Source: an optimization exercise on an open RTL-to-GDS flow (aim: a short achievable clock period and few clock cycles). Production flows keep margins and buffers that such runs may drop. RTL that was checked went through simulation tests only; none was proved equivalent to the original. The series may have gaps, and a smaller design here may also do less where the tests do not look. No functional check of the RTL was part of run 3.

run_1/layer_met1.png
Scale bar: 200 um.
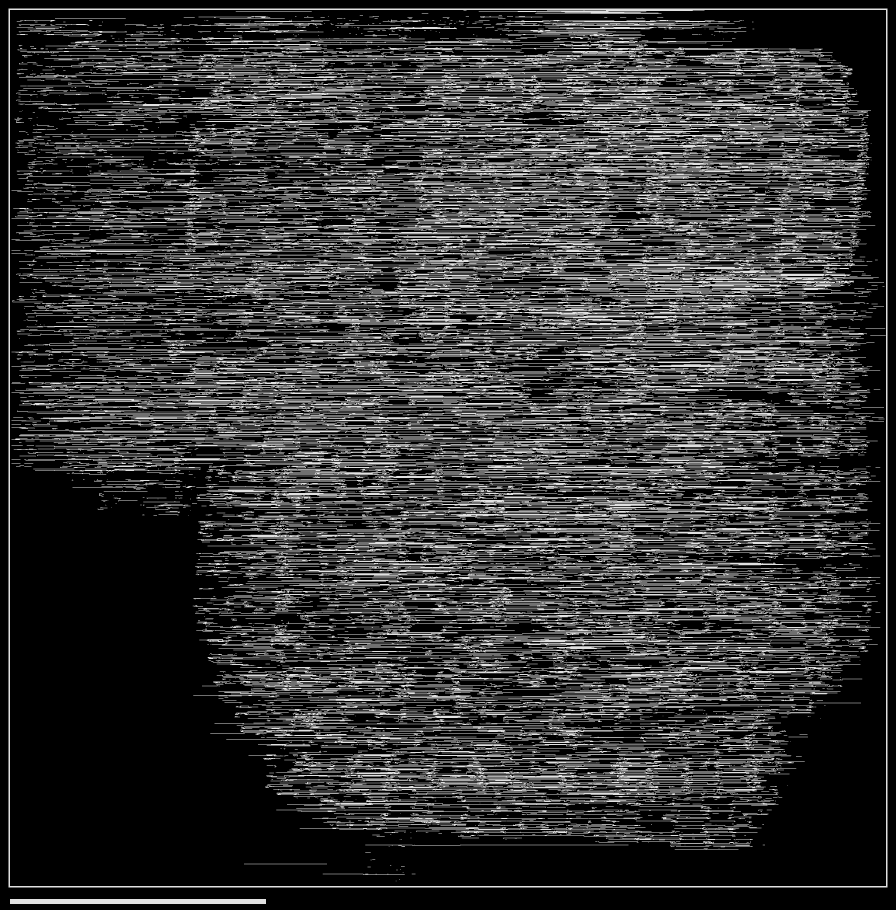
run_1/placement.png
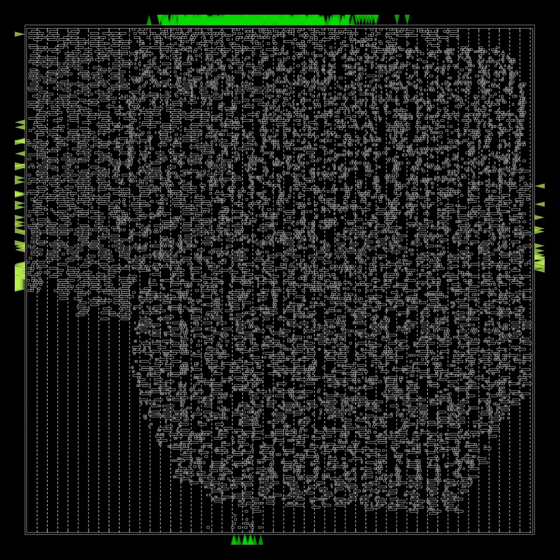
run_1/wires.png
Two of the layers only.
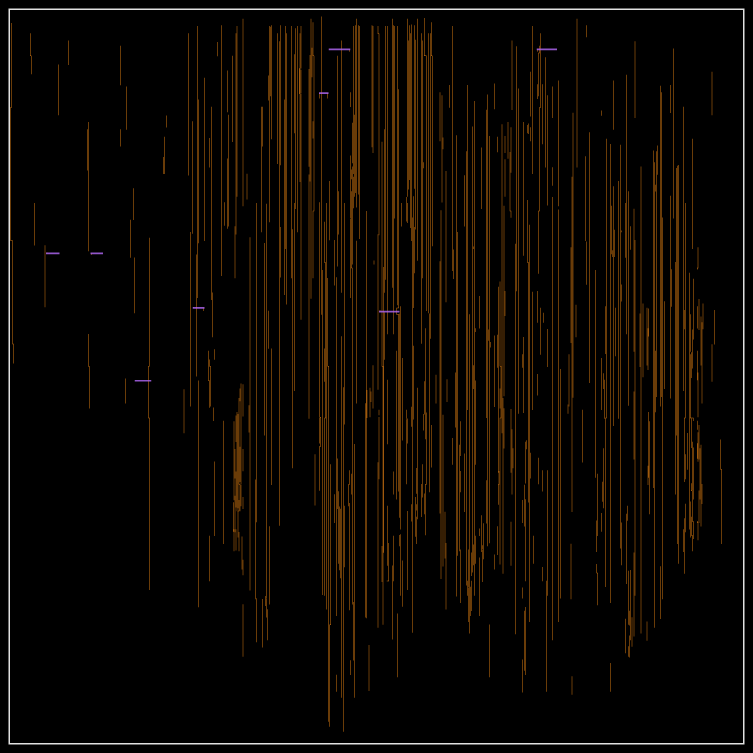
==> flow/design.v <==
`timescale 1ns / 10ps
module y86_seq(
    input clk,
    input rst,
    output [63:0] imem_addr,
    input [79:0] imem_rdata,
    output [63:0] dmem_addr,
    output [63:0] dmem_wdata,
    output dmem_we,
    input [63:0] dmem_rdata,
    output halted
);
localparam HALT = 4'h0, NOP = 4'h1, CMOVXX = 4'h2, IRMOVQ = 4'h3,
           RMMOVQ = 4'h4, MRMOVQ = 4'h5, OPQ = 4'h6, JXX = 4'h7,
           CALL = 4'h8, RET = 4'h9, PUSHQ = 4'hA, POPQ = 4'hB;
reg [79:0] ir;           
reg        xvalid;       
reg [63:0] xpc;          
reg [63:0] fpc;          
reg        halted_r;
reg        zf, sf, of;
reg [63:0] rf [0:14];
reg [63:0] ras [0:7];
reg [2:0]  ras_sp;       
wire [3:0] icode = ir[7:4];
wire [3:0] ifun  = ir[3:0];
wire [3:0] rA    = ir[15:12];
wire [3:0] rB    = ir[11:8];
wire [63:0] valC_r = ir[79:16];    
wire [63:0] valC_j = ir[71:8];     
reg [3:0] len;
always @(*) begin
    case (icode)
        CMOVXX, OPQ, PUSHQ, POPQ: len = 4'd2;
        IRMOVQ, RMMOVQ, MRMOVQ:   len = 4'd10;
        JXX, CALL:                len = 4'd9;
        default:                  len = 4'd1;
    endcase
end
wire [63:0] valP = xpc + {60'd0, len};
reg cc;
always @(*) begin
    case (ifun)
        4'd0: cc = 1'b1;
        4'd1: cc = (sf ^ of) | zf;
        4'd2: cc = sf ^ of;
        4'd3: cc = zf;
        4'd4: cc = ~zf;
        4'd5: cc = ~(sf ^ of);
        4'd6: cc = ~(sf ^ of) & ~zf;
        default: cc = 1'b0;
    endcase
end
wire run = xvalid & ~halted_r;
wire is_ret  = run & (icode == RET);
wire is_call = run & (icode == CALL);
wire is_halt = run & (icode == HALT);
wire [63:0] ras_top = ras[ras_sp];
wire stack_op = (icode == CALL) | (icode == RET) | (icode == PUSHQ) | (icode == POPQ);
wire [3:0] srcA = (icode == RET || icode == POPQ) ? 4'd4 : rA;
wire [3:0] srcB = stack_op ? 4'd4 : rB;
wire [63:0] valA = (srcA == 4'hF) ? 64'd0 : rf[srcA];
wire [63:0] valB = (srcB == 4'hF) ? 64'd0 : rf[srcB];
wire [63:0] sum  = valB + valA;
wire [63:0] diff = valB - valA;
reg  [63:0] opres;
always @(*) begin
    case (ifun[1:0])
        2'd0: opres = sum;
        2'd1: opres = diff;
        2'd2: opres = valB & valA;
        default: opres = valB ^ valA;
    endcase
end
wire new_zf = (opres == 64'd0);
wire new_sf = opres[63];
wire new_of = (ifun[1:0] == 2'd0) ? ((valB[63] == valA[63]) && (sum[63] != valB[63])) :
              (ifun[1:0] == 2'd1) ? ((valB[63] != valA[63]) && (diff[63] != valB[63])) : 1'b0;
wire [63:0] maddr = valB + valC_r;
wire [63:0] sp_dec = valB - 64'd8;
wire [63:0] sp_inc = valB + 64'd8;
reg [63:0] daddr, dwdata;
reg        dwe;
always @(*) begin
    daddr  = maddr;
    dwdata = valA;
    dwe    = 1'b0;
    case (icode)
        RMMOVQ: dwe = 1'b1;
        PUSHQ:  begin daddr = sp_dec; dwe = 1'b1; end
        CALL:   begin daddr = sp_dec; dwdata = valP; dwe = 1'b1; end
        RET, POPQ: daddr = valB;
        default: ;
    endcase
end
assign dmem_addr  = daddr;
assign dmem_wdata = dwdata;
assign dmem_we    = dwe & run & ~rst;
reg [3:0]  dstE, dstM;
reg [63:0] valE;
always @(*) begin
    dstE = 4'hF;
    dstM = 4'hF;
    valE = opres;
    case (icode)
        CMOVXX: begin if (cc) dstE = rB; valE = valA; end
        IRMOVQ: begin dstE = rB; valE = valC_r; end
        OPQ:    dstE = rB;
        MRMOVQ: dstM = rA;
        CALL, PUSHQ: begin dstE = 4'd4; valE = sp_dec; end
        RET:    begin dstE = 4'd4; valE = sp_inc; end
        POPQ:   begin dstE = 4'd4; valE = sp_inc; dstM = rA; end
        default: ;
    endcase
end
integer i;
always @(posedge clk) begin
    if (run) begin
        for (i = 0; i < 15; i = i + 1) begin
            if (dstM == i)
                rf[i] <= dmem_rdata;
            else if (dstE == i)
                rf[i] <= valE;
        end
    end
end
reg [63:0] npc;
always @(*) begin
    if (!xvalid)
        npc = fpc;
    else begin
        case (icode)
            HALT: npc = xpc;
            JXX:  npc = cc ? valC_j : valP;
            CALL: npc = valC_j;
            RET:  npc = ras_top;
            default: npc = valP;
        endcase
    end
end
assign imem_addr = npc;
wire ret_miss = is_ret & (dmem_rdata != ras_top);
always @(posedge clk) begin
    if (rst) begin
        xvalid   <= 1'b0;
        fpc      <= 64'd0;
        halted_r <= 1'b0;
        zf <= 1'b1; sf <= 1'b0; of <= 1'b0;
        ras_sp   <= 3'd0;
    end
    else if (!halted_r) begin
        ir  <= imem_rdata;
        xpc <= npc;
        xvalid <= ~is_halt & ~ret_miss;
        fpc <= dmem_rdata;
        if (is_halt)
            halted_r <= 1'b1;
        if (run && icode == OPQ) begin
            zf <= new_zf; sf <= new_sf; of <= new_of;
        end
        if (is_call) begin
            ras[ras_sp + 3'd1] <= valP;
            ras_sp <= ras_sp + 3'd1;
        end
        else if (is_ret)
            ras_sp <= ras_sp - 3'd1;
    end
end
assign halted = halted_r | is_halt;
endmodule
==> flow/run.sh <==
#!/bin/bash
# synth_recipe.tcl (not shown) runs the flow's synth.tcl, then flattens the netlist and writes it again
# the make line also repeats each setting of config.mk as NAME=value (left out here)
make -C /OpenROAD-flow-scripts/flow DESIGN_CONFIG=/design/flow/config.mk WORK_HOME=/design/flow/orfs CLKGATE_MAP_FILE= SYNTH_SCRIPT=/design/flow/synth_recipe.tcl finish
==> flow/config.mk <==
export PLATFORM = sky130hd
export DESIGN_NAME = y86_seq
export DESIGN_NICKNAME = y86_seq
export VERILOG_FILES = /design/flow/design.v
export SDC_FILE = /design/flow/constraint.sdc
export NUM_CORES = 4
export LEC_CHECK = 0
export CAP_MARGIN = 20
export CORE_MARGIN = 2
export CORE_UTILIZATION = 22
export PLACE_DENSITY = 0.3
export SLEW_MARGIN = 20
==> flow/constraint.sdc <==
create_clock -name core_clock -period 50.0 [get_ports {clk}]
set_input_delay 10.0000 -clock core_clock [delete_from_list [all_inputs] [get_ports {clk}]]
set_output_delay 10.0000 -clock core_clock [all_outputs]
set_load 0.01 [all_outputs]
==> results by group, run 1 <==
Finish
  • Final core utilization: 0.2622
  • Max FFs per register: 960
  • Fillers: approximately 49000
  • Final-layout clock-cell area share: 0.05865
  • Layout cell share with drive strength beyond 1: 0.1203
  • Clock buf count: 279
  • Register area: 0.05011 mm^2
  • Nets: ~11000
  • Multi-input gates: 7403
  • Commonest non-fill, non-tap cell in the layout: edfxtp_1
  • Combined area of the multi-input logic cells: approximately 0.048 mm^2
  • Sequential cells: 1694
  • Biggest register: rf
  • Most frequent cells in the layout: edfxtp_1, nand2_1, o21ai_0

STA
  • Slew Viols, Final: 0
  • Worst hold slack: 478.1 ps
  • Final hold vios: 0
  • Setup violations, final: 0
  • Tcrit/Tclk final: 0.4388
  • Fmax: between 0.04 and 0.05 GHz
  • Final TNS setup: 0 ps
  • Final WS setup: ~28000 ps
  • Min Tclk post-route: roughly 22000 ps

Floorplanning
  • I/O pin count: 340
  • Die height: around 700 um
  • Die Footprint: between 0.4 and 0.5 mm^2

Worst setup path
  • FF-to-FF path depth: 29
  • CP delay by family, top: simple AND/OR/NAND/NOR gates
  • Stages on the worst setup path: 4
  • CP endpoint kind: output pin
  • CP Data Arrival Time: 11940 ps
  • Worst Setup Start Kind: input pin
  • Crit-path max cell delay: slightly above 800 ps
  • CP startpoint: rst
  • Reg2reg end: zf
  • Critical path cell sequence: buf_4 -> nor2_4 -> o2111a_1 -> clkdlybuf4s50_1
  • Type of the worst setup path: input pin to output pin
  • Reg-to-reg startpoint: ir[6]
  • R2r setup slk: between 30000 and 40000 ps
  • Critical Path Sink: dmem_we
  • Worst Path Buf+Inv: 2
  • Max stage delay cell, worst path: nor2_4

Placed design
  • Placed cell areas: 0.1134 mm^2
  • Global placement routability congestion: between 0.9 and 1
  • Post-DP HPWL: between 400000 and 500000 um
  • Pre-CTS WS: between 20000 and 30000 ps

Clocking
  • Clk slew on worst S/H paths: roughly 60 ps
  • Clk sinks: between 1500 and 2000
  • # hold bufs at CTS: 0
  • Clk buf depth: 4
  • Cts bufs inserted: 217
  • Clock latency on the worst-skew pair: roughly 1000 ps
  • Post-cts resize count: 0
  • Postcts setup bufs: 0
  • CTS root buf: clkbuf_16

Global route
  • Most used routing layer: met2
  • First-pass GRT wire length: approximately 920000 um
  • GRT met3 Usage: 0.04227
  • Largest net degree at the start of global routing: between 60 and 70
  • Total gr overflow: 0
  • Vias in the first global route: ~91000

Logic synthesis
  • Avg Cell Area, Syn: 9.845 um^2
  • Sequential share of the synthesized area: 0.4916
  • Yosys reg bits: 1694
  • Async S/R FF share, synth: 0
  • Top-count cell post-synth: edfxtp_1
  • Syn Inst Count: about 10000
  • Unique masters post-synth: 111
  • Area contributors post-synth: edfxtp_1, o21ai_0, a22oi_1
  • Synth Area in XOR/XNOR: 0.03189
  • Synth area leader: edfxtp_1
  • Synth warnings: 2
  • Synth top area share: 0.4763
  • Fraction of the mapped netlist area in simple logic gates: 0.1313
  • Syn Nets: between 10000 and 15000

Hold path
  • Hold path cells: 2
  • WHS Endpoint: of

Status
  • Status: finished clean

Routing
  • First drt pass iteration count: 10
  • Metal-1 WL: around 300000 um
  • Post-DRT Antenna Nets: 0
  • DRC viols: 0
  • Vias per cell: 5.718
  • Iter 0 DRT Violations: approximately 14000

Flow run
  • Max-Cap Viols: 0
Testbench counts for the RTL of run 1, summed over its fixed seeds: cycles 19,925.
Back to the opening pictures, layer_met1.png:
The layer carries 301 mm of wire. The layer holds 42% of the routed length. 10250 nets have wire on it.
Routed WL: 710000 um
grt met1 use: 0.3896

Back to the opening pictures, placement.png:
Tap Count: 6149
Row Count: 249

Back to the opening pictures, wires.png:
Orange marks metal 4, wire length 52.9 mm. Purple marks metal 5, wire length 105 um.
Vias: 95751
WL/cell: 42.40 um
Total GRT Usage: 0.2912

==> run 2, diff against run 1 <==
==> flow/flow/run.sh (new file) <==
#!/bin/bash
# Standard layout (standard.sh, unchanged synthesis), with a setup
# margin for repair_timing so that it works on the I/O paths that set the
# period instead of stopping at the 50 ns clock.
set -uo pipefail
bash standard.sh SETUP_SLACK_MARGIN=29.4 finish > standard_flow.log 2>&1
==> flow/standard.sh (new file) <==
#!/bin/bash
# synth_recipe.tcl (not shown) runs the flow's synth.tcl, then flattens the netlist and writes it again
# the make line also repeats each setting of config.mk as NAME=value (left out here)
make -C /OpenROAD-flow-scripts/flow DESIGN_CONFIG=/design/flow/config.mk WORK_HOME=/design/flow/orfs CLKGATE_MAP_FILE= SYNTH_SCRIPT=/design/flow/synth_recipe.tcl "${@:-finish}"
removed: flow/run.sh
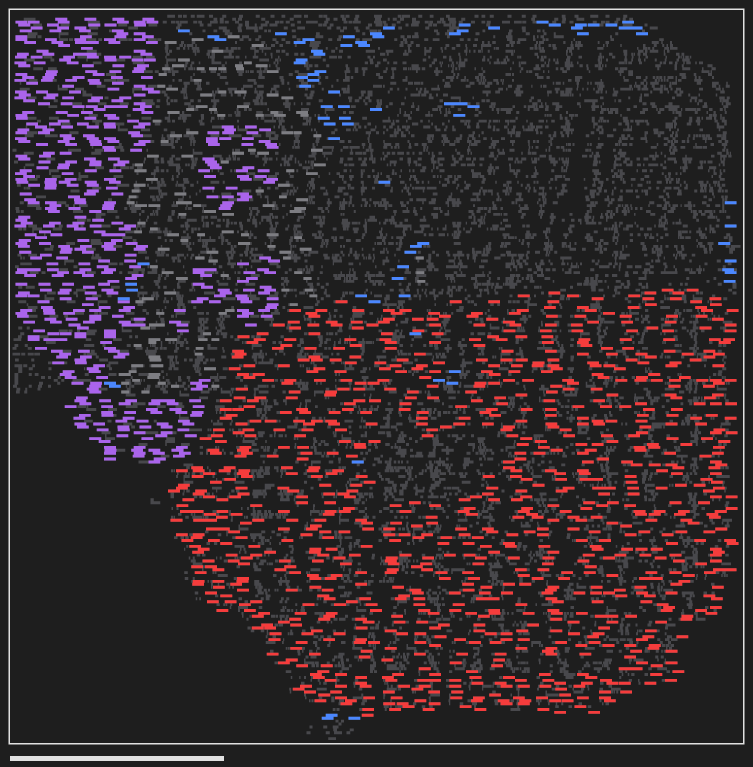
run_2/flops_by_reg.png
Scale bar: 200 um. Other sequential cells in the stronger grey, the rest of the logic in the fainter grey.
Blue marks ir, flops 80. Red marks rf, flops 960. Purple marks ras, flops 512.
sequential cell area share: 0.4148
final core utilization: 0.2624
register area: 0.05011 mm^2

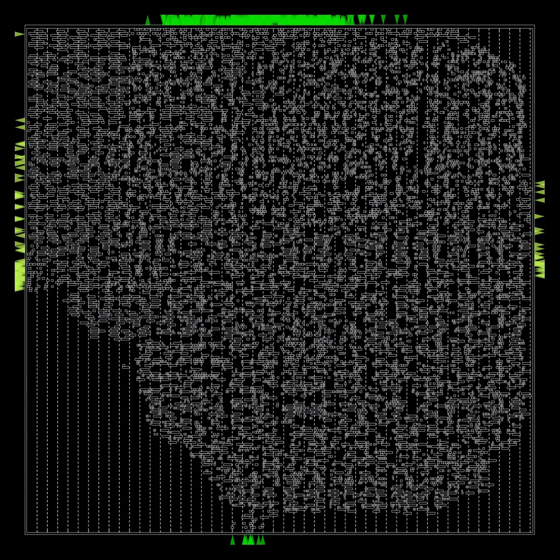
run_2/placement.png
core area: 0.4605 mm^2
sequential cells: 1694
non-filler cells, final: 16797

==> run 2 against run 1 <==
Net effect:
- worst setup slack improved by 1200 ps
- die area did not move
- global-route usage rose by 0.23 points
- area after synthesis did not move
- routed wire length rose by 0.76%
- worst hold slack improved by 5.0 ps
- highest routed layer unchanged
==> results by group, run 2 <==
Routing
  • Vias per cell: between 5 and 6
  • Vias: slightly below 100k
  • Post-DRT Antenna Nets: 0
  • Metal-1 WL: 306000 um
  • Routed WL: around 720000 um

Logic synthesis
  • Synth Area in XOR/XNOR: 0.03189
  • Avg Cell Area, Syn: a little under 10 um^2
  • Top-count cell post-synth: edfxtp_1
  • Synth warnings: 2
  • Fraction of the mapped netlist area in simple logic gates: 0.1313
  • Unique masters post-synth: about 110
  • Synth top area share: 0.4763
  • Syn Inst Count: between 10000 and 15000
  • Synth area leader: edfxtp_1
  • Sequential share of the synthesized area: 0.4916
  • Area contributors post-synth: edfxtp_1, o21ai_0, a22oi_1

Global route
  • GRT met3 Usage: 0.04567
  • First-pass GRT wire length: approximately 930000 um
  • Total gr overflow: 0
  • Most used routing layer: met2
  • Vias in the first global route: 91382
  • Largest net degree at the start of global routing: between 80 and 90

STA
  • Min Tclk post-route: roughly 21000 ps
  • Final hold vios: 0
  • Tcrit/Tclk final: 0.4150
  • Final TNS setup: 0 ps

Finish
  • Max FFs per register: 960
  • Layout cell share with drive strength beyond 1: 0.1221
  • Multi-input gates: 7403
  • Fillers: between 40000 and 50000
  • Biggest register: rf
  • Combined area of the multi-input logic cells: 0.04756 mm^2
  • Commonest non-fill, non-tap cell in the layout: edfxtp_1

Worst setup path
  • Reg-to-reg startpoint: ir[6]
  • R2r setup slk: between 30000 and 40000 ps
  • CP delay by family, top: buffers and inverters
  • Type of the worst setup path: input pin to output pin
  • Reg2reg end: zf
  • Max stage delay cell, worst path: o2111a_1
  • CP Data Arrival Time: 10750 ps
  • Crit-path max cell delay: about 280 ps
  • CP endpoint kind: output pin
  • CP startpoint: rst
  • Worst Setup Start Kind: input pin
  • Stages on the worst setup path: 4

Flow run
  • Max-Cap Viols: 0

Placed design
  • Post-DP HPWL: about 500000 um
  • Pre-CTS WS: approximately 29000 ps

Hold path
  • Hold path cells: 2
  • WHS Endpoint: sf

Clocking
  • Postcts setup bufs: 3
  • Cts bufs inserted: between 200 and 250
  • Clk slew on worst S/H paths: roughly 60 ps
  • Clock latency on the worst-skew pair: around 1000 ps
  • Post-cts resize count: 8
  • Clk buf depth: 4
  • Clk sinks: around 1700

Floorplanning
  • Die Footprint: 0.4686 mm^2
  • Row Count: between 200 and 250
  • Die height: between 600 and 700 um

Status
  • Status: finished clean
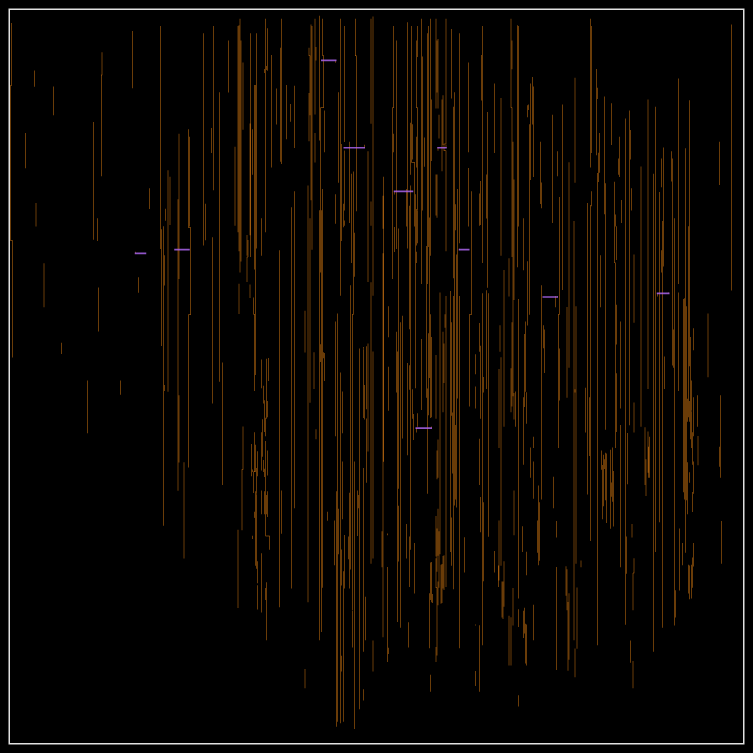
run_2/wires.png
Two of the layers only.
Purple marks metal 5, wire length 122 um. Orange marks metal 4, wire length 45.6 mm.
WL/cell: 42.59 um
Total GRT Usage: 0.2935

--- run 3 (changed files replaced; the others as in run 2) ---
removed: flow/flow/run.sh
removed: flow/standard.sh
==> flow/design.v <==
`timescale 1ns / 10ps
module y86_seq(
    input clk,
    input rst,
    output [63:0] imem_addr,
    input [79:0] imem_rdata,
    output [63:0] dmem_addr,
    output [63:0] dmem_wdata,
    output dmem_we,
    input [63:0] dmem_rdata,
    output halted
);
reg [63:0] PC;
reg halted_r;
wire [3:0] icode, ifun, rA, rB;
wire [63:0] valA, valB, valC, valP, valE, valF;
wire cnd, halt;
wire [63:0] nPC;
assign imem_addr = PC;
assign halted = halted_r;
fetch fetch_insta(
    .PC(PC),
    .imem_rdata(imem_rdata),
    .icode(icode),
    .ifun(ifun),
    .rA(rA),
    .rB(rB),
    .valC(valC),
    .valP(valP),
    .halt(halt)
);
decode decode_instb(
    .clk(clk),
    .cnd(cnd),
    .halted(halted_r | rst),
    .rA(rA),
    .rB(rB),
    .valE(valE),
    .valF(valF),
    .icode(icode),
    .ifun(ifun),
    .valA(valA),
    .valB(valB)
);
execute execute_instc(
    .clk(clk),
    .rst(rst),
    .halted(halted_r),
    .icode(icode),
    .ifun(ifun),
    .valA(valA),
    .valB(valB),
    .valC(valC),
    .valE(valE),
    .cnd(cnd)
);
memory memory_instd(
    .rst(rst),
    .halted(halted_r),
    .icode(icode),
    .ifun(ifun),
    .valA(valA),
    .valB(valB),
    .valE(valE),
    .valP(valP),
    .dmem_rdata(dmem_rdata),
    .valF(valF),
    .dmem_addr(dmem_addr),
    .dmem_wdata(dmem_wdata),
    .dmem_we(dmem_we)
);
pc_update pc_update_inste(
    .cnd(cnd),
    .icode(icode),
    .ifun(ifun),
    .valC(valC),
    .valP(valP),
    .valF(valF),
    .PC(PC),
    .nPC(nPC)
);
always @(posedge clk)
begin
    if (rst)
    begin
        PC <= 64'd0;
        halted_r <= 1'b0;
    end
    else if (!halted_r)
    begin
        PC <= nPC;
        if (halt)
            halted_r <= 1'b1;
    end
end
endmodule
`timescale 1ns / 10ps
module fetch(PC, imem_rdata, icode, ifun, rA, rB, valC, valP, halt);
input [63:0] PC;
input [79:0] imem_rdata;
output reg [3:0] icode;
output reg [3:0] ifun;
output reg [3:0] rA;
output reg [3:0] rB;
output reg [63:0] valC;
output reg [63:0] valP;
output reg halt;
parameter HALT = 4'b0000;
parameter NOP = 4'b0001;
parameter CMOVXX = 4'b0010;
parameter IRMOVQ = 4'b0011;
parameter RMMOVQ = 4'b0100;
parameter MRMOVQ = 4'b0101;
parameter OPQ = 4'b0110;
parameter JXX = 4'b0111;
parameter CALL = 4'b1000;
parameter RET = 4'b1001;
parameter PUSHQ = 4'b1010;
parameter POPQ = 4'b1011;
wire [7:0] mem [0:9];
genvar gi;
generate for (gi = 0; gi < 10; gi = gi + 1) begin : bytes
    assign mem[gi] = imem_rdata[8*gi+7:8*gi];
end
endgenerate
always @ (*)
    begin
        ifun = mem[0][3:0];
        icode = mem[0][7:4];
        rA = 4'hF;
        rB = 4'hF;
        valC = 64'd0;
        valP = PC + 1;
        halt = 0;
        if (icode == HALT)
        begin
        halt = 1;
        valP = PC + 1;
        end
        else if (icode == NOP)
        begin
        valP = PC + 1;
        end
        else if (icode == CMOVXX)
        begin
        rA = mem[1][7:4];
        rB = mem[1][3:0];
        valP = PC + 2;
        end
        else if (icode == IRMOVQ)
        begin
        rA = mem[1][7:4];
        rB = mem[1][3:0];
        valC = {mem[9], mem[8], mem[7], mem[6], mem[5], mem[4], mem[3], mem[2]};
        valP = PC + 10;
        end
        else if (icode == RMMOVQ)
        begin
        rA = mem[1][7:4];
        rB = mem[1][3:0];
        valC = {mem[9], mem[8], mem[7], mem[6], mem[5], mem[4], mem[3], mem[2]};
        valP = PC + 10;
        end
        else if (icode == MRMOVQ)
        begin
        rA = mem[1][7:4];
        rB = mem[1][3:0];
        valC = {mem[9], mem[8], mem[7], mem[6], mem[5], mem[4], mem[3], mem[2]};
        valP = PC + 10;
        end
        else if (icode == OPQ)
        begin
        rA = mem[1][7:4];
        rB = mem[1][3:0];
        valP = PC + 2;
        end
        else if (icode == JXX)
        begin
        valC = {mem[8], mem[7], mem[6], mem[5], mem[4], mem[3], mem[2], mem[1]};
        valP = PC + 9;
        end
        else if (icode == CALL)
        begin
        valC = {mem[8], mem[7], mem[6], mem[5], mem[4], mem[3], mem[2], mem[1]};
        valP = PC + 9;
        end
        else if (icode == RET)
        begin
        valP = PC + 1;
        end
        else if (icode == PUSHQ)
        begin
        rA = mem[1][7:4];
        rB = mem[1][3:0];
        valP = PC + 2;
        end
        else if (icode == POPQ)
        begin
        rA = mem[1][7:4];
        rB = mem[1][3:0];
        valP = PC + 2;
        end
    end
endmodule
`timescale 1ns/10ps
module decode(
    input clk,
    input cnd,
    input halted,
    input [3:0] rA,
    input [3:0] rB,
    input [63:0] valE,
    input [63:0] valF,
    input [3:0] icode,
    input [3:0] ifun,
    output reg [63:0] valA,
    output reg [63:0] valB
);
reg [63:0]rm[0:14];
parameter HALT = 4'b0000;
parameter NOP = 4'b0001;
parameter CMOVXX = 4'b0010;
parameter IRMOVQ = 4'b0011;
parameter RMMOVQ = 4'b0100;
parameter MRMOVQ = 4'b0101;
parameter OPQ = 4'b0110;
parameter JXX = 4'b0111;
parameter CALL = 4'b1000;
parameter RET = 4'b1001;
parameter PUSHQ = 4'b1010;
parameter POPQ = 4'b1011;
reg [3:0] srcA, srcB, dstE, dstM;
always @(*) begin
    srcA = 4'hF;
    srcB = 4'hF;
    dstE = 4'hF;
    dstM = 4'hF;
    case(icode)
    CMOVXX:
    begin
    srcA = rA;
    if (cnd) dstE = rB;
    end
    IRMOVQ:
    begin
    dstE = rB;
    end
    RMMOVQ:
    begin
    srcA = rA;
    srcB = rB;
    end
    MRMOVQ:
    begin
    srcB = rB;
    dstM = rA;
    end
    OPQ:
    begin
    srcA = rA;
    srcB = rB;
    dstE = rB;
    end
    CALL:
    begin
    srcB = 4'd4;
    dstE = 4'd4;
    end
    RET:
    begin
    srcA = 4'd4;
    srcB = 4'd4;
    dstE = 4'd4;
    end
    PUSHQ:
    begin
    srcA = rA;
    srcB = 4'd4;
    dstE = 4'd4;
    end
    POPQ:
    begin
    srcA = 4'd4;
    srcB = 4'd4;
    dstE = 4'd4;
    dstM = rA;
    end
    default: ;
    endcase
    valA = (srcA == 4'hF) ? 64'd0 : rm[srcA];
    valB = (srcB == 4'hF) ? 64'd0 : rm[srcB];
end
integer i;
always @ (posedge clk)
    begin
        if (!halted)
        begin
            for (i = 0; i < 15; i = i + 1)
            begin
                if (dstM == i)
                    rm[i] <= valF;
                else if (dstE == i)
                    rm[i] <= valE;
            end
        end
   end
endmodule
`timescale 1ns / 10ps
module execute(
    input clk,
    input rst,
    input halted,
    input [3:0]icode,
    input [3:0]ifun,
    input [63:0]valA,
    input [63:0]valB,
    input [63:0]valC,
    output reg signed [63:0] valE,
    output reg cnd
);
parameter HALT = 4'b0000;
parameter NOP = 4'b0001;
parameter CMOVXX = 4'b0010;
parameter IRMOVQ = 4'b0011;
parameter RMMOVQ = 4'b0100;
parameter MRMOVQ = 4'b0101;
parameter OPQ = 4'b0110;
parameter JXX = 4'b0111;
parameter CALL = 4'b1000;
parameter RET = 4'b1001;
parameter PUSHQ = 4'b1010;
parameter POPQ = 4'b1011;
parameter FRRMOVQ = 4'b0000;
parameter FCMOVLE = 4'b0001;
parameter FCMOVL = 4'b0010;
parameter FCMOVE = 4'b0011;
parameter FCMOVNE = 4'b0100;
parameter FCMOVGE = 4'b0101;
parameter FCMOVG = 4'b0110;
parameter FOPADD = 4'b0000;
parameter FOPSUB = 4'b0001;
parameter FOPAND = 4'b0010;
parameter FOPXOR = 4'b0011;
parameter OPAND = 2'b00;
parameter OPXOR = 2'b01;
parameter OPADD = 2'b10;
parameter OPSUB = 2'b11;
reg z, s, o;
reg [1:0] select;
wire signed [63:0] p;
wire signed [63:0] q;
wire signed [63:0] r;
wire ofw;
assign p = valB;
assign q = valA;
alu inst1(
    .select(select),
    .p(p),
    .q(q),
    .r(r),
    .ofw(ofw)
);
always @(*)
begin
    case(ifun)
        FOPAND: select = OPAND;
        FOPXOR: select = OPXOR;
        FOPSUB: select = OPSUB;
        default: select = OPADD;
    endcase
end
wire new_z, new_s, new_o;
assign new_z = (r == 64'd0);
assign new_s = r[63];
assign new_o = (select == OPADD) ? ((p[63] == q[63]) && (r[63] != p[63])) :
               (select == OPSUB) ? ((p[63] != q[63]) && (r[63] != p[63])) : 1'b0;
always @(posedge clk)
begin
    if (rst)
    begin
        z <= 1'b1;
        s <= 1'b0;
        o <= 1'b0;
    end
    else if (icode == OPQ && !halted)
    begin
        z <= new_z;
        s <= new_s;
        o <= new_o;
    end
end
reg cc;
always @(*)
begin
    case(ifun)
        4'd0: cc = 1'b1;
        4'd1: cc = (s ^ o) | z;
        4'd2: cc = s ^ o;
        4'd3: cc = z;
        4'd4: cc = ~z;
        4'd5: cc = ~(s ^ o);
        4'd6: cc = ~(s ^ o) & ~z;
        default: cc = 1'b0;
    endcase
end
always @(*)
begin
    cnd = 0;
    valE = 64'd0;
    if(icode == CMOVXX)
    begin
        cnd = cc;
        valE = 64'd0 + valA;
    end
    else if(icode == IRMOVQ)
    begin
        valE = 64'd0 + valC;
    end
    else if(icode == RMMOVQ)
    begin
        valE = valB + valC;
    end
    else if(icode == MRMOVQ)
    begin
        valE = valB + valC;
    end
    else if(icode == OPQ)
    begin
        valE = r;
    end
    else if(icode == JXX)
    begin
        cnd = cc;
    end
    else if(icode == CALL)
    begin
        valE = -64'd8 + valB;
    end
    else if(icode == RET)
    begin
        valE = 64'd8 + valB;
    end
    else if(icode == PUSHQ)
    begin
        valE = -64'd8 + valB;
    end
    else if(icode == POPQ)
    begin
        valE = 64'd8 + valB;
    end
end
endmodule
`timescale 1ns / 10ps
module memory(
    input rst,
    input halted,
    input [3:0] icode,
    input [3:0] ifun,
    input [63:0] valA,
    input [63:0] valB,
    input [63:0] valE,
    input [63:0] valP,
    input [63:0] dmem_rdata,
    output reg [63:0] valF,
    output reg [63:0] dmem_addr,
    output reg [63:0] dmem_wdata,
    output reg dmem_we
);
parameter HALT = 4'b0000;
parameter NOP = 4'b0001;
parameter CMOVXX = 4'b0010;
parameter IRMOVQ = 4'b0011;
parameter RMMOVQ = 4'b0100;
parameter MRMOVQ = 4'b0101;
parameter OPQ = 4'b0110;
parameter JXX = 4'b0111;
parameter CALL = 4'b1000;
parameter RET = 4'b1001;
parameter PUSHQ = 4'b1010;
parameter POPQ = 4'b1011;
always @(*)
begin
    dmem_addr = valE;
    dmem_wdata = valA;
    dmem_we = 1'b0;
    valF = dmem_rdata;
    case(icode)
    RMMOVQ:
    begin
        dmem_we = 1'b1;
    end
    CALL:
    begin
        dmem_wdata = valP;
        dmem_we = 1'b1;
    end
    RET:
    begin
        dmem_addr = valA;
    end
    PUSHQ:
    begin
        dmem_we = 1'b1;
    end
    POPQ:
    begin
        dmem_addr = valA;
    end
    default: ;
    endcase
    if (rst || halted)
        dmem_we = 1'b0;
end
endmodule
`timescale 1ns / 10ps
module pc_update(
    input cnd,
    input [3:0]icode,
    input [3:0]ifun,
    input [63:0]valC,
    input [63:0]valP,
    input [63:0]valF,
    input [63:0]PC,
    output reg [63:0]nPC
);
parameter HALT = 4'b0000;
parameter NOP = 4'b0001;
parameter CMOVXX = 4'b0010;
parameter IRMOVQ = 4'b0011;
parameter RMMOVQ = 4'b0100;
parameter MRMOVQ = 4'b0101;
parameter OPQ = 4'b0110;
parameter JXX = 4'b0111;
parameter CALL = 4'b1000;
parameter RET = 4'b1001;
parameter PUSHQ = 4'b1010;
parameter POPQ = 4'b1011;
always @(*)
begin
    case(icode)
    HALT:
    begin
        nPC = PC;
    end
    JXX:
    begin
        if(cnd == 1)
        begin
            nPC = valC;
        end
        else
        begin
            nPC = valP;
        end
    end
    CALL:
    begin
        nPC = valC;
    end
    RET:
    begin
        nPC = valF;
    end
    default:
    begin
        nPC = valP;
    end
    endcase
end
endmodule
`timescale 1ns / 1ps
module alu(select, p, q, r, ofw);
input [1:0] select;
input signed [63:0] p, q;
output reg signed [63:0] r;
output reg ofw;
wire signed [63:0] and_out, xor_out, add_out, sub_out;
wire and_ofw, xor_ofw, add_ofw, sub_ofw;
and64 sel_and(p, q, and_out);
xor64 sel_xor(p, q, xor_out);
add64 sel_add(p, q, add_out, add_ofw);
subg sel_sub(p, q, sub_out, sub_ofw);
always @(*)
begin
if (select == 2'b00) begin
    r = and_out;
    ofw = 0;
end
else if(select == 2'b01) begin
    r = xor_out;
    ofw = 0;
end
else if(select == 2'b10) begin
    r = add_out;
    ofw = add_ofw;
end
else begin
    r = sub_out;
    ofw = sub_ofw;
end
end
endmodule
`timescale 1ns / 1ps
module add64(p,q,r,ofw);
input signed [63:0]p, q;
output signed [63:0]r;
output ofw;
wire [64:0]c;
assign c[0] = 0;
genvar idx;
generate for(idx = 0; idx < 64; idx = idx + 1) begin
addg gate1(p[idx], q[idx], c[idx], r[idx], c[idx + 1]);
end
endgenerate
xor gate2(ofw, c[63], c[64]);
endmodule
`timescale 1ns / 1ps
module addg(p,q,c,r,carry);
input p;
input q;
input c;
output r;
output carry;
wire w1, w2, w3;
xor gate1(r, p, q, c);
and gate2(w1, p, q);
and gate3(w2, p, c);
and gate4(w3, q, c);
or gate5(carry, w1, w2, w3);
endmodule
`timescale 1ns / 1ps
module subg (p,q,r,ofw);
input signed [63:0] p, q;
output ofw;
output signed [63:0] r;
wire [63:0]c;
genvar idx;
for (idx = 0; idx < 64; idx = idx + 1) begin
    not gate1 (c[idx],q[idx]);
end
wire [63:0]ob;
assign ob = 1;
wire [63:0]def;
wire dummy;
add64 gate2(c, ob, def, dummy);
add64 gate3(p, def, r, ofw);
endmodule
`timescale 1ns / 1ps
module and64(p,q,r);
input signed [63:0]p, q;
output signed [63:0]r;
genvar idx;
generate for(idx = 0; idx < 64; idx = idx + 1) begin
  andg gate1(p[idx], q[idx], r[idx]);
end
endgenerate
endmodule
`timescale 1ns / 1ps
module andg(p,q,r);
input p;
input q;
output r;
and gate1(r,p,q);
endmodule
`timescale 1ns / 1ps
module xor64(p,q,r);
input signed [63:0]p;
input signed [63:0]q;
output signed [63:0]r;
genvar idx;
generate for(idx = 0; idx < 64; idx = idx + 1) begin
  xorg gate1(p[idx], q[idx], r[idx]);
end
endgenerate
endmodule
`timescale 1ns / 1ps
module xorg(p,q,r);
input p;
input q;
output r;
xor gate1(r, p, q);
endmodule
==> flow/run.sh <==
#!/bin/bash
# synth_recipe.tcl (not shown) runs the flow's synth.tcl, then flattens the netlist and writes it again
# the make line also repeats each setting of config.mk as NAME=value (left out here)
make -C /OpenROAD-flow-scripts/flow DESIGN_CONFIG=/design/flow/config.mk WORK_HOME=/design/flow/orfs CLKGATE_MAP_FILE= SYNTH_SCRIPT=/design/flow/synth_recipe.tcl finish
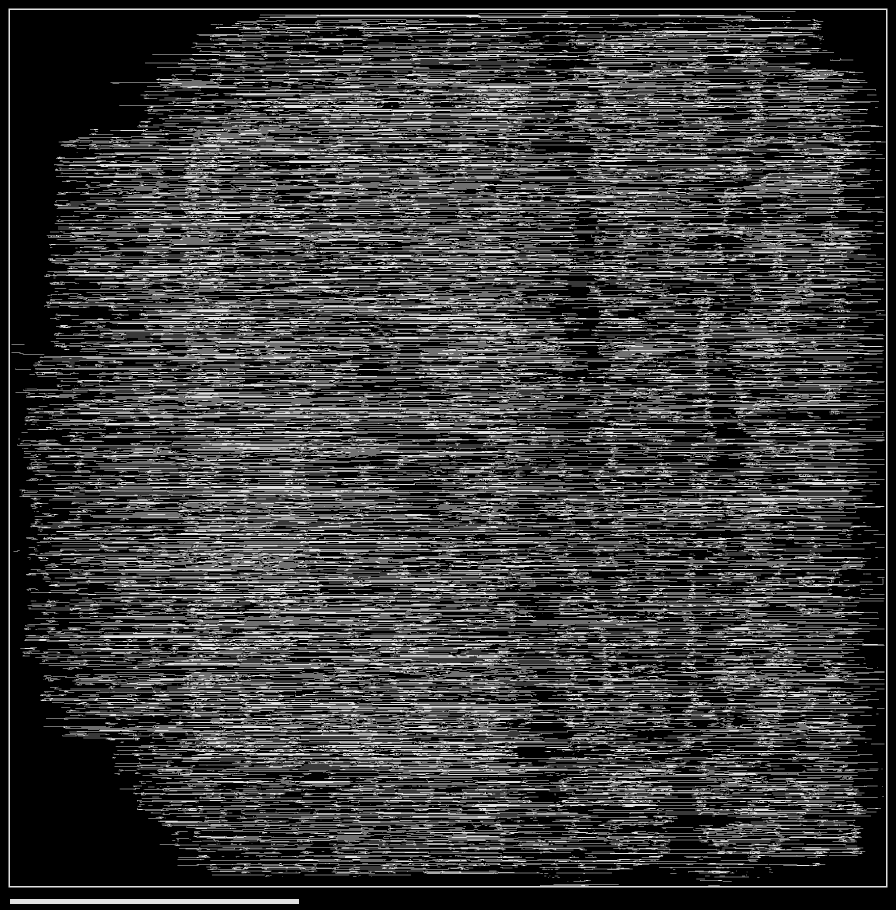
run_3/layer_met1.png
Scale bar: 200 um.
The longest straight run is 242 um. The wires run mostly horizontal. 9825 nets have wire on it. The layer carries 294 mm of wire.
grt met1 use: 0.4888
Routed WL: 703000 um

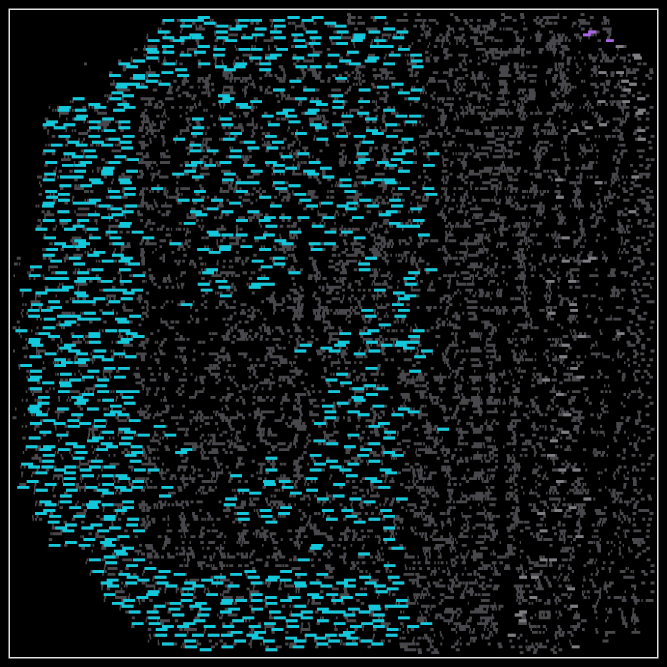
run_3/by_instance.png
Other sequential cells in the stronger grey, the rest of the logic in the fainter grey.
Purple marks execute_instc, flops 3. Cyan marks decode_instb, flops 960.
Another 65 sequential cells are not coloured.
Die Footprint: 0.3682 mm^2
non-filler cells, final: 14797
final core utilization: 0.2709

==> run 3 against run 2 <==
Net effect:
- still clean on timing, DRC and antenna
- worst hold slack got worse by 13 ps
- area after synthesis decreased by 22%
- via count decreased by 5.6%
- die area decreased by 21%
- critical endpoint is now dmem_addr[61]
==> results by group, run 3 <==
Global route
  • Vias in the first global route: around 84000
  • GR Util met2: 0.5534
  • First-pass GRT wire length: between 800000 and 900000 um
  • Initial antenna violation count: 75
  • Total gr overflow: 0
  • Most used routing layer: met2
  • Largest net degree at the start of global routing: between 60 and 70
  • GRT met3 Usage: 0.07403

STA
  • Final WS setup: 774.6 ps
  • Min Tclk post-route: just under 50000 ps
  • Worst hold slack: around 470 ps
  • Slew @ Worst Pin: roughly 1400 ps
  • Final Skew: between 70 and 80 ps
  • Fmax: 0.02031 GHz
  • Final hold vios: 0
  • Final TNS setup: 0 ps
  • RSZ-0062 raised after global routing: no
  • Setup violations, final: 0
  • Slew margin rel.: 0.06945
  • Tcrit/Tclk final: 0.9845
  • Slew Viols, Final: 0

Worst setup path
  • Req. time, crit path: 40000 ps
  • CP startpoint: imem_rdata[15]
  • Crit-path max cell delay: 540 ps
  • Reg-to-reg startpoint: decode_instb.rm[5][0]
  • Reg2reg end: execute_instc.z
  • Type of the worst setup path: input pin to output pin
  • R2r setup slk: 19550 ps
  • CP Data Arrival Time: between 30000 and 40000 ps
  • Max stage delay cell, worst path: fa_2
  • CP delay by family, top: adder cells
  • Worst-path maximum fanout: 37
  • FF-to-FF path depth: 80
  • Worst Path Buf+Inv: 12
  • Critical Path Sink: dmem_addr[61]
  • Stages on the worst setup path: 88
  • Worst Setup Start Kind: input pin
  • CP most frequent cell: fa_1
  • CP endpoint kind: output pin

Logic synthesis
  • Avg Cell Area, Syn: around 8.4 um^2
  • Syn Nets: between 9000 and 10000
  • Synth warnings: 8
  • Syn Inst Count: 9523
  • Compound-Gate Fraction of Synth Area: 0.2954
  • Sequential share of the synthesized area: 0.3777
  • Commonest cells in the netlist: a21oi_1, nor2_1, edfxtp_1, nand2_1, clkbuf_1
  • Top-count cell post-synth: a21oi_1
  • Synth Area in XOR/XNOR: 0.02202
  • Yosys reg bits: 1028
  • Synth top area share: 0.3607
  • Post-Synth Adder-Cell Area: 0.06130
  • Post-synthesis mux area share: 0.01717
  • EDFF count, synth: 960
  • Unique masters post-synth: about 110
  • Synth area leader: edfxtp_1
  • Most frequently used flop master after synthesis: edfxtp_1
  • Area contributors post-synth: edfxtp_1, a21oi_1, nor2_1
  • Fraction of the mapped netlist area in simple logic gates: 0.1659
  • Async S/R FF share, synth: 0
  • Synth Cell Area: about 0.080 mm^2

Finish
  • Most frequent cells in the layout: a21oi_1, nor2_1, edfxtp_1
  • Max FFs per register: 960
  • Register area: roughly 0.03 mm^2
  • Antenna fix cells: 36
  • Non-clk invs: between 200 and 300
  • Area grow syn2layout: 22.68%
  • Final-layout clock-cell area share: 0.04528
  • Final Cell Area: between 0.09 and 0.1 mm^2
  • Biggest register: decode_instb.rm
  • Combined area of the multi-input logic cells: approximately 0.047 mm^2
  • Top cell category: multi-input combinational cells
  • Signal buf overhead: 0.09880
  • Fillers: approximately 39000
  • Multi-input gates: about 7300
  • Sequential cells: 1028
  • Clock buf count: between 150 and 200
  • Nets: between 10000 and 15000
  • Largest regs: decode_instb.rm x960, PC x64
  • Commonest non-fill, non-tap cell in the layout: a21oi_1
  • Layout cell share with drive strength beyond 1: 0.1500
  • Multi-input combinational area share: 0.4763
  • Sequential cell area share: 0.3079
  • Signal buffers: 1159

Clocking
  • CTS root buf: clkbuf_16
  • Cts bufs inserted: approximately 150
  • # hold bufs at CTS: 0
  • Post-cts resize count: 84
  • TritonCTS clock tree: built
  • Postcts setup bufs: 7
  • Clk buf depth: 4
  • Clk sinks: around 1000
  • Clk slew on worst S/H paths: 80 ps
  • Clock latency on the worst-skew pair: about 920 ps

Routing
  • Wire length on met2: slightly below 300000 um
  • Iter 0 DRT Violations: approximately 15000
  • Top layer in use: met5
  • Met3 wire len: a little over 60000 um
  • Vias: slightly above 90000
  • Vias per cell: 6.139
  • DRC viols: 0
  • Metal-1 WL: a little under 300000 um
  • First drt pass iteration count: 9
  • Post-DRT Antenna Nets: 0

Placed design
  • Global placement routability congestion: ~1
  • Post-DP HPWL: approximately 520000 um
  • Placed cell areas: a little over 0.09 mm^2
  • Pre-CTS WS: -2551 ps
  • Cells after DPL: around 14000

Hold path
  • Tightest Hold Check Type: flip-flop to flip-flop
  • Hold path cells: 2
  • WHS Endpoint: execute_instc.o
  • Hold wc startpoint: execute_instc.o

Floorplanning
  • Tap Count: between 4000 and 5000
  • Row Count: 221
  • I/O pin count: 340
  • Starting Density: 0.2208
  • Core area: approximately 0.36 mm^2
  • Chip Width: 606.8 um
  • Die height: 606.8 um

Status
  • Status: finished clean

Flow run
  • Max-Cap Viols: 0
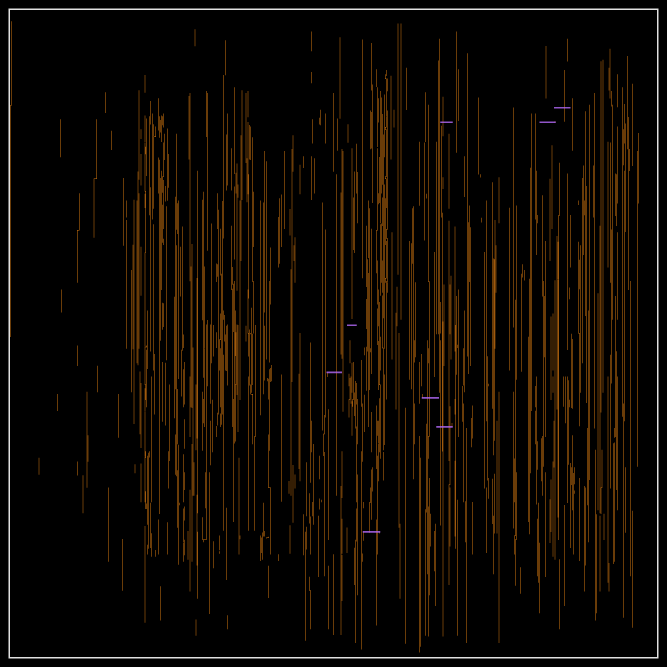
run_3/wires.png
Two of the layers only.
Orange marks metal 4, wire length 50.1 mm. Purple marks metal 5, wire length 101 um.
Total GRT Usage: 0.3695
WL/cell: 47.51 um

## Run 4: files that changed since run 3, shown whole
==> flow/design.v <==
`timescale 1ns / 10ps
module y86_dec(
    input  [79:0] b,
    output [3:0]  icode,
    output [3:0]  ifun,
    output [3:0]  rA,
    output [3:0]  rB,
    output [63:0] valC,
    output reg [3:0] len,
    output [3:0]  srcA,
    output [3:0]  srcB,
    output        is_mem,
    output        is_store
);
    localparam CMOVXX = 4'h2, IRMOVQ = 4'h3, RMMOVQ = 4'h4, MRMOVQ = 4'h5,
               OPQ = 4'h6, JXX = 4'h7, CALL = 4'h8, RET = 4'h9,
               PUSHQ = 4'hA, POPQ = 4'hB;
    assign icode = b[7:4];
    assign ifun  = b[3:0];
    assign rA    = b[15:12];
    assign rB    = b[11:8];
    assign valC  = (icode == JXX || icode == CALL) ? b[71:8] : b[79:16];
    always @(*) begin
        case (icode)
            CMOVXX, OPQ, PUSHQ, POPQ: len = 4'd2;
            IRMOVQ, RMMOVQ, MRMOVQ:   len = 4'd10;
            JXX, CALL:                len = 4'd9;
            default:                  len = 4'd1;
        endcase
    end
    wire stack_op = (icode == CALL) | (icode == RET) | (icode == PUSHQ) | (icode == POPQ);
    assign srcA = (icode == RET || icode == POPQ) ? 4'd4 :
                  (icode == CMOVXX || icode == RMMOVQ || icode == OPQ || icode == PUSHQ) ? rA : 4'hF;
    assign srcB = stack_op ? 4'd4 :
                  (icode == RMMOVQ || icode == MRMOVQ || icode == OPQ) ? rB : 4'hF;
    assign is_mem   = (icode == RMMOVQ) | (icode == MRMOVQ) | stack_op;
    assign is_store = (icode == RMMOVQ) | (icode == CALL) | (icode == PUSHQ);
endmodule
module y86_cond(
    input [3:0] ifun,
    input zf, sf, of,
    output reg cc
);
    always @(*) begin
        case (ifun)
            4'd0: cc = 1'b1;
            4'd1: cc = (sf ^ of) | zf;
            4'd2: cc = sf ^ of;
            4'd3: cc = zf;
            4'd4: cc = ~zf;
            4'd5: cc = ~(sf ^ of);
            4'd6: cc = ~(sf ^ of) & ~zf;
            default: cc = 1'b0;
        endcase
    end
endmodule
module y86_alu(
    input  [1:0]  fn,
    input  [63:0] a,       
    input  [63:0] b,       
    output reg [63:0] r,   
    output zf, sf, of
);
    wire [63:0] sum  = b + a;
    wire [63:0] diff = b - a;
    always @(*) begin
        case (fn)
            2'd0: r = sum;
            2'd1: r = diff;
            2'd2: r = b & a;
            default: r = b ^ a;
        endcase
    end
    assign zf = (r == 64'd0);
    assign sf = r[63];
    assign of = (fn == 2'd0) ? ((b[63] == a[63]) && (sum[63] != b[63])) :
                (fn == 2'd1) ? ((b[63] != a[63]) && (diff[63] != b[63])) : 1'b0;
endmodule
module y86_seq(
    input clk,
    input rst,
    output [63:0] imem_addr,
    input [79:0] imem_rdata,
    output [63:0] dmem_addr,
    output [63:0] dmem_wdata,
    output dmem_we,
    input [63:0] dmem_rdata,
    output halted
);
localparam HALT = 4'h0, NOP = 4'h1, CMOVXX = 4'h2, IRMOVQ = 4'h3,
           RMMOVQ = 4'h4, MRMOVQ = 4'h5, OPQ = 4'h6, JXX = 4'h7,
           CALL = 4'h8, RET = 4'h9, PUSHQ = 4'hA, POPQ = 4'hB;
localparam Q = 24;             
reg [8*Q-1:0] q;               
reg [5:0]     qcnt;            
reg [63:0]    qpc;             
reg [63:0]    tpc;             
reg           halted_r;
reg           zf, sf, of;
reg [63:0]    rf [0:14];
reg [63:0]    ras [0:7];
reg [2:0]     ras_sp;          
wire [63:0]   ras_top = ras[ras_sp];
wire run = ~halted_r;
wire [79:0] b1 = q[79:0];
wire [3:0] ic1, fn1, rA1, rB1, len1, srcA1, srcB1;
wire [63:0] C1;
wire mem1, st1;
y86_dec dec1(.b(b1), .icode(ic1), .ifun(fn1), .rA(rA1), .rB(rB1), .valC(C1),
             .len(len1), .srcA(srcA1), .srcB(srcB1), .is_mem(mem1), .is_store(st1));
reg [79:0] b2;
always @(*) begin
    case (len1)
        4'd2:    b2 = q[16 +: 80];
        4'd9:    b2 = q[72 +: 80];
        4'd10:   b2 = q[80 +: 80];
        default: b2 = q[8 +: 80];
    endcase
end
wire [3:0] ic2, fn2, rA2, rB2, len2, srcA2, srcB2;
wire [63:0] C2;
wire mem2, st2;
y86_dec dec2(.b(b2), .icode(ic2), .ifun(fn2), .rA(rA2), .rB(rB2), .valC(C2),
             .len(len2), .srcA(srcA2), .srcB(srcB2), .is_mem(mem2), .is_store(st2));
wire [63:0] pc1  = qpc;
wire [63:0] valP1 = qpc + {60'd0, len1};
wire [63:0] valP2 = valP1 + {60'd0, len2};
wire [63:0] A1 = (srcA1 == 4'hF) ? 64'd0 : rf[srcA1];
wire [63:0] B1 = (srcB1 == 4'hF) ? 64'd0 : rf[srcB1];
wire [63:0] r1;
wire nz1, ns1, no1;
y86_alu alu1(.fn(fn1[1:0]), .a(A1), .b(B1), .r(r1), .zf(nz1), .sf(ns1), .of(no1));
wire cc1;
y86_cond cnd1(.ifun(fn1), .zf(zf), .sf(sf), .of(of), .cc(cc1));
wire v1 = run & (qcnt >= {2'd0, len1});
wire taken1 = (ic1 == JXX & cc1) | (ic1 == CALL) | (ic1 == RET);
wire halt1 = (ic1 == HALT);
reg [3:0]  dstE1, dstM1;
reg [63:0] valE1;
always @(*) begin
    dstE1 = 4'hF;
    dstM1 = 4'hF;
    valE1 = r1;
    case (ic1)
        CMOVXX: begin if (cc1) dstE1 = rB1; valE1 = A1; end
        IRMOVQ: begin dstE1 = rB1; valE1 = C1; end
        OPQ:    dstE1 = rB1;
        MRMOVQ: dstM1 = rA1;
        CALL, PUSHQ: begin dstE1 = 4'd4; valE1 = B1 - 64'd8; end
        RET:    begin dstE1 = 4'd4; valE1 = B1 + 64'd8; end
        POPQ:   begin dstE1 = 4'd4; valE1 = B1 + 64'd8; dstM1 = rA1; end
        default: ;
    endcase
end
reg [63:0] addr1, data1;
always @(*) begin
    addr1 = B1 + C1;
    data1 = A1;
    case (ic1)
        PUSHQ: addr1 = B1 - 64'd8;
        CALL:  begin addr1 = B1 - 64'd8; data1 = valP1; end
        RET, POPQ: addr1 = B1;
        default: ;
    endcase
end
wire [63:0] rfA2 = (srcA2 == 4'hF) ? 64'd0 : rf[srcA2];
wire [63:0] rfB2 = (srcB2 == 4'hF) ? 64'd0 : rf[srcB2];
wire fA2E = (srcA2 != 4'hF) & (srcA2 == dstE1);
wire fB2E = (srcB2 != 4'hF) & (srcB2 == dstE1);
wire fA2M = (srcA2 != 4'hF) & (srcA2 == dstM1);
wire fB2M = (srcB2 != 4'hF) & (srcB2 == dstM1);
wire [63:0] A2n = fA2E ? valE1 : rfA2;
wire [63:0] A2  = fA2M ? dmem_rdata : A2n;
wire [63:0] B2  = fB2M ? dmem_rdata : fB2E ? valE1 : rfB2;
wire [63:0] r2;
wire nz2, ns2, no2;
y86_alu alu2(.fn(fn2[1:0]), .a(A2), .b(B2), .r(r2), .zf(nz2), .sf(ns2), .of(no2));
wire op1 = (ic1 == OPQ);
wire zf1 = op1 ? nz1 : zf;
wire sf1 = op1 ? ns1 : sf;
wire of1 = op1 ? no1 : of;
wire cc2;
y86_cond cnd2(.ifun(fn2), .zf(zf1), .sf(sf1), .of(of1), .cc(cc2));
wire wr1 = (ic1 == CMOVXX) | (ic1 == IRMOVQ) | (ic1 == OPQ);
wire adep = mem2 & wr1 & (srcB2 == rB1);
wire fit2 = qcnt >= ({2'd0, len1} + {2'd0, len2});
wire v2 = v1 & ~taken1 & ~halt1 & fit2 & ~(mem1 & mem2) & ~adep
        & ~((ic2 == HALT) & st1);
wire taken2 = (ic2 == JXX & cc2) | (ic2 == CALL) | (ic2 == RET);
wire halt2 = (ic2 == HALT);
reg [3:0]  dstE2, dstM2;
reg [63:0] valE2;
always @(*) begin
    dstE2 = 4'hF;
    dstM2 = 4'hF;
    valE2 = r2;
    case (ic2)
        CMOVXX: begin if (cc2) dstE2 = rB2; valE2 = A2; end
        IRMOVQ: begin dstE2 = rB2; valE2 = C2; end
        OPQ:    dstE2 = rB2;
        MRMOVQ: dstM2 = rA2;
        CALL, PUSHQ: begin dstE2 = 4'd4; valE2 = rfB2 - 64'd8; end
        RET:    begin dstE2 = 4'd4; valE2 = rfB2 + 64'd8; end
        POPQ:   begin dstE2 = 4'd4; valE2 = rfB2 + 64'd8; dstM2 = rA2; end
        default: ;
    endcase
end
reg [63:0] addr2, data2;
always @(*) begin
    addr2 = rfB2 + C2;
    data2 = A2n;
    case (ic2)
        PUSHQ: addr2 = rfB2 - 64'd8;
        CALL:  begin addr2 = rfB2 - 64'd8; data2 = valP2; end
        RET, POPQ: addr2 = rfB2;
        default: ;
    endcase
end
wire m1 = v1 & mem1;
assign dmem_addr  = m1 ? addr1 : addr2;
assign dmem_wdata = m1 ? data1 : data2;
assign dmem_we    = ((v1 & st1) | (v2 & st2)) & ~rst;
wire redir1 = v1 & taken1;
wire redir2 = v2 & taken2;
wire redir  = redir1 | redir2;
reg [63:0] target;
always @(*) begin
    if (redir1) target = (ic1 == RET) ? ras_top : C1;
    else        target = (ic2 == RET) ? ras_top : C2;
end
wire ret_now  = (v1 & ic1 == RET) | (v2 & ic2 == RET);
wire call_now = (v1 & ic1 == CALL) | (v2 & ic2 == CALL);
wire [63:0] call_ret = (ic1 == CALL) ? valP1 : valP2;
wire ret_miss = ret_now & (dmem_rdata != ras_top);
assign imem_addr = redir ? target : tpc;
wire halt_now = (v1 & halt1) | (v2 & halt2);
assign halted = halted_r | halt_now;
wire [4:0] used = (v1 ? {1'b0, len1} : 5'd0) + (v2 ? {1'b0, len2} : 5'd0);
wire [5:0] rem  = qcnt - {1'b0, used};
wire [5:0] take = (rem + 6'd10 > Q) ? (Q - rem) : 6'd10;
reg [8*Q-1:0] qsh, qnew;
integer j;
always @(*) begin
    qsh = q >> (8 * used);
    for (j = 0; j < Q; j = j + 1) begin
        if (j < rem)
            qnew[8*j +: 8] = qsh[8*j +: 8];
        else if (j - rem < 10)
            qnew[8*j +: 8] = imem_rdata[8*(j - rem) +: 8];
        else
            qnew[8*j +: 8] = 8'h00;
    end
end
always @(posedge clk) begin
    if (rst) begin
        qcnt     <= 6'd0;
        qpc      <= 64'd0;
        tpc      <= 64'd0;
        halted_r <= 1'b0;
        zf <= 1'b1; sf <= 1'b0; of <= 1'b0;
        ras_sp   <= 3'd0;
    end
    else if (run) begin
        if (ret_miss) begin
            qcnt <= 6'd0;
            qpc  <= dmem_rdata;
            tpc  <= dmem_rdata;
        end
        else if (redir) begin
            q[79:0] <= imem_rdata;
            qcnt <= 6'd10;
            qpc  <= target;
            tpc  <= target + 64'd10;
        end
        else begin
            q    <= qnew;
            qcnt <= rem + take;
            qpc  <= qpc + {59'd0, used};
            tpc  <= tpc + {58'd0, take};
        end
        if (halt_now)
            halted_r <= 1'b1;
        if (v2 & ic2 == OPQ) begin
            zf <= nz2; sf <= ns2; of <= no2;
        end
        else if (v1 & op1) begin
            zf <= nz1; sf <= ns1; of <= no1;
        end
        if (call_now) begin
            ras[ras_sp + 3'd1] <= call_ret;
            ras_sp <= ras_sp + 3'd1;
        end
        else if (ret_now)
            ras_sp <= ras_sp - 3'd1;
    end
end
integer i;
always @(posedge clk) begin
    if (run) begin
        for (i = 0; i < 15; i = i + 1) begin
            if (v2 && dstM2 == i)
                rf[i] <= dmem_rdata;
            else if (v2 && dstE2 == i)
                rf[i] <= valE2;
            else if (v1 && dstM1 == i)
                rf[i] <= dmem_rdata;
            else if (v1 && dstE1 == i)
                rf[i] <= valE1;
        end
    end
end
endmodule
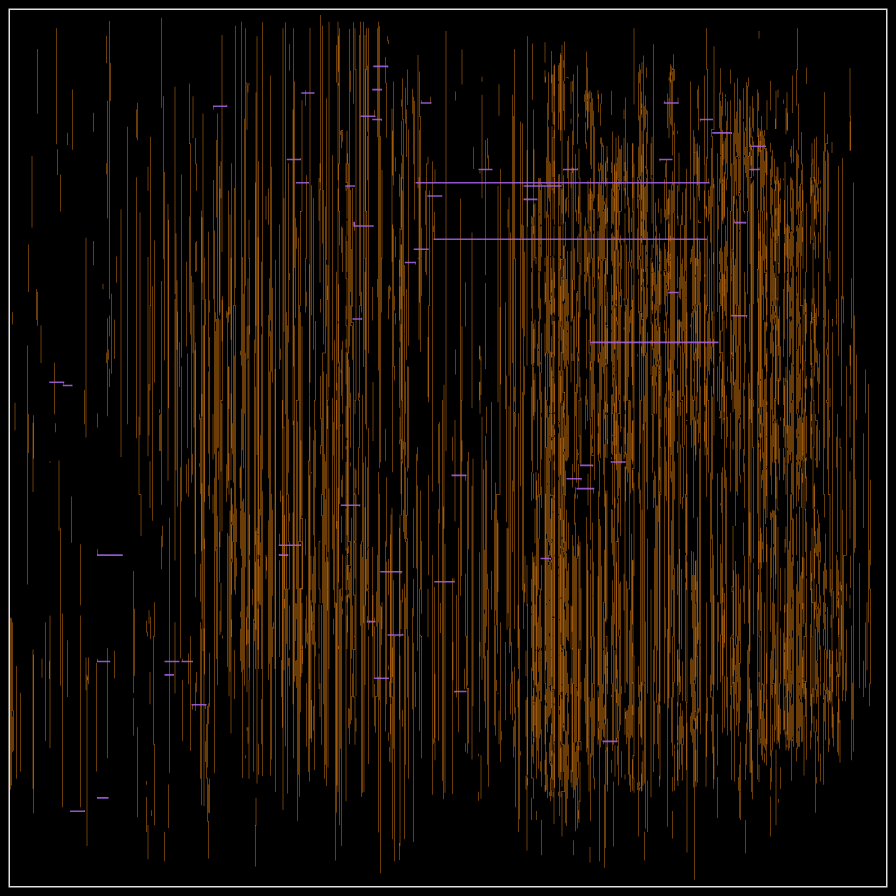
run_4/wires.png
Two of the layers only.
Total GRT Usage: 0.4679
WL/cell: 60.80 um

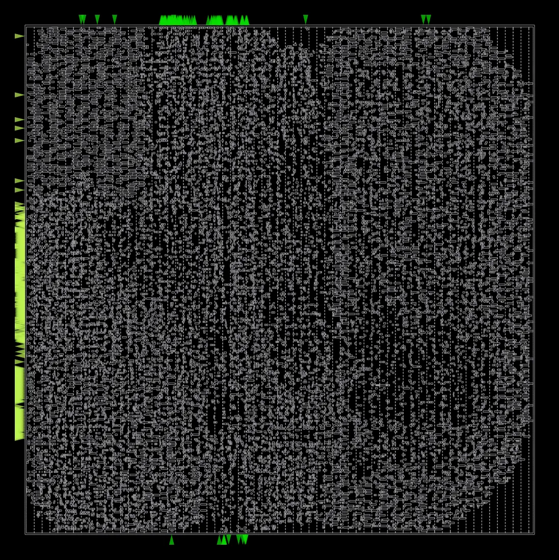
run_4/placement.png
final core utilization: 0.2644
sequential cell area share: 0.2526
Fillers: 85798
Tap Count: 10528
non-filler cells, final: 32376

==> run 4 against run 3 <==
Net effect:
- the layout now fails its checks (antenna rules)
- synthesized cell count increased by 120%
- worst setup slack better by 22000 ps
- via count rose by 150%
- worst hold slack lost 13 ps
- highest routed layer unchanged
- critical path depth fell by 56
- critical endpoint is now imem_addr[53]
- maximum frequency increased by 84%
- sequential cell count up 783
- non-clock buffer count up 698
- core utilization shrank 0.66 points
==> results by group, run 4 <==
Status
  • Status: failed layout checks
  • Layout check faults: antenna rules

Global route
  • GRT met3 Usage: 0.1834
  • Total gr overflow: 0
  • Vias in the first global route: between 200k and 250k
  • Most used routing layer: met2
  • Largest net degree at the start of global routing: 155
  • First-pass GRT wire length: approximately 2400000 um
  • Initial antenna violation count: around 420
  • GR Util met2: 0.6548

Finish
  • Combined area of the multi-input logic cells: 0.1165 mm^2
  • Sequential cells: roughly 1800
  • Signal buffers: about 1900
  • Register area: ~0.053 mm^2
  • Top cell category: multi-input combinational cells
  • Commonest non-fill, non-tap cell in the layout: nand2_1
  • Largest regs: rf x960, ras x512, q x192
  • Clock buf count: between 300 and 400
  • Final-layout clock-cell area share: 0.04086
  • Antenna fix cells: between 300 and 400
  • Final Cell Area: around 0.21 mm^2
  • Multi-input combinational area share: 0.5559
  • Non-clk invs: approximately 600
  • Multi-input gates: approximately 17000
  • Layout cell share with drive strength beyond 1: 0.1509
  • Most frequent cells in the layout: nand2_1, nor2_1, edfxtp_1
  • Area grow syn2layout: 19.75%
  • Biggest register: rf
  • Signal buf overhead: 0.07265
  • Max FFs per register: 960
  • Nets: ~22000

Logic synthesis
  • Syn Inst Count: roughly 21000
  • Fraction of the mapped netlist area in simple logic gates: 0.1646
  • Commonest cells in the netlist: nand2_1, nor2_1, edfxtp_1
  • Top-count cell post-synth: nand2_1
  • Post-synthesis mux area share: 0.07981
  • EDFF count, synth: about 1700
  • Main combinational cell family by area after synthesis: compound AO/OA/AOI/OAI gates
  • Yosys reg bits: between 1500 and 2000
  • Most frequently used flop master after synthesis: edfxtp_1
  • Avg Cell Area, Syn: around 8.3 um^2
  • Synth Area in XOR/XNOR: 0.04180
  • Sequential share of the synthesized area: 0.3024
  • Synth top area share: 0.2856
  • Async S/R FF share, synth: 0
  • Compound-Gate Fraction of Synth Area: 0.3193
  • Post-Synth Adder-Cell Area: 0.03346
  • Syn Nets: approximately 22000
  • Synth Cell Area: 0.1749 mm^2
  • Area contributors post-synth: edfxtp_1, a22oi_1, a21oi_1
  • Synth warnings: 5
  • Synth area leader: edfxtp_1
  • Unique masters post-synth: 120

Placed design
  • Cells after DPL: about 32000
  • Placed cell areas: approximately 0.2 mm^2
  • Post-DP HPWL: between 1500000 and 2000000 um
  • # port buffers: approximately 340
  • Global placement routability congestion: approximately 1.1
  • Pre-CTS WS: 25240 ps

Floorplanning
  • Chip Width: roughly 900 um
  • I/O pin count: 340
  • Die Footprint: between 0.8 and 0.9 mm^2
  • Die height: approximately 900 um
  • Starting Density: 0.2207
  • Core area: 0.7925 mm^2
  • Row Count: between 300 and 400

Clocking
  • Clk buf depth: 4
  • Post-cts resize count: 0
  • # hold bufs at CTS: 0
  • Cts bufs inserted: about 270
  • Clock latency on the worst-skew pair: approximately 1100 ps
  • Postcts setup bufs: 0
  • Clk slew on worst S/H paths: 70 ps
  • TritonCTS clock tree: built
  • CTS H-tree lvls: 5
  • Clk sinks: roughly 1800
  • CTS root buf: clkbuf_16

STA
  • Final hold vios: 0
  • Slew margin rel.: 0.05059
  • Tcrit/Tclk final: 0.5346
  • Slew @ Worst Pin: 1415 ps
  • Slew Viols, Final: 0
  • Final TNS setup: 0 ps
  • Worst hold slack: between 400 and 500 ps
  • RSZ-0062 raised after global routing: no
  • Setup violations, final: 0
  • Final WS setup: about 23000 ps
  • Final Skew: 144.5 ps
  • Fmax: between 0.03 and 0.04 GHz
  • Min Tclk post-route: around 27000 ps

Worst setup path
  • Worst Setup Start Kind: flip-flop
  • Type of the worst setup path: flip-flop to output pin
  • Crit-path max cell delay: roughly 1100 ps
  • Critical Path Sink: imem_addr[53]
  • Req. time, crit path: ~40000 ps
  • Worst-path maximum fanout: 154
  • Worst Path Buf+Inv: 5
  • CP startpoint: q[6]
  • Stages on the worst setup path: 32
  • CP Data Arrival Time: about 17000 ps
  • R2r setup slk: just under 30000 ps
  • FF-to-FF path depth: 39
  • Max stage delay cell, worst path: a21oi_1
  • Reg2reg end: zf
  • CP endpoint kind: output pin
  • CP delay by family, top: simple AND/OR/NAND/NOR gates
  • Reg-to-reg startpoint: q[6]

Routing
  • Vias per cell: 6.954
  • Top layer in use: met5
  • DRC viols: 0
  • Metal-1 WL: 751000 um
  • First drt pass iteration count: 15
  • Post-DRT Antenna Nets: 1
  • Wire length on met2: roughly 790000 um
  • Iter 0 DRT Violations: around 43000
  • Met3 wire len: 228300 um

Flow run
  • Max-Cap Viols: 0

Hold path
  • WHS Endpoint: tpc[58]
  • Tightest Hold Check Type: flip-flop to flip-flop
  • Hold path cells: 2
  • Hold wc startpoint: tpc[58]
Testbench counts for the RTL of run 4, summed over its fixed seeds: cycles 14,798.
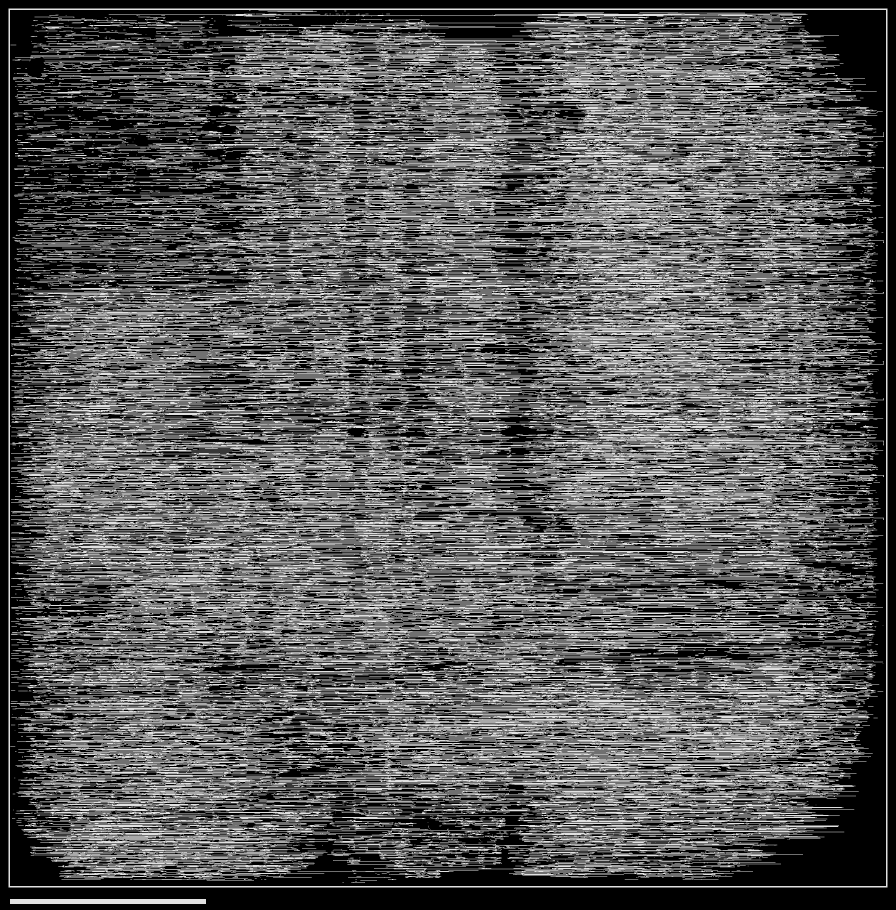
run_4/layer_met1.png
Scale bar: 200 um.
Routed WL: 1968000 um
Vias: 225157
grt met1 use: 0.5605

==> run 5, diff against run 4 <==
--- a/flow/design.v
+++ b/flow/design.v
@@ -94,6 +94,10 @@
 reg [8*Q-1:0] q;               
-reg [5:0]     qcnt;            
-reg [63:0]    qpc;             
-reg [63:0]    tpc;             
+reg [5:0]     qcnt_r;          
+reg [63:0]    qpc_r;           
+reg [63:0]    tpc_r;           
 reg           halted_r;
+reg           rst_q;           
+wire [5:0]  qcnt = rst_q ? 6'd0 : qcnt_r;
+wire [63:0] qpc  = rst_q ? 64'd0 : qpc_r;
+wire [63:0] tpc  = rst_q ? 64'd0 : tpc_r;
 reg           zf, sf, of;
@@ -103,3 +107,3 @@
 wire [63:0]   ras_top = ras[ras_sp];
-wire run = ~halted_r;
+wire run = ~halted_r | rst_q;
 wire [79:0] b1 = q[79:0];
@@ -110,16 +114,20 @@
              .len(len1), .srcA(srcA1), .srcB(srcB1), .is_mem(mem1), .is_store(st1));
-reg [79:0] b2;
-always @(*) begin
-    case (len1)
-        4'd2:    b2 = q[16 +: 80];
-        4'd9:    b2 = q[72 +: 80];
-        4'd10:   b2 = q[80 +: 80];
-        default: b2 = q[8 +: 80];
-    endcase
-end
-wire [3:0] ic2, fn2, rA2, rB2, len2, srcA2, srcB2;
-wire [63:0] C2;
-wire mem2, st2;
-y86_dec dec2(.b(b2), .icode(ic2), .ifun(fn2), .rA(rA2), .rB(rB2), .valC(C2),
-             .len(len2), .srcA(srcA2), .srcB(srcB2), .is_mem(mem2), .is_store(st2));
+wire [3:0] ic2p [0:3], fn2p [0:3], rA2p [0:3], rB2p [0:3], len2p [0:3],
+           srcA2p [0:3], srcB2p [0:3];
+wire [63:0] C2p [0:3];
+wire [3:0] mem2p, st2p, fit2p;
+genvar gp;
+generate for (gp = 0; gp < 4; gp = gp + 1) begin : d2
+    localparam integer P = (gp == 0) ? 1 : (gp == 1) ? 2 : (gp == 2) ? 9 : 10;
+    y86_dec dec2(.b(q[8*P +: 80]), .icode(ic2p[gp]), .ifun(fn2p[gp]), .rA(rA2p[gp]),
+                 .rB(rB2p[gp]), .valC(C2p[gp]), .len(len2p[gp]), .srcA(srcA2p[gp]),
+                 .srcB(srcB2p[gp]), .is_mem(mem2p[gp]), .is_store(st2p[gp]));
+    assign fit2p[gp] = (qcnt >= P + len2p[gp]);
+end
+endgenerate
+wire [1:0] sel2 = (len1 == 4'd2) ? 2'd1 : (len1 == 4'd9) ? 2'd2 : (len1 == 4'd10) ? 2'd3 : 2'd0;
+wire [3:0] ic2 = ic2p[sel2], fn2 = fn2p[sel2], rA2 = rA2p[sel2], rB2 = rB2p[sel2],
+           len2 = len2p[sel2], srcA2 = srcA2p[sel2], srcB2 = srcB2p[sel2];
+wire [63:0] C2 = C2p[sel2];
+wire mem2 = mem2p[sel2], st2 = st2p[sel2], fit2 = fit2p[sel2];
 wire [63:0] pc1  = qpc;
@@ -185,3 +193,2 @@
 wire adep = mem2 & wr1 & (srcB2 == rB1);
-wire fit2 = qcnt >= ({2'd0, len1} + {2'd0, len2});
 wire v2 = v1 & ~taken1 & ~halt1 & fit2 & ~(mem1 & mem2) & ~adep
@@ -236,3 +243,3 @@
 wire halt_now = (v1 & halt1) | (v2 & halt2);
-assign halted = halted_r | halt_now;
+assign halted = (halted_r | halt_now) & ~rst_q;
 wire [4:0] used = (v1 ? {1'b0, len1} : 5'd0) + (v2 ? {1'b0, len2} : 5'd0);
@@ -253,16 +260,10 @@
 end
+always @(posedge clk)
+    rst_q <= rst;
 always @(posedge clk) begin
-    if (rst) begin
-        qcnt     <= 6'd0;
-        qpc      <= 64'd0;
-        tpc      <= 64'd0;
-        halted_r <= 1'b0;
-        zf <= 1'b1; sf <= 1'b0; of <= 1'b0;
-        ras_sp   <= 3'd0;
-    end
-    else if (run) begin
+    if (run) begin
         if (ret_miss) begin
-            qcnt <= 6'd0;
-            qpc  <= dmem_rdata;
-            tpc  <= dmem_rdata;
+            qcnt_r <= 6'd0;
+            qpc_r  <= dmem_rdata;
+            tpc_r  <= dmem_rdata;
         end
@@ -270,15 +271,17 @@
             q[79:0] <= imem_rdata;
-            qcnt <= 6'd10;
-            qpc  <= target;
-            tpc  <= target + 64'd10;
+            qcnt_r <= 6'd10;
+            qpc_r  <= target;
+            tpc_r  <= target + 64'd10;
         end
         else begin
-            q    <= qnew;
-            qcnt <= rem + take;
-            qpc  <= qpc + {59'd0, used};
-            tpc  <= tpc + {58'd0, take};
-        end
-        if (halt_now)
-            halted_r <= 1'b1;
-        if (v2 & ic2 == OPQ) begin
+            q      <= qnew;
+            qcnt_r <= rem + take;
+            qpc_r  <= qpc + {59'd0, used};
+            tpc_r  <= tpc + {58'd0, take};
+        end
+        halted_r <= halt_now;
+        if (rst_q) begin
+            zf <= 1'b1; sf <= 1'b0; of <= 1'b0;
+        end
+        else if (v2 & ic2 == OPQ) begin
             zf <= nz2; sf <= ns2; of <= no2;
@@ -288,3 +291,5 @@
         end
-        if (call_now) begin
+        if (rst_q)
+            ras_sp <= 3'd0;
+        else if (call_now) begin
             ras[ras_sp + 3'd1] <= call_ret;
==> flow/flow/run.sh (new file) <==
#!/bin/bash
# Standard layout (standard.sh, unchanged synthesis), with a setup
# margin for repair_timing so that it works on the I/O paths that set the
# period instead of stopping at the 50 ns clock.
set -uo pipefail
bash standard.sh SETUP_SLACK_MARGIN=29.4 finish > standard_flow.log 2>&1
==> flow/standard.sh (new file) <==
#!/bin/bash
# synth_recipe.tcl (not shown) runs the flow's synth.tcl, then flattens the netlist and writes it again
# the make line also repeats each setting of config.mk as NAME=value (left out here)
make -C /OpenROAD-flow-scripts/flow DESIGN_CONFIG=/design/flow/config.mk WORK_HOME=/design/flow/orfs CLKGATE_MAP_FILE= SYNTH_SCRIPT=/design/flow/synth_recipe.tcl "${@:-finish}"
--- a/flow/config.mk
+++ b/flow/config.mk
@@ -9,4 +9,4 @@
 export CORE_MARGIN = 2
-export CORE_UTILIZATION = 22
-export PLACE_DENSITY = 0.3
+export CORE_UTILIZATION = 40
+export PLACE_DENSITY = 0.55
 export SLEW_MARGIN = 20
removed: flow/run.sh
==> run 5 against run 4 <==
Net effect:
- the run now fails in global routing
- synthesized cell count increased by 4.5%
- area after synthesis rose by 5.3%
==> results by group, run 5 <==
Status
  • Status: stopped before the end
  • Exit stage: global routing
  • Tool error: [ERROR GRT-0116] Global routing finished with congestion. Check the congestion regions in the DRC Viewer.

Global route
  • Grt met1 use: 0.8706
  • First-pass GRT wire length: between 2000000 and 3000000 um
  • Largest net degree at the start of global routing: around 110
  • Total gr overflow: 1956
  • Vias in the first global route: approximately 260k
  • GR Util met2: 0.9274
  • GRT met3 Usage: 0.7912
  • Most used routing layer: met2
  • Total GRT Usage: 0.8505

Floorplanning
  • Starting Density: 0.4013
  • Chip Width: ~680 um
  • Die height: between 600 and 700 um
  • Row Count: 249
  • I/O pin count: between 300 and 400

Logic synthesis
  • Synth Cell Area: approximately 0.18 mm^2
  • Most frequently used flop master after synthesis: edfxtp_1
  • Synth top area share: 0.2941
  • Avg Cell Area, Syn: 8.323 um^2
  • EDFF count, synth: ~1800
  • Synth warnings: 6
  • Synth area leader: edfxtp_1
  • Synth Area in XOR/XNOR: 0.03921
  • Sequential share of the synthesized area: 0.2962
  • Area contributors post-synth: edfxtp_1, a22oi_1, a21oi_1
  • Yosys reg bits: about 1800
  • Fraction of the mapped netlist area in simple logic gates: 0.1634
  • Compound-Gate Fraction of Synth Area: 0.3346
  • Commonest cells in the netlist: nand2_1, edfxtp_1, nor2_1
  • Main combinational cell family by area after synthesis: compound AO/OA/AOI/OAI gates
  • Syn Inst Count: roughly 22000
  • Post-Synth Adder-Cell Area: 0.03260
  • Top-count cell post-synth: nand2_1
  • Post-synthesis mux area share: 0.07235
  • Syn Nets: between 20000 and 25000
  • Async S/R FF share, synth: 0
  • Unique masters post-synth: 140

Placed design
  • Cells after DPL: around 28000
  • # port buffers: between 300 and 400
  • Global placement routability congestion: 1.332
  • Post-DP HPWL: 1304000 um
  • Placed cell areas: a little over 0.2 mm^2
  • Pre-CTS WS: ~26000 ps

Clocking
  • Clk buf depth: 4
  • CTS H-tree lvls: 4
  • Cts bufs inserted: 224
  • CTS root buf: clkbuf_16
  • Clk sinks: 1824
  • # hold bufs at CTS: 0
  • Post-cts resize count: approximately 980
  • Postcts setup bufs: about 270
Testbench counts for the RTL of run 5, summed over its fixed seeds: cycles 14,798.

==> what the ideal ports hide <==
The flow's constraints put no driver on any port. The routed layouts listed below were extracted and timed again, unchanged, in two steps.
Step 1: set_driving_cell puts a clkbuf_16 on clk and a buf_2 on each other input, an assumption about the parent block.
Step 2, shift: input delay + t, output delay - t, t = (earliest + latest rising clock arrival at the registers) / 2. This alone moves slack from input paths to output paths.
a / b / c = ideal ports / drivers / drivers and shift; a / b = the first two.
run | shift t [ns] | setup WS [ns] | worst register clock-pin slew, ns
run 1 | 1.065 | 28.062 / 28.033 / 28.033 | 0.07 / 0.07
run 2 | 1.056 | 29.249 / 29.087 / 29.087 | 0.07 / 0.07
run 3 | 0.995 | 0.775 / 0.740 / 0.740 | 0.08 / 0.08
run 4 | 1.210 | 23.269 / 23.106 / 24.316 | 0.09 / 0.09
For run 2, which loses most, drivers alone change the setup slack by -0.162 ns; drivers and shift together by -0.162 ns.
